From an optimization exercise on the open Yosys and OpenROAD flow, aimed at small area, a short achievable clock period and few clock cycles; shortcuts taken in it are not production practice.
Only simulation tests tie the RTL to the original design; equivalence was not proved.
The series may have gaps, and a smaller design here may also do less where the tests do not look.

==> run_1/final_clocks.png <==
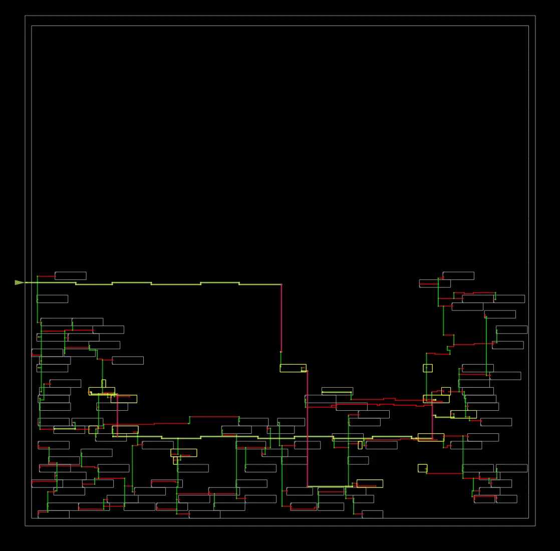
==> run_1/final_placement.png <==
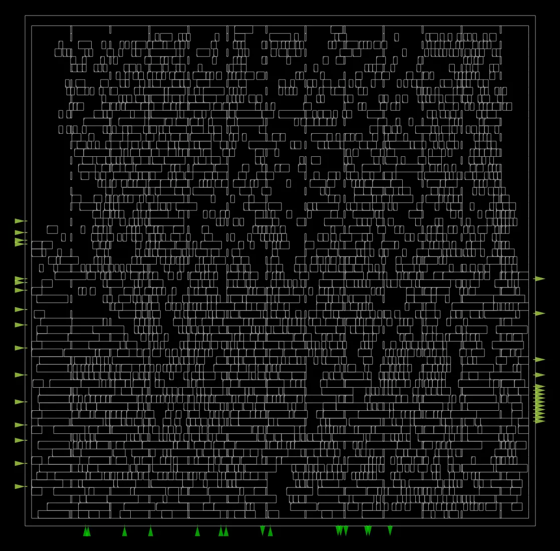
==> run_1/pins.png <==
Bar = 50 um. Pins as bars across the die edge, other pins in grey.
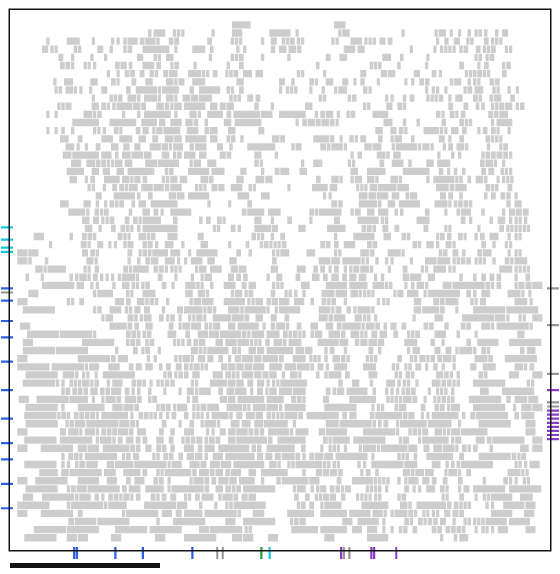
## flow/design.v in outline (module list and top-level ports)
// module CoeffTokenDecode: 579 lines
// module TotalZeroTable_1: 2375 lines
// module RunBeforeTable: 101 lines
// module RunBeforeShort: 39 lines
// module CAVLC: 275 lines
module CAVLC (
  input  logic        Clk,           
  input  logic        nReset,        
  input  logic        Enable,        
  input  logic  [4:0] nC,            
  input  logic [15:0] Bitstream,     
  output logic        RdReq,         
  output logic [12:0] LevelOut,      
  output logic        WrReq,         
  output logic        BlockDone,     
  output logic  [4:0] TotalCoeffOut  
);
  // ...
==> flow/run.sh <==
#!/bin/bash
# synth_recipe.tcl (not shown) runs the flow's synth.tcl, then flattens the netlist and writes it again
# the make line also repeats each setting of config.mk as NAME=value (left out here)
make -C /OpenROAD-flow-scripts/flow DESIGN_CONFIG=/design/flow/config.mk WORK_HOME=/design/flow/orfs CLKGATE_MAP_FILE= SYNTH_SCRIPT=/design/flow/synth_recipe.tcl finish
==> flow/config.mk <==
export PLATFORM = sky130hd
export DESIGN_NAME = CAVLC
export DESIGN_NICKNAME = CAVLC
export VERILOG_FILES = /design/flow/design.v
export SDC_FILE = /design/flow/constraint.sdc
export NUM_CORES = 4
export LEC_CHECK = 0
export ABC_AREA = 1
export CAP_MARGIN = 20
export CORE_MARGIN = 2
export CORE_UTILIZATION = 40
export SETUP_SLACK_MARGIN = 5
export SLEW_MARGIN = 20
==> flow/constraint.sdc <==
create_clock -name core_clock -period 11.0 [get_ports {Clk}]
set_input_delay 2.2000 -clock core_clock [delete_from_list [all_inputs] [get_ports {Clk}]]
set_output_delay 2.2000 -clock core_clock [all_outputs]
set_load 0.01 [all_outputs]
==> flow_summary.json, run 1 <==
{
  "status": "complete, no violations",
  "reg2reg_depth": 50,
  "synthXorXnorAreaFrac_pct": 1.13,
  "area_growth_pct": 32.7,
  "row_count": 64,
  "port-buffer-count": 44,
  "gr-max-usage-layer": "met2",
  "place_hpwl_um": 47600,
  "critical_path.max_stage_delay_ns": 0.54,
  "die_w_um": 180,
  "cts_root_buf": "clkbuf_16",
  "drive_gt1_share_pct": 24.8,
  "use_met1_pct": 53.0,
  "drv_cap": 0,
  "grt_first_pass_wirelength_um": 97600,
  "cp_max_fo": 8,
  "htreeDepth": 3,
  "grt_max_degree": 49,
  "worstMarginPinSlew_ns": 0.989,
  "synth.distinct_cells": 65,
  "cp_common_cell": "o21ai_1",
  "avgSynthCellArea_um2": 6.10,
  "cts_tree": "yes",
  "rsz0062_at_grt": "yes",
  "slowest_stage": "dfrtp_4",
  "arrival_ns": 6.89,
  "route.detailed.drc": 0,
  "grt-ovfl-total": 0,
  "ant_nets": 0,
  "rrSetupSlack_ns": 4.36,
  "use_met3_pct": 12.0,
  "dr.pass1.iters": 6,
  "synth-edff-count": 74,
  "synth_top_family_by_area": "simple AND/OR/NAND/NOR gates",
  "synthCells": 2041
}
Testbench counts for the RTL of run 1, summed over its fixed seeds: cycles 24,765.
Notes on final_clocks.png above:
CTS Buf Count: 9
clkbuf count: 9

Notes on final_placement.png above:
seq_cells: 95
sequential share of cell area: 16.5%
core area: 0.0306 mm2

Notes on pins.png above:
| port | colour | pins | direction | edge |
|---|---|---|---|---|
| nC | cyan | 5 | input | 4 west, 1 south |
| RdReq | green | 1 | output | south |
| LevelOut | purple | 13 | output | 9 east, 4 south |
| Bitstream | blue | 16 | input | 11 west, 5 south |
all pins by edge: 16 west, 15 south, 14 east

==> run 1: Yosys cell counts, drive strengths merged (8+ instances only) <==
cell type / n / area share [%]
a31oi: 19 / 0.96
nand3: 248 / 10
o31ai: 9 / 0.54
nor3: 17 / 0.72
xor2: 12 / 0.84
nand4: 15 / 0.75
dfxtp: 9 / 1.4
o211ai: 21 / 1.3
o221ai: 8 / 0.56
buf: 58 / 2.9
nand2: 632 / 21
dfrtp: 12 / 2.4
clkbuf: 28 / 0.84
ha: 64 / 6.4
edfxtp: 74 / 18
o22ai: 14 / 0.70
nor2: 213 / 7.0
a21oi: 121 / 4.9
inv: 220 / 6.7
o21ai: 165 / 6.7
==> run 1: worst max-delay path, delay by kind of cell (launching register included) <==
kind / cells / cell delay (ns)
AOI/OAI and AO/OA: 9 / 0.99
and+or+nand+nor: 25 / 2.57
xor gates and xnor gates: 2 / 0.29
DFF: 1 / 0.54
buffers and inverters: 10 / 1.10
adders and majority gates: 4 / 0.99
==> run 1: cell usage in the layout (no fill, tap or decap), types with 10 or more instances in the layout <==
master | synthesis | final
nand3_1 | 242 | 181
ha_1 | 64 | 40
o21ai_0 | 128 | 100
buf_6 | 9 | 15
inv_2 | 14 | 33
nor2_2 | 6 | 19
nand2_2 | 30 | 57
a31oi_1 | 19 | 16
edfxtp_1 | 74 | 74
buf_4 | 13 | 144
buf_12 | 0 | 12
o21ai_1 | 35 | 47
a21oi_1 | 121 | 104
clkdlybuf4s50_1 | 0 | 44
ha_4 | 0 | 18
a21oi_2 | 0 | 15
nand3_2 | 3 | 49
nand2_1 | 590 | 527
nor2_4 | 4 | 10
nand2_8 | 2 | 13
nand2_4 | 10 | 36
inv_1 | 203 | 175
nor3_1 | 16 | 15
xor2_1 | 12 | 10
nor2_1 | 201 | 182
o21ai_2 | 2 | 16
nand3_4 | 3 | 18
o22ai_1 | 14 | 10
nand4_1 | 15 | 15
o211ai_1 | 20 | 20
==> run 1: what timing repair did <==
| action | 4_1_cts | 5_1_grt |
|---|---|---|
| gates cloned | 9 | 0 |
| gates resized for setup | 279 | 139 |
| pin swaps | 95 | 68 |
| endpoints found under the hold margin | 0 | 0 |
| endpoints found under the setup margin | 43 | 32 |
| buffers inserted | 107 | 31 |
==> run 1: cells by family (layout without fill, tap and decap cells) <==
group,Yosys count,after routing
fa+ha+maj,68,68
compound gates,405,405
mux,2,2
flops,95,95
buf+inv,313,471
xor+xnor,16,16
simple gates,1142,1143
==> run 1: layer usage <==
layer | part of all wire (%) | wire [um] | vias up
li1 | - | - | 7166
met1 | 40 | 26500 | 7585
met2 | 41 | 27300 | 1185
met3 | 13 | 8440 | 286
met4 | 5.9 | 3880 | 4
met5 | 0.15 | 96 | -
==> run 1: stage by stage <==
stage	hold WS (ns)	area, um2
4_1_cts	0.434	15700
3_5_place_dp	0.416	13300
2_1_floorplan	0.400	12600
5_1_grt	0.455	16500
6_report	0.428	16500
3_3_place_gp	0.412	13300
==> run 1: area by class of cell <==
type	count	area, um2
Fill cell	3065	14100
Tap cell	396	495
Sequential cell	95	2720
Clock inverter	7	46.3
Multi-Input combinational cell	1634	9950
Inverter	227	953
Timing Repair inverter	6	57.6
Timing Repair Buffer	222	2070
Clock buffer	9	225
==> run 2: too many edits to list; what changed since run 1 <==
flow/design.v: 3369 -> 3422 lines; modules unchanged: 2
  TotalZeroTable_1: edited, 2375 -> 2406 lines
  RunBeforeShort: edited, 39 -> 60 lines
  CAVLC: edited, 275 -> 276 lines
==> module RunBeforeShort as of run 2 <==
module RunBeforeShort (
  input  logic [2:0] ZerosLeft,
  input  logic [2:0] Bits,
  output logic [2:0] RunBefore,
  output logic [1:0] Len
);
always_comb begin
  case ({ZerosLeft, Bits})
    6'd8: {RunBefore, Len} = {3'd1, 2'd1};
    6'd9: {RunBefore, Len} = {3'd1, 2'd1};
    6'd10: {RunBefore, Len} = {3'd1, 2'd1};
    6'd11: {RunBefore, Len} = {3'd1, 2'd1};
    6'd12: {RunBefore, Len} = {3'd0, 2'd1};
    6'd13: {RunBefore, Len} = {3'd0, 2'd1};
    6'd14: {RunBefore, Len} = {3'd0, 2'd1};
    6'd15: {RunBefore, Len} = {3'd0, 2'd1};
    6'd16: {RunBefore, Len} = {3'd2, 2'd2};
    6'd17: {RunBefore, Len} = {3'd2, 2'd2};
    6'd18: {RunBefore, Len} = {3'd1, 2'd2};
    6'd19: {RunBefore, Len} = {3'd1, 2'd2};
    6'd20: {RunBefore, Len} = {3'd0, 2'd1};
    6'd21: {RunBefore, Len} = {3'd0, 2'd1};
    6'd22: {RunBefore, Len} = {3'd0, 2'd1};
    6'd23: {RunBefore, Len} = {3'd0, 2'd1};
    6'd24: {RunBefore, Len} = {3'd3, 2'd2};
    6'd25: {RunBefore, Len} = {3'd3, 2'd2};
    6'd26: {RunBefore, Len} = {3'd2, 2'd2};
    6'd27: {RunBefore, Len} = {3'd2, 2'd2};
    6'd28: {RunBefore, Len} = {3'd1, 2'd2};
    6'd29: {RunBefore, Len} = {3'd1, 2'd2};
    6'd30: {RunBefore, Len} = {3'd0, 2'd2};
    6'd31: {RunBefore, Len} = {3'd0, 2'd2};
    6'd32: {RunBefore, Len} = {3'd4, 2'd3};
    6'd33: {RunBefore, Len} = {3'd3, 2'd3};
    6'd34: {RunBefore, Len} = {3'd2, 2'd2};
    6'd35: {RunBefore, Len} = {3'd2, 2'd2};
    6'd36: {RunBefore, Len} = {3'd1, 2'd2};
    6'd37: {RunBefore, Len} = {3'd1, 2'd2};
    6'd38: {RunBefore, Len} = {3'd0, 2'd2};
    6'd39: {RunBefore, Len} = {3'd0, 2'd2};
    6'd40: {RunBefore, Len} = {3'd5, 2'd3};
    6'd41: {RunBefore, Len} = {3'd4, 2'd3};
    6'd42: {RunBefore, Len} = {3'd3, 2'd3};
    6'd43: {RunBefore, Len} = {3'd2, 2'd3};
    6'd44: {RunBefore, Len} = {3'd1, 2'd2};
    6'd45: {RunBefore, Len} = {3'd1, 2'd2};
    6'd46: {RunBefore, Len} = {3'd0, 2'd2};
    6'd47: {RunBefore, Len} = {3'd0, 2'd2};
    6'd48: {RunBefore, Len} = {3'd1, 2'd3};
    6'd49: {RunBefore, Len} = {3'd2, 2'd3};
    6'd50: {RunBefore, Len} = {3'd4, 2'd3};
    6'd51: {RunBefore, Len} = {3'd3, 2'd3};
    6'd52: {RunBefore, Len} = {3'd6, 2'd3};
    6'd53: {RunBefore, Len} = {3'd5, 2'd3};
    6'd54: {RunBefore, Len} = {3'd0, 2'd2};
    6'd55: {RunBefore, Len} = {3'd0, 2'd2};
    default: {RunBefore, Len} = 5'bx;
  endcase
end
endmodule
==> module CAVLC as of run 2 <==
module CAVLC (
  input  logic        Clk,           
  input  logic        nReset,        
  input  logic        Enable,        
  input  logic  [4:0] nC,            
  input  logic [15:0] Bitstream,     
  output logic        RdReq,         
  output logic [12:0] LevelOut,      
  output logic        WrReq,         
  output logic        BlockDone,     
  output logic  [4:0] TotalCoeffOut  
);
localparam logic [2:0] S_F0 = 3'd0,   
                       S_F1 = 3'd1,   
                       S_CT = 3'd2,   
                       S_T1 = 3'd3,   
                       S_LV = 3'd4,   
                       S_TZ = 3'd5,   
                       S_RB = 3'd6,   
                       S_FW = 3'd7;   
logic  [2:0] State, NextState;
logic [15:0] W0, W1, W2;
logic  [4:0] Ptr;
logic  [4:0] PtrBase;
logic [15:0] Win;
logic  [4:0] NumShift;
logic  [4:0] PtrSum;
logic  [4:0] TotalCoeff;
logic  [1:0] TrailingOnes;
logic        ChromaDC;
logic  [4:0] LevelIdx;       
logic        First;
logic  [2:0] SuffixLength;
logic  [3:0] ZerosLeft;
logic  [3:0] RunsLeft;
logic  [1:0] T1Cnt;
logic  [1:0] T1Signs;
logic  [7:0] Level;
logic  [4:0] CtTotalCoeff;
logic  [1:0] CtTrailingOnes;
logic  [4:0] CtLen;
logic  [3:0] TzTotalZeros, TzLen;
logic  [3:0] RbRun, RbLen;
logic  [3:0] RbLongRun, RbLongLen;
logic  [2:0] RbShortRun;
logic  [1:0] RbShortLen;
logic        RbShort;
logic  [3:0] Prefix;
logic  [3:0] Suffix4;
logic  [5:0] Suffix6;
logic        CtFit;
logic  [4:0] CtShift;
logic  [2:0] CtSigns;
logic        CtT1Write;
logic  [7:0] LevelCode;
logic        Adjust;
logic  [7:0] LevelVal;
logic  [4:0] LvLen;
logic  [2:0] NextSuffixLength;
logic        MaxCoeff;
logic        BlockEnd;
logic        LvDecode;
logic  [1:0] T1CntNext;
assign LevelOut      = {{5{Level[7]}}, Level};
assign TotalCoeffOut = TotalCoeff;
logic [30:0] Sh16;
logic [22:0] Sh8;
logic [18:0] Sh4;
logic [16:0] Sh2;
assign Sh16 = Ptr[4] ? {W1, W2[15:1]} : {W0, W1[15:1]};
assign Sh8  = Ptr[3] ? Sh16[22:0] : Sh16[30:8];
assign Sh4  = Ptr[2] ? Sh8[18:0]  : Sh8[22:4];
assign Sh2  = Ptr[1] ? Sh4[16:0]  : Sh4[18:2];
assign Win  = Ptr[0] ? Sh2[15:0]  : Sh2[16:1];
assign PtrBase = LvDecode ? {1'b0, Ptr[3:0]} + {2'b0, SuffixLength} + 5'd1 : {1'b0, Ptr[3:0]};
assign PtrSum  = PtrBase + NumShift;
assign RdReq   = Ptr[4];
CoeffTokenDecode uCoeffTokenDecode (
  .Lz          (Prefix),
  .S6          (Suffix6),
  .Win         (Win),
  .nC          (nC),
  .TotalCoeff  (CtTotalCoeff),
  .TrailingOnes(CtTrailingOnes),
  .Len         (CtLen),
  .Fit         (CtFit),
  .Shift       (CtShift),
  .Signs       (CtSigns)
);
TotalZeroTable_1 uTotalZeroTable (
  .Lz          (Prefix),
  .S           (Suffix6[5:3]),
  .TotalCoeff  (TotalCoeff[3:0]),
  .ChromaDC    (ChromaDC),
  .TotalZeros  (TzTotalZeros),
  .K           (),
  .Flat        (),
  .Len         (TzLen)
);
RunBeforeTable uRunBeforeTable (
  .Lz          (Prefix),
  .S           (Suffix6[5:3]),
  .RunBefore   (RbLongRun),
  .Len         (RbLongLen)
);
RunBeforeShort uRunBeforeShort (
  .ZerosLeft   (ZerosLeft[2:0]),
  .Bits        (Win[15:13]),
  .RunBefore   (RbShortRun),
  .Len         (RbShortLen)
);
assign RbShort = (ZerosLeft <= 4'd6);
assign RbRun   = RbShort ? {1'b0, RbShortRun} : RbLongRun;
assign RbLen   = RbShort ? {2'b0, RbShortLen} : RbLongLen;
logic        Z8, Z4, Z2, Z1;
logic [15:0] N8, N4, N2, N1;
assign Z8      = ~|Win[15:8];
assign N8      = Z8 ? {Win[7:0], 8'b0} : Win;
assign Z4      = ~|N8[15:12];
assign N4      = Z4 ? {N8[11:0], 4'b0} : N8;
assign Z2      = ~|N4[15:14];
assign N2      = Z2 ? {N4[13:0], 2'b0} : N4;
assign Z1      = ~N2[15];
assign N1      = Z1 ? {N2[14:0], 1'b0} : N2;
assign Prefix  = {Z8, Z4, Z2, Z1};
assign Suffix6 = N1[14:9];
assign Suffix4 = Suffix6[5:2];
always_comb begin
  case (SuffixLength)
    3'd0:    LevelCode = {4'd0, Prefix};
    3'd1:    LevelCode = {3'd0, Prefix, Suffix4[3]};
    3'd2:    LevelCode = {2'd0, Prefix, Suffix4[3:2]};
    3'd3:    LevelCode = {1'd0, Prefix, Suffix4[3:1]};
    default: LevelCode = {Prefix, Suffix4};
  endcase
end
assign Adjust   = First && (TrailingOnes != 2'd3);
assign LevelVal = ({1'b0, LevelCode[7:1]} +
                   {6'd0, Adjust & ~LevelCode[0], Adjust ^ ~LevelCode[0]}) ^ {8{LevelCode[0]}};
assign LvLen    = {1'b0, Prefix} + {2'b0, SuffixLength} + 5'd1;
always_comb begin
  if (SuffixLength == 3'd0)
    NextSuffixLength = (Prefix >= (Adjust ? 4'd4 : 4'd6)) ? 3'd2 : 3'd1;
  else if (SuffixLength == 3'd1 && Adjust)
    NextSuffixLength = (Prefix >= 4'd2) ? 3'd2 : 3'd1;
  else if (Prefix >= 4'd3 && SuffixLength != 3'd4)
    NextSuffixLength = SuffixLength + 3'd1;
  else
    NextSuffixLength = SuffixLength;
end
assign MaxCoeff = ChromaDC ? (TotalCoeff == 5'd4) : (TotalCoeff == 5'd16);
assign LvDecode = (State == S_LV) && (T1Cnt == 2'd0);
always_comb begin
  NextState = State;
  NumShift  = 5'd0;
  BlockEnd  = 1'b0;
  case (State)
    S_CT: begin
      NumShift = CtShift;
      if (CtTotalCoeff == 5'd0)                 BlockEnd  = 1'b1;
      else if (CtTrailingOnes != 2'd0 && !CtFit) NextState = S_T1;
      else if (CtTotalCoeff == {3'd0, CtTrailingOnes}) NextState = S_TZ;
      else                                      NextState = S_LV;
    end
    S_T1: begin
      NumShift = {3'd0, TrailingOnes};
      if (TotalCoeff == {3'd0, TrailingOnes}) NextState = S_TZ;
      else                         NextState = S_LV;
    end
    S_LV: begin
      if (LvDecode) begin
        NumShift = {1'b0, Prefix};
        if (LevelIdx + 5'd1 == TotalCoeff) begin
          if (MaxCoeff) BlockEnd  = 1'b1;
          else          NextState = S_TZ;
        end
      end
    end
    S_TZ: begin
      NumShift = {1'b0, TzLen};
      if (TzTotalZeros == 4'd0 || TotalCoeff == 5'd1) BlockEnd  = 1'b1;
      else                                            NextState = S_RB;
    end
    S_RB: begin
      NumShift = {1'b0, RbLen};
      if (ZerosLeft == RbRun || RunsLeft == 4'd1) BlockEnd = 1'b1;
    end
    S_FW: BlockEnd = 1'b1;
    default: ;
  endcase
end
assign CtT1Write = (State == S_CT) && (CtTrailingOnes != 2'd0) && CtFit;
assign T1CntNext = (State == S_T1) ? TrailingOnes - 2'd1 :
                   CtT1Write       ? CtTrailingOnes - 2'd1 :
                   (T1Cnt != 2'd0) ? T1Cnt - 2'd1 : 2'd0;
always_ff @(posedge Clk or negedge nReset)
  if (!nReset) begin
    State        <= S_F0;
    WrReq        <= 1'b0;
    BlockDone    <= 1'b0;
    Ptr          <= '0;
    T1Cnt        <= '0;
  end
  else if (!Enable) begin
    State     <= S_F0;
    WrReq     <= 1'b0;
    BlockDone <= 1'b0;
    Ptr       <= '0;
    T1Cnt     <= '0;
  end
  else begin
    WrReq     <= 1'b0;
    BlockDone <= 1'b0;
    case (State)
      S_F0: begin
        Ptr <= 5'd16;
        if (Ptr[4]) State <= S_F1;
      end
      S_F1: State <= S_CT;
      default: begin
        Ptr   <= PtrSum;
        T1Cnt <= T1CntNext;
        if (BlockEnd) begin
          if (T1CntNext == 2'd0) begin
            State     <= S_CT;
            BlockDone <= 1'b1;
          end
          else State <= S_FW;
        end
        else State <= NextState;
        if (State == S_T1 || CtT1Write) WrReq <= 1'b1;
        else if (T1Cnt != 2'd0) WrReq <= 1'b1;
        else if (LvDecode) WrReq <= 1'b1;
      end
    endcase
  end
always_ff @(posedge Clk) begin
  if (State == S_T1) T1Signs <= Win[14:13];
  else if (State == S_CT) T1Signs <= CtSigns[1:0];
  else if (T1Cnt != 2'd0) T1Signs <= {T1Signs[0], 1'b0};
  if (State == S_CT) begin
    TotalCoeff   <= CtTotalCoeff;
    TrailingOnes <= CtTrailingOnes;
    ChromaDC     <= (nC == 5'd30);
    LevelIdx     <= {3'd0, CtTrailingOnes};
    First        <= 1'b1;
    SuffixLength <= (CtTotalCoeff > 5'd10 && CtTrailingOnes != 2'd3) ? 3'd1 : 3'd0;
  end
  if (LvDecode) begin
    LevelIdx     <= LevelIdx + 5'd1;
    First        <= 1'b0;
    SuffixLength <= NextSuffixLength;
  end
  if (State == S_TZ) begin
    ZerosLeft <= TzTotalZeros;
    RunsLeft  <= TotalCoeff[3:0] - 4'd1;
  end
  if (State == S_RB) begin
    ZerosLeft <= ZerosLeft - RbRun;
    RunsLeft  <= RunsLeft - 4'd1;
  end
  if (Enable && Ptr[4]) begin
    W0 <= W1;
    W1 <= W2;
    W2 <= Bitstream;
  end
  if (State == S_T1)
    Level <= Win[15] ? 8'hFF : 8'h01;
  else if (State == S_CT)
    Level <= CtSigns[2] ? 8'hFF : 8'h01;
  else if (T1Cnt != 2'd0)
    Level <= T1Signs[1] ? 8'hFF : 8'h01;
  else
    Level <= LevelVal;
end
endmodule
--- a/flow/config.mk
+++ b/flow/config.mk
@@ -10,4 +10,5 @@
 export CORE_MARGIN = 2
 export CORE_UTILIZATION = 40
+export PLACE_DENSITY = 0.75
 export SETUP_SLACK_MARGIN = 5
 export SLEW_MARGIN = 20
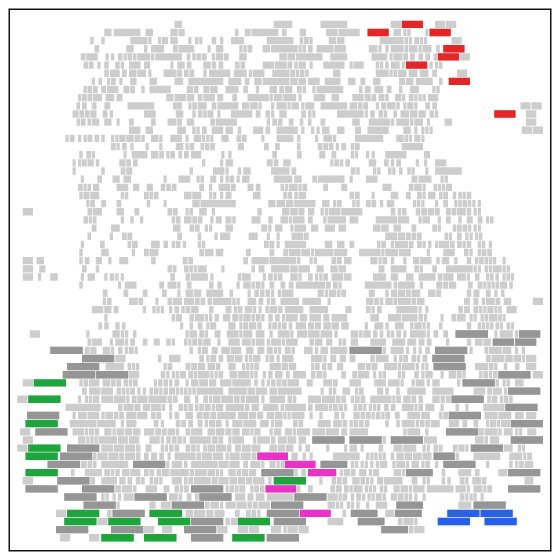
(run_2/registers.png)
| netlist name | colour | flops | where |
|---|---|---|---|
| Ptr | magenta | 5 | south |
| Level | red | 8 | north-east |
| W2 | green | 16 | south-west |
| RunsLeft | blue | 4 | south-east |

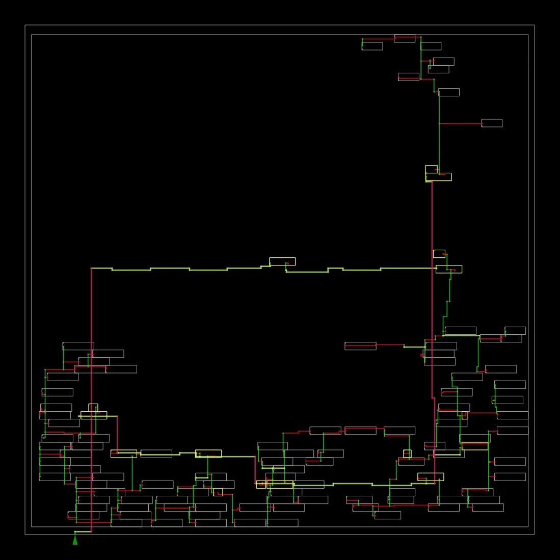
(run_2/final_clocks.png)
CTS Sinks: 98

==> flow_summary.json, run 2 <==
{
  "cts_buffers": 9,
  "yosysTopAreaCell": "edfxtp_1",
  "worstMarginPinSlew_ns": 1.06,
  "rrSetupSlack_ns": 4.28,
  "status": "complete, no violations",
  "dr_wl_met3_um": 9750,
  "rsz0062_at_grt": "yes",
  "port-buffer-count": 44,
  "synth_area_leaders": "edfxtp_1 18%, nand2_1 15%, nand3_1 9.4%",
  "route.detailed.drc": 0,
  "crit_buf_inv": 6,
  "path_delay_family": "simple AND/OR/NAND/NOR gates",
  "synth.most_common_cell": "nand2_1",
  "cp_num_cells": 39,
  "grt_first_pass_wirelength_um": 95200,
  "grt_max_degree": 50,
  "dr_wl_met2_um": 26600,
  "cp_common_cell": "nand2_1",
  "htreeDepth": 3,
  "met1_length_um": 23900,
  "die_w_um": 180,
  "place_hpwl_um": 44300,
  "design.core.area_mm2": 0.0306,
  "regArea_mm2": 0.00278,
  "drv_cap": 0,
  "ant_nets": 0,
  "arrival_ns": 6.98,
  "synth_top_family_by_area": "simple AND/OR/NAND/NOR gates",
  "layout.cells.most_common": "nand2_1",
  "grt-ovfl-total": 0,
  "synth-edff-count": 74,
  "slowest_stage": "dfrtp_4",
  "area_growth_pct": 33.5,
  "dr.max_layer_used": "met5",
  "synth_top_area_share_pct": 17.9,
  "synthCells": 1951,
  "synth_common_cells": "499 x nand2_1, 233 x nand3_1, 192 x inv_1",
  "cp_max_fo": 8,
  "avgSynthCellArea_um2": 6.37,
  "cts_tree": "yes",
  "reg2reg_depth": 39,
  "fillerInstances": 2857,
  "multiInputGateArea_mm2": 0.00977,
  "synth.distinct_cells": 70
}
Testbench counts for the RTL of run 2, summed over its fixed seeds: cycles 24,765.
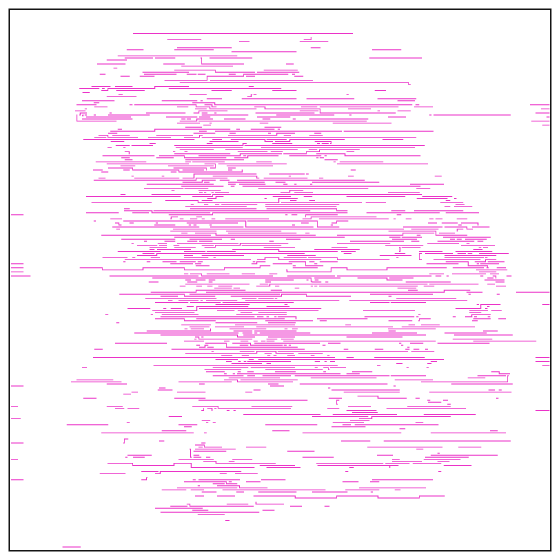
(run_2/met3.png)
longest straight run: 80.5 um
share of all routed wire: 15%
nets with wire on the layer: 510
main direction: horizontal
wire length on this layer: 9750 um

## run 2: cell types whose count changed after synthesis, sizes merged, moves of 4 or more
cell | previous run | this run
a221oi | 7 | 3
a31oi | 19 | 12
buf | 58 | 64
ha | 64 | 68
inv | 220 | 206
nand2 | 632 | 538
nand3 | 248 | 252
nor2 | 213 | 167
nor4 | 6 | 2
o21ai | 165 | 195
o21bai | 1 | 6
xnor2 | 4 | 9
xor2 | 12 | 20
## run 2: kinds of logic (layout without fill, tap and decap cells)
logic type / count (synthesis) / in the layout
AO/OA/AOI/OAI: 439 / 439
XOR/XNOR: 29 / 29
adder cells (fa/ha/maj): 73 / 73
buffers and inverters: 303 / 475
flip-flops: 98 / 98
multiplexers: 2 / 2
other: 0 / 1
AND/OR/NAND/NOR: 1007 / 1013
## run 2: what timing repair did
item / in CTS / in global routing
gates cloned: 15 / 0
buffers inserted: 119 / 46
resized for setup: 216 / 127
endpoints found under the setup margin: 42 / 29
pin swaps: 73 / 69
## run 2: metal layers
layer,up-vias,GRT usage (%)
met5,-,0
met4,4,23.5
met3,441,13.6
met2,1551,55.0
met1,7633,48.9
li1,7001,-
## run 2: layout make-up
cell class / instances / share of cell area (%)
Inverter: 211 / 5.70
Tap cell: 396 / 2.99
Timing Repair Buffer: 242 / 13.5
Sequential cell: 98 / 16.8
Antenna cell: 1 / 0.0151
Multi-Input combinational cell: 1556 / 58.9
Clock inverter: 7 / 0.370
Clock buffer: 9 / 1.36
Timing Repair inverter: 6 / 0.340
## run 2: stage by stage
stage	setup slack [ns]	hold WS (ns)	cell area, um2
floorplan	4.95	0.400	12800
global placement	2.00	0.406	13400
detailed placement	1.89	0.408	13400
CTS	4.52	0.444	15700
global route	3.99	0.460	16600
finish	4.28	0.438	16600
==> run 3: too many edits to list; what changed since run 2 <==
flow/design.v: 3422 -> 3138 lines; modules unchanged: 4
  CoeffTokenDecode: edited, 579 -> 295 lines
--- a/flow/config.mk
+++ b/flow/config.mk
@@ -10,5 +10,4 @@
 export CORE_MARGIN = 2
 export CORE_UTILIZATION = 40
-export PLACE_DENSITY = 0.75
 export SETUP_SLACK_MARGIN = 5
 export SLEW_MARGIN = 20
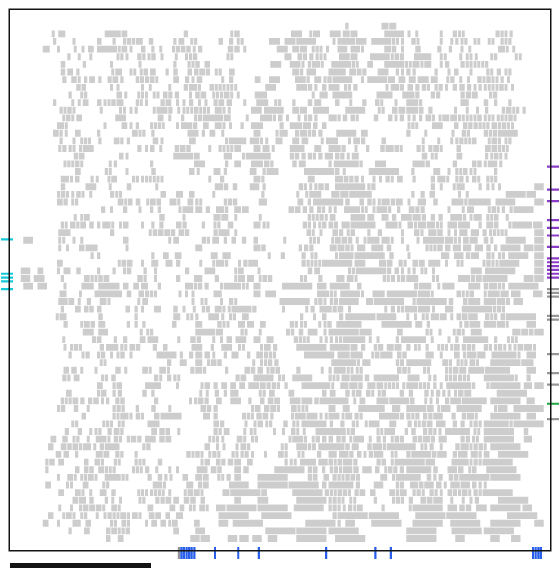
(run_3/pins.png)
Bar = 50 um. Pins as bars across the die edge, other pins in grey.
| port | colour | pins | direction | edge |
|---|---|---|---|---|
| nC | cyan | 5 | input | west |
| Bitstream | blue | 16 | input | south |
| LevelOut | purple | 13 | output | east |
| RdReq | green | 1 | output | east |

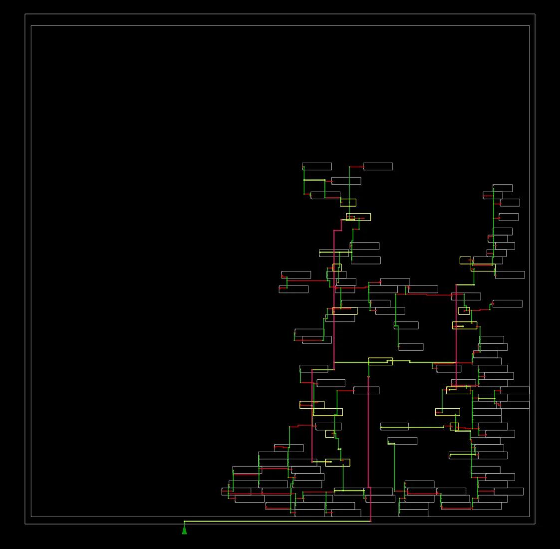
(run_3/final_clocks.png)
worst skew pair latency: 0.36 ns
Final Skew: 0.0121 ns

==> flow_summary.json, run 3 <==
{
  "rsz0062_at_grt": "yes",
  "synth_area_leaders": "edfxtp_1 16%, nand2_1 15%, nand3_1 9.0%",
  "yosysTopAreaCell": "edfxtp_1",
  "clockBufferDepth": 2,
  "cts_tree": "yes",
  "ant_nets": 0,
  "reg2reg_depth": 37,
  "endpoint_kind": "flip-flop",
  "synthCells": 2354,
  "synth_top_area_share_pct": 15.7,
  "slew_headroom_pct": 35.4,
  "grt-ovfl-total": 0,
  "route.detailed.drc": 0,
  "synth_common_cells": "560 x nand2_1, 313 x nor2_1, 282 x inv_1",
  "drive_gt1_share_pct": 15.6,
  "layout.cells.most_common": "nand2_1",
  "cts_root_buf": "clkbuf_16",
  "cp_max_fo": 21,
  "worstMarginPinSlew_ns": 0.969,
  "arrival_ns": 6.21,
  "row_count": 68,
  "syn-num-nets": 2430,
  "hold_buffers": 0,
  "port-buffer-count": 44,
  "place_hpwl_um": 56800,
  "area_growth_pct": 19.3,
  "cp_common_cell": "nand2_1",
  "synth.most_common_cell": "nand2_1",
  "final_cell_mix": "534 x nand2_1, 289 x nor2_1, 270 x inv_1",
  "grt_first_pass_wirelength_um": 107000,
  "synth-edff-count": 74,
  "cts_buffers": 9,
  "cts.sinks": 98,
  "critical_path_class": "flip-flop to flip-flop",
  "min_path_type": "flip-flop to flip-flop",
  "hold_path_depth": 0,
  "status": "complete, no violations",
  "die_w_um": 192,
  "synth.distinct_cells": 70,
  "slowest_stage": "dfrtp_4",
  "htreeDepth": 3,
  "design.core.area_mm2": 0.0347,
  "layout.cells.non_filler": 2911,
  "critical_path.max_stage_delay_ns": 0.62,
  "die_area_mm2": 0.0369,
  "avgSynthCellArea_um2": 6.01,
  "rrSetupSlack_ns": 5.03,
  "dr.pass1.iters": 8,
  "grt_max_degree": 49,
  "drv_cap": 0,
  "wl_per_cell_um": 25.4
}
Testbench counts for the RTL of run 3, summed over its fixed seeds: cycles 24,765.
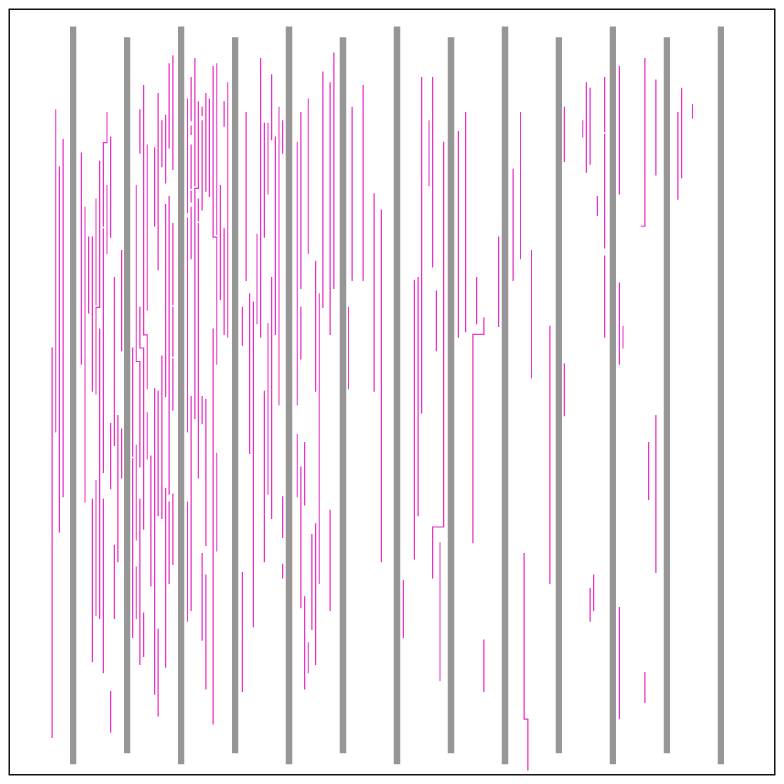
(run_3/met4.png)
Supply wires on this layer in grey.
main direction: vertical
nets with wire on the layer: 138
share of all routed wire: 8.0%
DR vias: 18600
final wirelength: 74000 um

## run 3: cell count changes in the layout (fill, tap and decap cells not counted), moves of 20 or more
cell / change
inv_1: +100
nand4_1: +110
nand3_2: -21
nand2_1: +109
nand3_1: +53
nor4_1: +27
a21oi_1: -33
nor2_1: +148
nand2_2: -32
buf_6: -20
buf_4: -69
nor3_1: +41
## run 3: critical path, delay by kind of cell, from the launching register on
family,cells,cell delay (ns)
XOR/XNOR,1,0.15
adder cells (fa/ha/maj),3,0.74
AO/OA/AOI/OAI,8,1.10
AND/OR/NAND/NOR,20,2.51
buffers and inverters,5,0.73
flip-flops,1,0.62
## run 3: routing by layer
layer	vias to the layer above	part of all wire [%]	track usage [%]
met1	8621	38	49.2
li1	8200	-	-
met3	362	11	6.12
met5	-	0	0
met2	1435	44	63.1
met4	0	8.0	23.3
## run 3: area by class of cell
cell class                      count  area (um2)
Fill cell                        3661       17800
Multi-Input combinational cell   1871       10500
Sequential cell                    98        2780
Timing Repair Buffer              151        1450
Inverter                          315        1260
Tap cell                          455         569
Clock buffer                        9         225
Clock inverter                      7        95.1
Timing Repair inverter              4        32.5
Antenna cell                        1        2.50
## run 3: per-stage QoR
| stage | hold slack (ns) | instance area, um2 | setup slack [ns] |
|---|---|---|---|
| after floorplan | 0.400 | 14100 | 5.30 |
| after global placement | 0.414 | 14800 | 3.16 |
| after detailed placement | 0.415 | 14800 | 3.03 |
| after CTS | 0.433 | 15800 | 4.95 |
| after global routing | 0.458 | 16900 | 4.92 |
| final | 0.431 | 16900 | 5.03 |
## run 3: cell families after synthesis
group,count (synthesis),share of synthesized area [%]
xor+xnor,28,1.73
mux,1,0.0708
flops,98,19.5
buf+inv,389,11.8
compound gates,325,13.6
fa+ha+maj,52,4.86
simple gates,1461,48.4
## run 3: timing repair
item | in CTS | in global routing
resized for setup | 79 | 137
cloned | 4 | 7
buffers inserted | 45 | 48
endpoints found under the setup margin | 37 | 15
pin swaps | 15 | 43
--- run 4 (diff from run 3) ---
--- a/flow/design.v
+++ b/flow/design.v
@@ -2909,2 +2909,5 @@
 logic        RbShort;
+logic  [2:0] Zl1, Rb2Run, Rb2Bits;
+logic  [1:0] Rb2Len;
+logic        RbTwo;
 logic  [3:0] Prefix;
@@ -2976,2 +2979,17 @@
 assign RbLen   = RbShort ? {2'b0, RbShortLen} : RbLongLen;
+assign Zl1 = ZerosLeft[2:0] - RbShortRun;
+always_comb begin
+  case (RbShortLen)
+    2'd1:    Rb2Bits = Win[14:12];
+    2'd2:    Rb2Bits = Win[13:11];
+    default: Rb2Bits = Win[12:10];
+  endcase
+end
+RunBeforeShort uRunBeforeShort2 (
+  .ZerosLeft   (Zl1),
+  .Bits        (Rb2Bits),
+  .RunBefore   (Rb2Run),
+  .Len         (Rb2Len)
+);
+assign RbTwo = RbShort && (Zl1 != 3'd0) && (RunsLeft >= 4'd2);
 logic        Z8, Z4, Z2, Z1;
@@ -3046,4 +3064,10 @@
     S_RB: begin
-      NumShift = {1'b0, RbLen};
-      if (ZerosLeft == RbRun || RunsLeft == 4'd1) BlockEnd = 1'b1;
+      if (RbTwo) begin
+        NumShift = {3'd0, RbShortLen} + {3'd0, Rb2Len};
+        if (Zl1 == Rb2Run || RunsLeft == 4'd2) BlockEnd = 1'b1;
+      end
+      else begin
+        NumShift = {1'b0, RbLen};
+        if (ZerosLeft == RbRun || RunsLeft == 4'd1) BlockEnd = 1'b1;
+      end
     end
@@ -3120,4 +3144,10 @@
   if (State == S_RB) begin
-    ZerosLeft <= ZerosLeft - RbRun;
-    RunsLeft  <= RunsLeft - 4'd1;
+    if (RbTwo) begin
+      ZerosLeft <= {1'b0, Zl1 - Rb2Run};
+      RunsLeft  <= RunsLeft - 4'd2;
+    end
+    else begin
+      ZerosLeft <= ZerosLeft - RbRun;
+      RunsLeft  <= RunsLeft - 4'd1;
+    end
   end
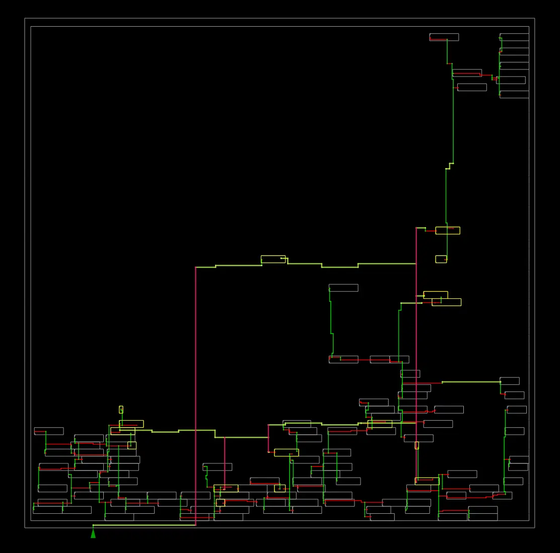
(run_4/final_clocks.png)
worst skew pair latency: 0.38 ns
Final Skew: 0.0184 ns
seq_cells: 98

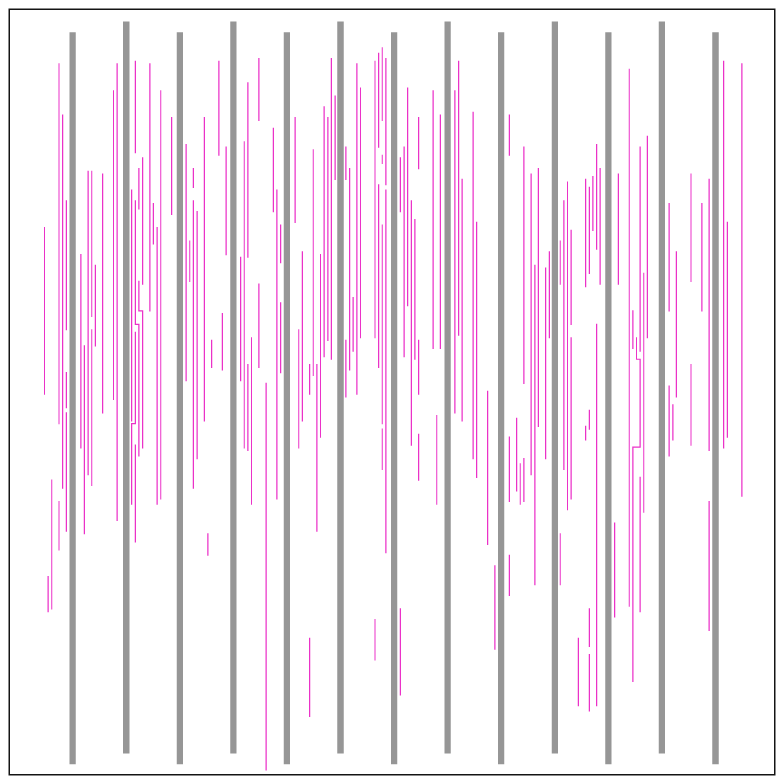
(run_4/met4.png)
Supply wires on this layer in grey.
longest straight run: 136 um
share of all routed wire: 8.1%
wire length on this layer: 6160 um
main direction: vertical

==> flow_summary.json, run 4 <==
{
  "wl_um": 76200,
  "route.detailed.drc": 0,
  "synth_fa_ha_area_share_pct": 6.17,
  "cts.sinks": 98,
  "critical_path_class": "flip-flop to flip-flop",
  "drive_gt1_share_pct": 16.6,
  "arrival_ns": 6.35,
  "gr-max-usage-layer": "met2",
  "final_cell_mix": "567 x nand2_1, 273 x nor2_1, 267 x inv_1",
  "rrSetupSlack_ns": 4.91,
  "hold_buffers": 0,
  "cts_root_buf": "clkbuf_16",
  "place_hpwl_um": 58400,
  "synth_simple_gate_area_share_pct": 45.4,
  "rsz0062_at_grt": "yes",
  "avgSynthCellArea_um2": 5.97,
  "synth.most_common_cell": "nand2_1",
  "reg2reg_depth": 31,
  "synthXorXnorAreaFrac_pct": 1.89,
  "synth_area_leaders": "nand2_1 16%, edfxtp_1 15%, nand3_1 9.2%",
  "use_met1_pct": 48.2,
  "clockBufferDepth": 2,
  "grt_max_degree": 49,
  "cts_tree": "yes",
  "dr.pass1.iters": 8,
  "hold_path_depth": 0,
  "use_met3_pct": 6.71,
  "cts_buffers": 9,
  "synth.distinct_cells": 66,
  "die_area_mm2": 0.0375,
  "row_count": 69,
  "synth_top_area_share_pct": 15.8,
  "synth_compound_area_share_pct": 15.9,
  "synth_common_cells": "603 x nand2_1, 291 x nor2_1, 287 x inv_1",
  "critical_path.max_stage_delay_ns": 0.59,
  "yosys-mux-area-fraction_pct": 0,
  "wl_per_cell_um": 25.3,
  "layout.cells.most_common": "nand2_1",
  "slew_headroom_pct": 32.4,
  "syn-num-nets": 2495,
  "grt_first_pass_wirelength_um": 110000,
  "synth-edff-count": 74,
  "grt-ovfl-total": 0,
  "status": "complete, no violations",
  "design.core.area_mm2": 0.0355
}
Testbench counts for the RTL of run 4, summed over its fixed seeds: cycles 23,168.
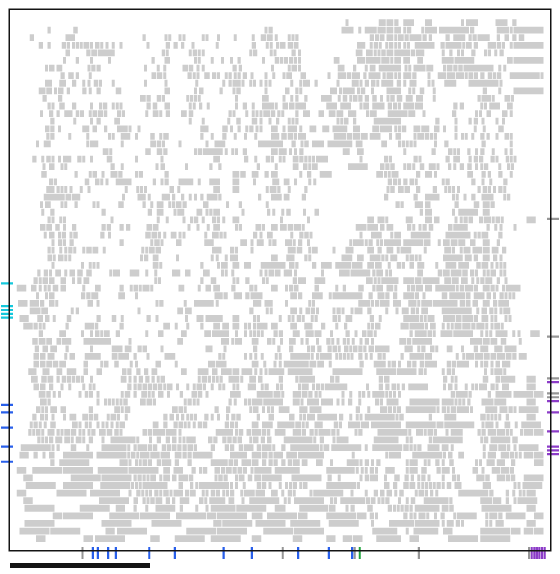
(run_4/pins.png)
Bar = 50 um. Pins as bars across the die edge, other pins in grey.
| port | colour | pins | direction | edge |
|---|---|---|---|---|
| Bitstream | blue | 16 | input | 11 south, 5 west |
| nC | cyan | 5 | input | west |
| LevelOut | purple | 13 | output | 7 east, 6 south |
| RdReq | green | 1 | output | south |
all pins by edge: 23 south, 12 east, 10 west
IO buf count: 44
Die X: 194 um

run 4: cells by family (layout without fill, tap and decap cells):
logic type,Yosys count,after routing
AOI/OAI and AO/OA,383,383
xor gates and xnor gates,31,31
adders and majority gates,66,66
buffers and inverters,384,521
DFF,98,98
other,0,1
and+or+nand+nor,1443,1445
run 4: cell type report:
cell class | count | area [um2]
antenna | 1 | 2.50
clock buffer | 10 | 229
clock inverter | 6 | 73.8
fill | 3757 | 17900
inverter | 310 | 1280
multi-input combinational | 1925 | 11000
sequential | 98 | 2780
tap | 461 | 577
timing repair buffer | 192 | 1650
timing repair inverter | 3 | 32.5
run 4: critical path: cells and delay by family, from the launching register on:
kind	cells	cell delay, ns
flops	1	0.54
buf+inv	6	0.70
compound gates	12	2.10
fa+ha+maj	6	1.87
xor+xnor	1	0.18
simple gates	6	0.56
run 4: stage by stage:
step / util [%] / worst slack, ns / instance area, um2
2_1_floorplan: - / 5.17 / 14400
3_3_place_gp: 42.3 / 2.41 / 15000
3_5_place_dp: 42.3 / 2.49 / 15000
4_1_cts: 45.9 / 5.01 / 16300
5_1_grt: 49.6 / 4.68 / 17600
6_report: 49.6 / 4.91 / 17600
run 4: what timing repair did:
action                     CTS  global route
gates resized for setup    131           164
gates cloned                 2             4
setup buffers               58            76
hold endpoints to repair     0             0
pin swaps                   32            68
setup endpoints to repair   46            19
run 4: metal layers:
| layer | share of wire, % | up-vias |
|---|---|---|
| li1 | - | 8455 |
| met1 | 38 | 8986 |
| met2 | 44 | 1265 |
| met3 | 9.3 | 328 |
| met4 | 8.1 | 0 |
| met5 | 0 | - |
--- run 5 (diff from run 4) ---
--- a/flow/design.v
+++ b/flow/design.v
@@ -2900,2 +2900,4 @@
 logic  [7:0] Level;
+logic  [7:0] Q0;
+logic        QFull, QPush;
 logic  [4:0] CtTotalCoeff;
@@ -3031,3 +3033,3 @@
 assign MaxCoeff = ChromaDC ? (TotalCoeff == 5'd4) : (TotalCoeff == 5'd16);
-assign LvDecode = (State == S_LV) && (T1Cnt == 2'd0);
+assign LvDecode = (State == S_LV) && (T1Cnt == 2'd0 || !QFull);
 always_comb begin
@@ -3081,2 +3083,3 @@
                    (T1Cnt != 2'd0) ? T1Cnt - 2'd1 : 2'd0;
+assign QPush = LvDecode && (T1Cnt != 2'd0 || QFull);
 always_ff @(posedge Clk or negedge nReset)
@@ -3088,2 +3091,3 @@
     T1Cnt        <= '0;
+    QFull        <= 1'b0;
   end
@@ -3095,2 +3099,3 @@
     T1Cnt     <= '0;
+    QFull     <= 1'b0;
   end
@@ -3108,4 +3113,5 @@
         T1Cnt <= T1CntNext;
+        QFull <= (T1Cnt != 2'd0) ? (QFull | LvDecode) : (QFull & LvDecode);
         if (BlockEnd) begin
-          if (T1CntNext == 2'd0) begin
+          if (T1CntNext == 2'd0 && !((T1Cnt != 2'd0) ? (QFull | LvDecode) : (QFull & LvDecode))) begin
             State     <= S_CT;
@@ -3117,3 +3123,3 @@
         if (State == S_T1 || CtT1Write) WrReq <= 1'b1;
-        else if (T1Cnt != 2'd0) WrReq <= 1'b1;
+        else if (T1Cnt != 2'd0 || QFull) WrReq <= 1'b1;
         else if (LvDecode) WrReq <= 1'b1;
@@ -3164,4 +3170,7 @@
     Level <= T1Signs[1] ? 8'hFF : 8'h01;
+  else if (QFull)
+    Level <= Q0;
   else
     Level <= LevelVal;
+  if (QPush) Q0 <= LevelVal;
 end
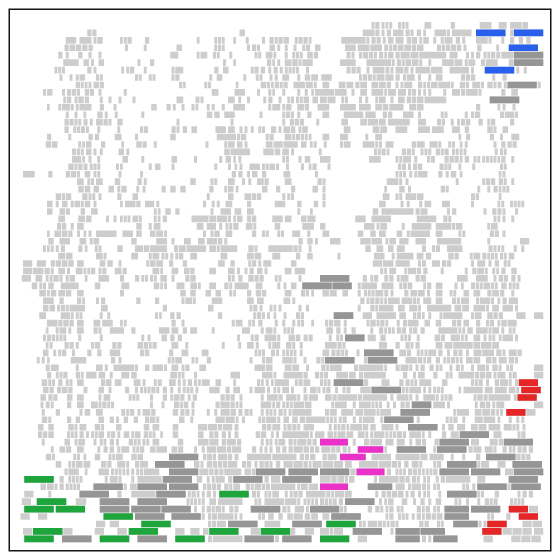
(run_5/registers.png)
| netlist name | colour | flops |
|---|---|---|
| RunsLeft | blue | 4 |
| Ptr | magenta | 5 |
| W2 | green | 16 |
| Level | red | 8 |

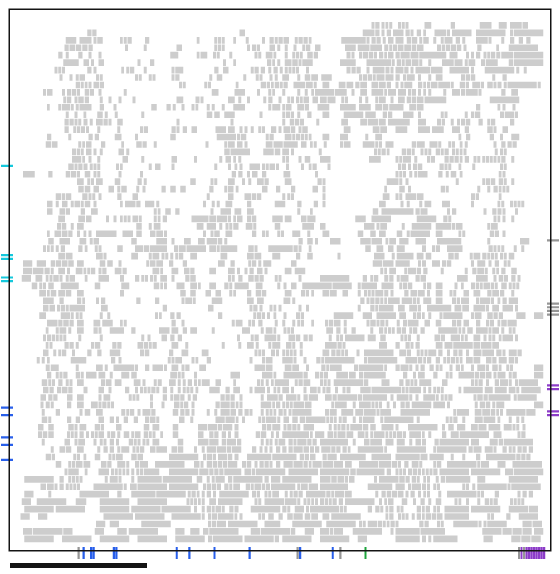
(run_5/pins.png)
Bar = 50 um. Pins as bars across the die edge, other pins in grey.
| port | colour | pins | direction | edge |
|---|---|---|---|---|
| RdReq | green | 1 | output | south |
| nC | cyan | 5 | input | west |
| LevelOut | purple | 13 | output | 9 south, 4 east |
| Bitstream | blue | 16 | input | 11 south, 5 west |
all pins by edge: 26 south, 10 west, 9 east

==> flow_summary.json, run 5 <==
{
  "status": "complete, no violations",
  "fillerInstances": 3759,
  "die_area_mm2": 0.0390,
  "slew_headroom_pct": 32.2,
  "cts_buffers": 9,
  "cp_max_fo": 7,
  "rsz0062_at_grt": "yes",
  "grt-ovfl-total": 0,
  "synth.most_common_cell": "nand2_1",
  "synthCells": 2521,
  "synth_top_area_share_pct": 16.5,
  "design.core.area_mm2": 0.0367,
  "worstMarginPinSlew_ns": 1.02,
  "hold_path_depth": 0,
  "critical_path.max_stage_delay_ns": 0.47,
  "layout.cells.most_common": "nand2_1",
  "min_path_type": "flip-flop to flip-flop",
  "dr.pass1.iters": 9,
  "final_cell_mix": "568 x nand2_1, 300 x nor2_1, 284 x inv_1",
  "endpoint_kind": "flip-flop",
  "grt_first_pass_wirelength_um": 117000,
  "avgSynthCellArea_um2": 5.93,
  "synth-edff-count": 82,
  "place_hpwl_um": 60900,
  "gr-max-usage-layer": "met2",
  "drive_gt1_share_pct": 19.3,
  "diodes": 0,
  "htreeDepth": 3,
  "met2_usage_pct": 64.2,
  "port-buffer-count": 44,
  "arrival_ns": 6.30,
  "drv_cap": 0,
  "critical_path_class": "flip-flop to flip-flop",
  "synth.distinct_cells": 65
}
Testbench counts for the RTL of run 5, summed over its fixed seeds: cycles 22,308.
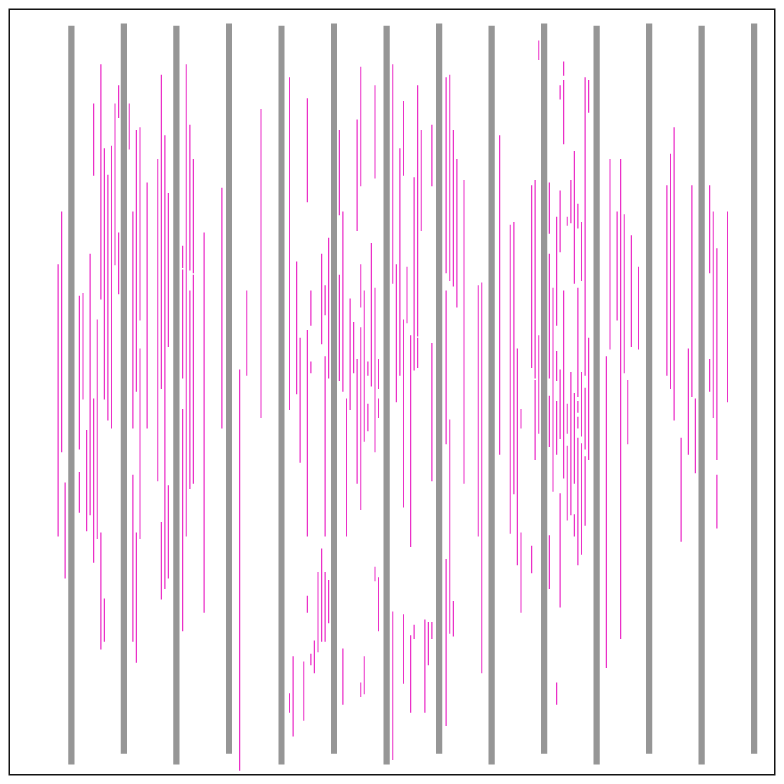
(run_5/met4.png)
Supply wires on this layer in grey.
main direction: vertical
share of all routed wire: 8.0%
nets with wire on the layer: 176
DR vias: 20300
final wirelength: 82700 um

-- run 5: changes by cell type after synthesis, moves of 5 or more --
cell,previous run,this run
clkbuf_1,20,27
nand2_1,603,621
o22ai_1,15,22
inv_1,287,311
buf_2,18,26
edfxtp_1,74,82
nor2_1,291,349
nand3_1,263,269
nor3_1,62,74
nand2_2,32,19
inv_2,16,11
-- run 5: kinds of logic (layout without fill, tap and decap cells) --
group	after synthesis	in the layout	synth area share, %
xor+xnor	28	28	1.64
buf+inv	410	588	11.4
fa+ha+maj	66	66	5.92
flops	107	107	20.2
simple gates	1521	1525	45.5
compound gates	389	389	15.3
-- run 5: cell type report --
type	count	share of cell area, %
clock buffer	9	1.19
clock inverter	7	0.483
inverter	329	7.16
multi-input combinational	2008	60.4
sequential	107	16.1
tap	468	3.10
timing repair buffer	238	11.4
timing repair inverter	5	0.238
-- run 5: routing by layer --
layer / part of all wire, % / up-vias
met2: 44 / 1509
met4: 8.0 / 0
met5: 0 / -
li1: - / 8907
met3: 10 / 408
met1: 38 / 9514
-- run 5: timing repair --
action                     4_1_cts  5_1_grt
pin swaps                       20       98
gates cloned                     7        6
setup endpoints to repair       43       26
setup buffers                   46      129
resized for setup              103      284
-- run 5: critical path: cells and delay by family (launching register included) --
| kind | cells | cell delay [ns] |
|---|---|---|
| compound gates | 7 | 1.03 |
| buf+inv | 8 | 1.33 |
| flops | 1 | 0.47 |
| fa+ha+maj | 3 | 0.73 |
| simple gates | 17 | 2.32 |
-- run 5: metrics by stage --
step	instance area, um2	setup WS, ns	std cells	hold slack (ns)
floorplan	15000	5.09	2521	0.400
global placement	15600	3.15	2967	0.402
detailed placement	15600	3.20	2967	0.410
CTS	16800	4.97	3036	0.430
global route	18900	4.79	3171	0.448
finish	18900	4.98	3171	0.429
--- run 6 (diff from run 5) ---
--- a/flow/design.v
+++ b/flow/design.v
@@ -2900,4 +2900,2 @@
 logic  [7:0] Level;
-logic  [7:0] Q0;
-logic        QFull, QPush;
 logic  [4:0] CtTotalCoeff;
@@ -2911,5 +2909,2 @@
 logic        RbShort;
-logic  [2:0] Zl1, Rb2Run, Rb2Bits;
-logic  [1:0] Rb2Len;
-logic        RbTwo;
 logic  [3:0] Prefix;
@@ -2921,3 +2916,2 @@
 logic        CtT1Write;
-logic  [7:0] LevelCode;
 logic        Adjust;
@@ -2981,17 +2975,2 @@
 assign RbLen   = RbShort ? {2'b0, RbShortLen} : RbLongLen;
-assign Zl1 = ZerosLeft[2:0] - RbShortRun;
-always_comb begin
-  case (RbShortLen)
-    2'd1:    Rb2Bits = Win[14:12];
-    2'd2:    Rb2Bits = Win[13:11];
-    default: Rb2Bits = Win[12:10];
-  endcase
-end
-RunBeforeShort uRunBeforeShort2 (
-  .ZerosLeft   (Zl1),
-  .Bits        (Rb2Bits),
-  .RunBefore   (Rb2Run),
-  .Len         (Rb2Len)
-);
-assign RbTwo = RbShort && (Zl1 != 3'd0) && (RunsLeft >= 4'd2);
 logic        Z8, Z4, Z2, Z1;
@@ -3009,14 +2988,38 @@
 assign Suffix4 = Suffix6[5:2];
+assign Adjust   = First && (TrailingOnes != 2'd3);
+logic [4:0] PrefixP1, PrefixP2;
+logic [7:0] LvPos, LvNeg;
+logic       LvSign;
+assign PrefixP1 = {1'b0, Prefix} + 5'd1;
+assign PrefixP2 = {1'b0, Prefix} + 5'd2;
 always_comb begin
   case (SuffixLength)
-    3'd0:    LevelCode = {4'd0, Prefix};
-    3'd1:    LevelCode = {3'd0, Prefix, Suffix4[3]};
-    3'd2:    LevelCode = {2'd0, Prefix, Suffix4[3:2]};
-    3'd3:    LevelCode = {1'd0, Prefix, Suffix4[3:1]};
-    default: LevelCode = {Prefix, Suffix4};
+    3'd0: begin
+      LvSign = Prefix[0];
+      LvPos  = {5'd0, Prefix[3:1]} + (Adjust ? 8'd2 : 8'd1);
+      LvNeg  = ~({5'd0, Prefix[3:1]} + {7'd0, Adjust});
+    end
+    3'd1: begin
+      LvSign = Suffix6[5];
+      LvPos  = {3'd0, Adjust ? PrefixP2 : PrefixP1};
+      LvNeg  = ~{3'd0, Adjust ? PrefixP1 : {1'b0, Prefix}};
+    end
+    3'd2: begin
+      LvSign = Suffix6[4];
+      LvPos  = Suffix6[5] ? {2'd0, PrefixP1, 1'b0} : {3'd0, Prefix, 1'b1};
+      LvNeg  = ~{3'd0, Prefix, Suffix6[5]};
+    end
+    3'd3: begin
+      LvSign = Suffix6[3];
+      LvPos  = (Suffix6[5:4] == 2'b11) ? {1'd0, PrefixP1, 2'b0} : {2'd0, Prefix, Suffix6[5:4] + 2'd1};
+      LvNeg  = ~{2'd0, Prefix, Suffix6[5:4]};
+    end
+    default: begin
+      LvSign = Suffix6[2];
+      LvPos  = (Suffix6[5:3] == 3'b111) ? {PrefixP1, 3'b0} : {1'd0, Prefix, Suffix6[5:3] + 3'd1};
+      LvNeg  = ~{1'd0, Prefix, Suffix6[5:3]};
+    end
   endcase
 end
-assign Adjust   = First && (TrailingOnes != 2'd3);
-assign LevelVal = ({1'b0, LevelCode[7:1]} +
-                   {6'd0, Adjust & ~LevelCode[0], Adjust ^ ~LevelCode[0]}) ^ {8{LevelCode[0]}};
+assign LevelVal = LvSign ? LvNeg : LvPos;
 assign LvLen    = {1'b0, Prefix} + {2'b0, SuffixLength} + 5'd1;
@@ -3033,3 +3036,3 @@
 assign MaxCoeff = ChromaDC ? (TotalCoeff == 5'd4) : (TotalCoeff == 5'd16);
-assign LvDecode = (State == S_LV) && (T1Cnt == 2'd0 || !QFull);
+assign LvDecode = (State == S_LV) && (T1Cnt == 2'd0);
 always_comb begin
@@ -3066,10 +3069,4 @@
     S_RB: begin
-      if (RbTwo) begin
-        NumShift = {3'd0, RbShortLen} + {3'd0, Rb2Len};
-        if (Zl1 == Rb2Run || RunsLeft == 4'd2) BlockEnd = 1'b1;
-      end
-      else begin
-        NumShift = {1'b0, RbLen};
-        if (ZerosLeft == RbRun || RunsLeft == 4'd1) BlockEnd = 1'b1;
-      end
+      NumShift = {1'b0, RbLen};
+      if (ZerosLeft == RbRun || RunsLeft == 4'd1) BlockEnd = 1'b1;
     end
@@ -3083,3 +3080,2 @@
                    (T1Cnt != 2'd0) ? T1Cnt - 2'd1 : 2'd0;
-assign QPush = LvDecode && (T1Cnt != 2'd0 || QFull);
 always_ff @(posedge Clk or negedge nReset)
@@ -3091,3 +3087,2 @@
     T1Cnt        <= '0;
-    QFull        <= 1'b0;
   end
@@ -3099,3 +3094,2 @@
     T1Cnt     <= '0;
-    QFull     <= 1'b0;
   end
@@ -3113,5 +3107,4 @@
         T1Cnt <= T1CntNext;
-        QFull <= (T1Cnt != 2'd0) ? (QFull | LvDecode) : (QFull & LvDecode);
         if (BlockEnd) begin
-          if (T1CntNext == 2'd0 && !((T1Cnt != 2'd0) ? (QFull | LvDecode) : (QFull & LvDecode))) begin
+          if (T1CntNext == 2'd0) begin
             State     <= S_CT;
@@ -3123,3 +3116,3 @@
         if (State == S_T1 || CtT1Write) WrReq <= 1'b1;
-        else if (T1Cnt != 2'd0 || QFull) WrReq <= 1'b1;
+        else if (T1Cnt != 2'd0) WrReq <= 1'b1;
         else if (LvDecode) WrReq <= 1'b1;
@@ -3150,10 +3143,4 @@
   if (State == S_RB) begin
-    if (RbTwo) begin
-      ZerosLeft <= {1'b0, Zl1 - Rb2Run};
-      RunsLeft  <= RunsLeft - 4'd2;
-    end
-    else begin
-      ZerosLeft <= ZerosLeft - RbRun;
-      RunsLeft  <= RunsLeft - 4'd1;
-    end
+    ZerosLeft <= ZerosLeft - RbRun;
+    RunsLeft  <= RunsLeft - 4'd1;
   end
@@ -3170,7 +3157,4 @@
     Level <= T1Signs[1] ? 8'hFF : 8'h01;
-  else if (QFull)
-    Level <= Q0;
   else
     Level <= LevelVal;
-  if (QPush) Q0 <= LevelVal;
 end
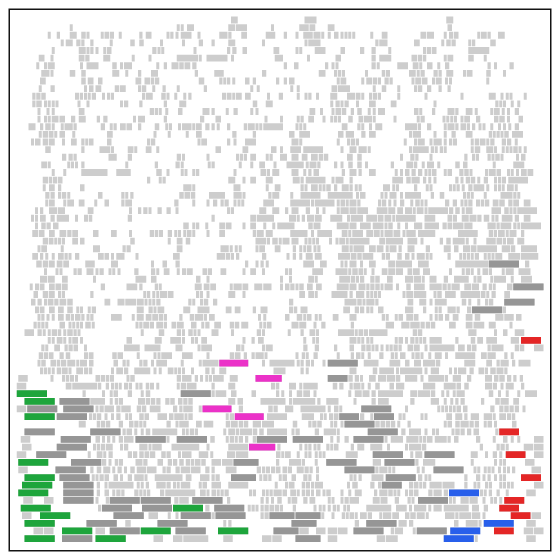
(run_6/registers.png)
| netlist name | colour | flops |
|---|---|---|
| Level | red | 8 |
| W2 | green | 16 |
| Ptr | magenta | 5 |
| RunsLeft | blue | 4 |
not coloured: 65

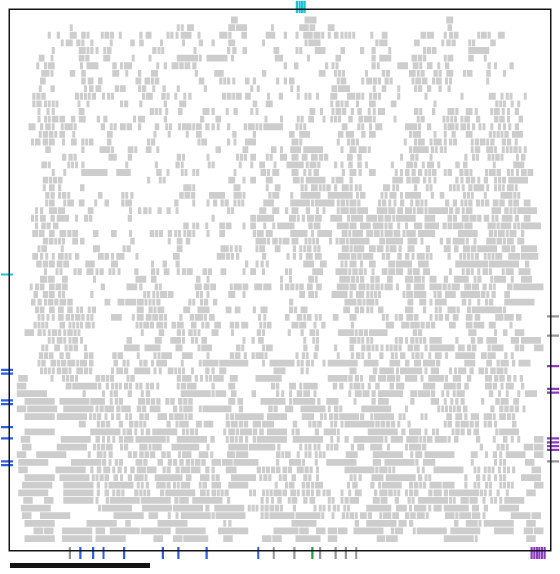
(run_6/pins.png)
Bar = 50 um. Pins as bars across the die edge, other pins in grey.
| port | colour | pins | direction | edge |
|---|---|---|---|---|
| RdReq | green | 1 | output | south |
| Bitstream | blue | 16 | input | 8 west, 8 south |
| LevelOut | purple | 13 | output | 7 east, 6 south |
| nC | cyan | 5 | input | 4 north, 1 west |
all pins by edge: 22 south, 10 east, 9 west, 4 north
Die X: 193 um
die height: 193 um

==> flow_summary.json, run 6 <==
{
  "area_growth_pct": 22.2,
  "final_cell_mix": "544 x nand2_1, 312 x nor2_1, 268 x inv_1",
  "dr_wl_met2_um": 32200,
  "grt-ovfl-total": 0,
  "avgSynthCellArea_um2": 5.90,
  "syn-num-nets": 2492,
  "num_vias": 19000,
  "cts_buffers": 9,
  "place_area_mm2": 0.0150,
  "synth_common_cells": "573 x nand2_1, 343 x nor2_1, 293 x inv_1",
  "row_count": 69,
  "endpoint_kind": "flip-flop",
  "synth.most_common_cell": "nand2_1",
  "synthXorXnorAreaFrac_pct": 1.17,
  "ant_nets": 0,
  "grt_first_pass_wirelength_um": 112000,
  "design.core.area_mm2": 0.0353,
  "critical_path_class": "flip-flop to flip-flop",
  "wl_um": 77800,
  "synth_fa_ha_area_share_pct": 5.36,
  "reg2reg_depth": 33,
  "cts_tree": "yes",
  "rrSetupSlack_ns": 5.02,
  "synth_simple_gate_area_share_pct": 45.9,
  "min_path_type": "flip-flop to flip-flop",
  "dr_wl_met3_um": 8640,
  "slew_headroom_pct": 31.2,
  "arrival_ns": 6.25,
  "port-buffer-count": 44,
  "critical_path.max_stage_delay_ns": 0.66,
  "status": "complete, no violations",
  "dr.pass1.iters": 8,
  "place_hpwl_um": 59300,
  "post-route-util_pct": 49.3,
  "clock_latency_ns": 0.38,
  "synth_area_leaders": "edfxtp_1 16%, nand2_1 15%, nand3_1 9.5%",
  "synthCells": 2410,
  "rsz0062_at_grt": "yes"
}
Testbench counts for the RTL of run 6, summed over its fixed seeds: cycles 24,765.
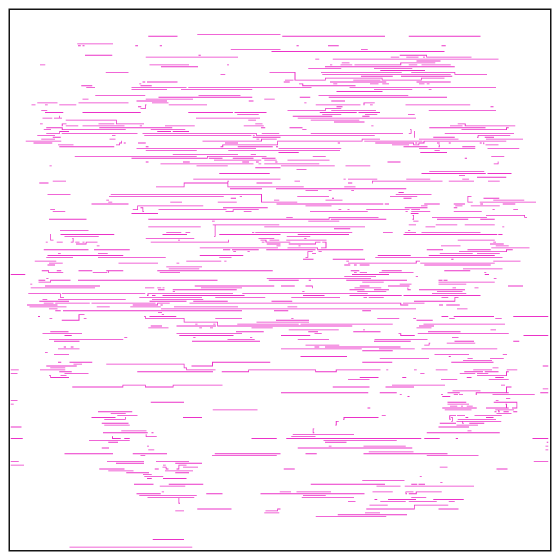
(run_6/met3.png)
longest straight run: 90.6 um
nets with wire on the layer: 487
share of all routed wire: 11%
wire length on this layer: 8640 um

-- run 6: area by class of cell --
type | count | area share (%)
Sequential cell | 98 | 16.0
Timing Repair Buffer | 178 | 9.42
Inverter | 316 | 7.44
Clock inverter | 7 | 0.539
Multi-Input combinational cell | 1923 | 61.9
Timing Repair inverter | 2 | 0.0791
Tap cell | 461 | 3.32
Clock buffer | 9 | 1.29
-- run 6: what timing repair did --
action / in CTS / in global routing
resized for setup: 140 / 143
cloned: 6 / 3
endpoints found under the hold margin: 0 / 0
pin swaps: 37 / 55
endpoints found under the setup margin: 31 / 24
setup buffers: 56 / 56
-- run 6: routing by layer --
layer | up-vias | global-route usage (%)
met4 | 2 | 25.5
met5 | - | 0
met2 | 1398 | 61.2
met1 | 8800 | 54.7
met3 | 375 | 8.00
li1 | 8474 | -
-- run 6: kinds of logic after synthesis --
kind of cell               count (synthesis)
and+or+nand+nor                         1459
adders and majority gates                 58
DFF                                       98
AOI/OAI and AO/OA                        381
buffers and inverters                    393
muxes                                      2
xor gates and xnor gates                  19
-- run 6: critical path, delay by kind of cell (launching register included) --
kind / cells / cell delay, ns
simple gates: 16 / 2.74
buf+inv: 8 / 1.13
compound gates: 6 / 0.99
flops: 1 / 0.45
fa+ha+maj: 2 / 0.40
xor+xnor: 1 / 0.10
-- run 6: stage by stage --
stage               worst slack, ns  hold slack, ns
detailed placement             2.81           0.420
global route                   4.74           0.437
finish                         5.02           0.432
CTS                            5.00           0.438
global placement               2.67           0.412
floorplan                      5.07           0.400

static timing again, ports no longer ideal:
The flow's constraints put no driver on any port. The routed layouts listed below were extracted and timed again, unchanged, in two steps.
Step 1, drivers: a clkbuf_16 drives Clk and a buf_2 each remaining input, both assumed.
Step 2 adds t to the input delays and takes it off the output delays; t is the mean of the earliest and latest rising clock arrival at the registers after step 1. Input paths then give back, and output paths get back, about the clock's delay inside the block.
a / b / c = no drivers / after step 1 / after step 2; a / b = the first two.
| run | t, ns | setup WS [ns] | worst register clock-pin slew, ns |
|---|---|---|---|
| run 1 | 0.405 | 4.356 / 4.356 / 4.158 | 0.08 / 0.08 |
| run 2 | 0.433 | 4.276 / 4.276 / 4.270 | 0.08 / 0.08 |
| run 3 | 0.399 | 5.031 / 5.031 / 4.689 | 0.08 / 0.08 |
| run 4 | 0.424 | 4.906 / 4.906 / 4.569 | 0.08 / 0.08 |
| run 5 | 0.442 | 4.976 / 4.976 / 4.762 | 0.10 / 0.10 |
| run 6 | 0.420 | 5.018 / 5.018 / 4.710 | 0.08 / 0.08 |
After both steps setup and hold are still met in every run listed. For run 3, which loses most, drivers alone change the setup slack by 0.000 ns; drivers and shift together by -0.342 ns.
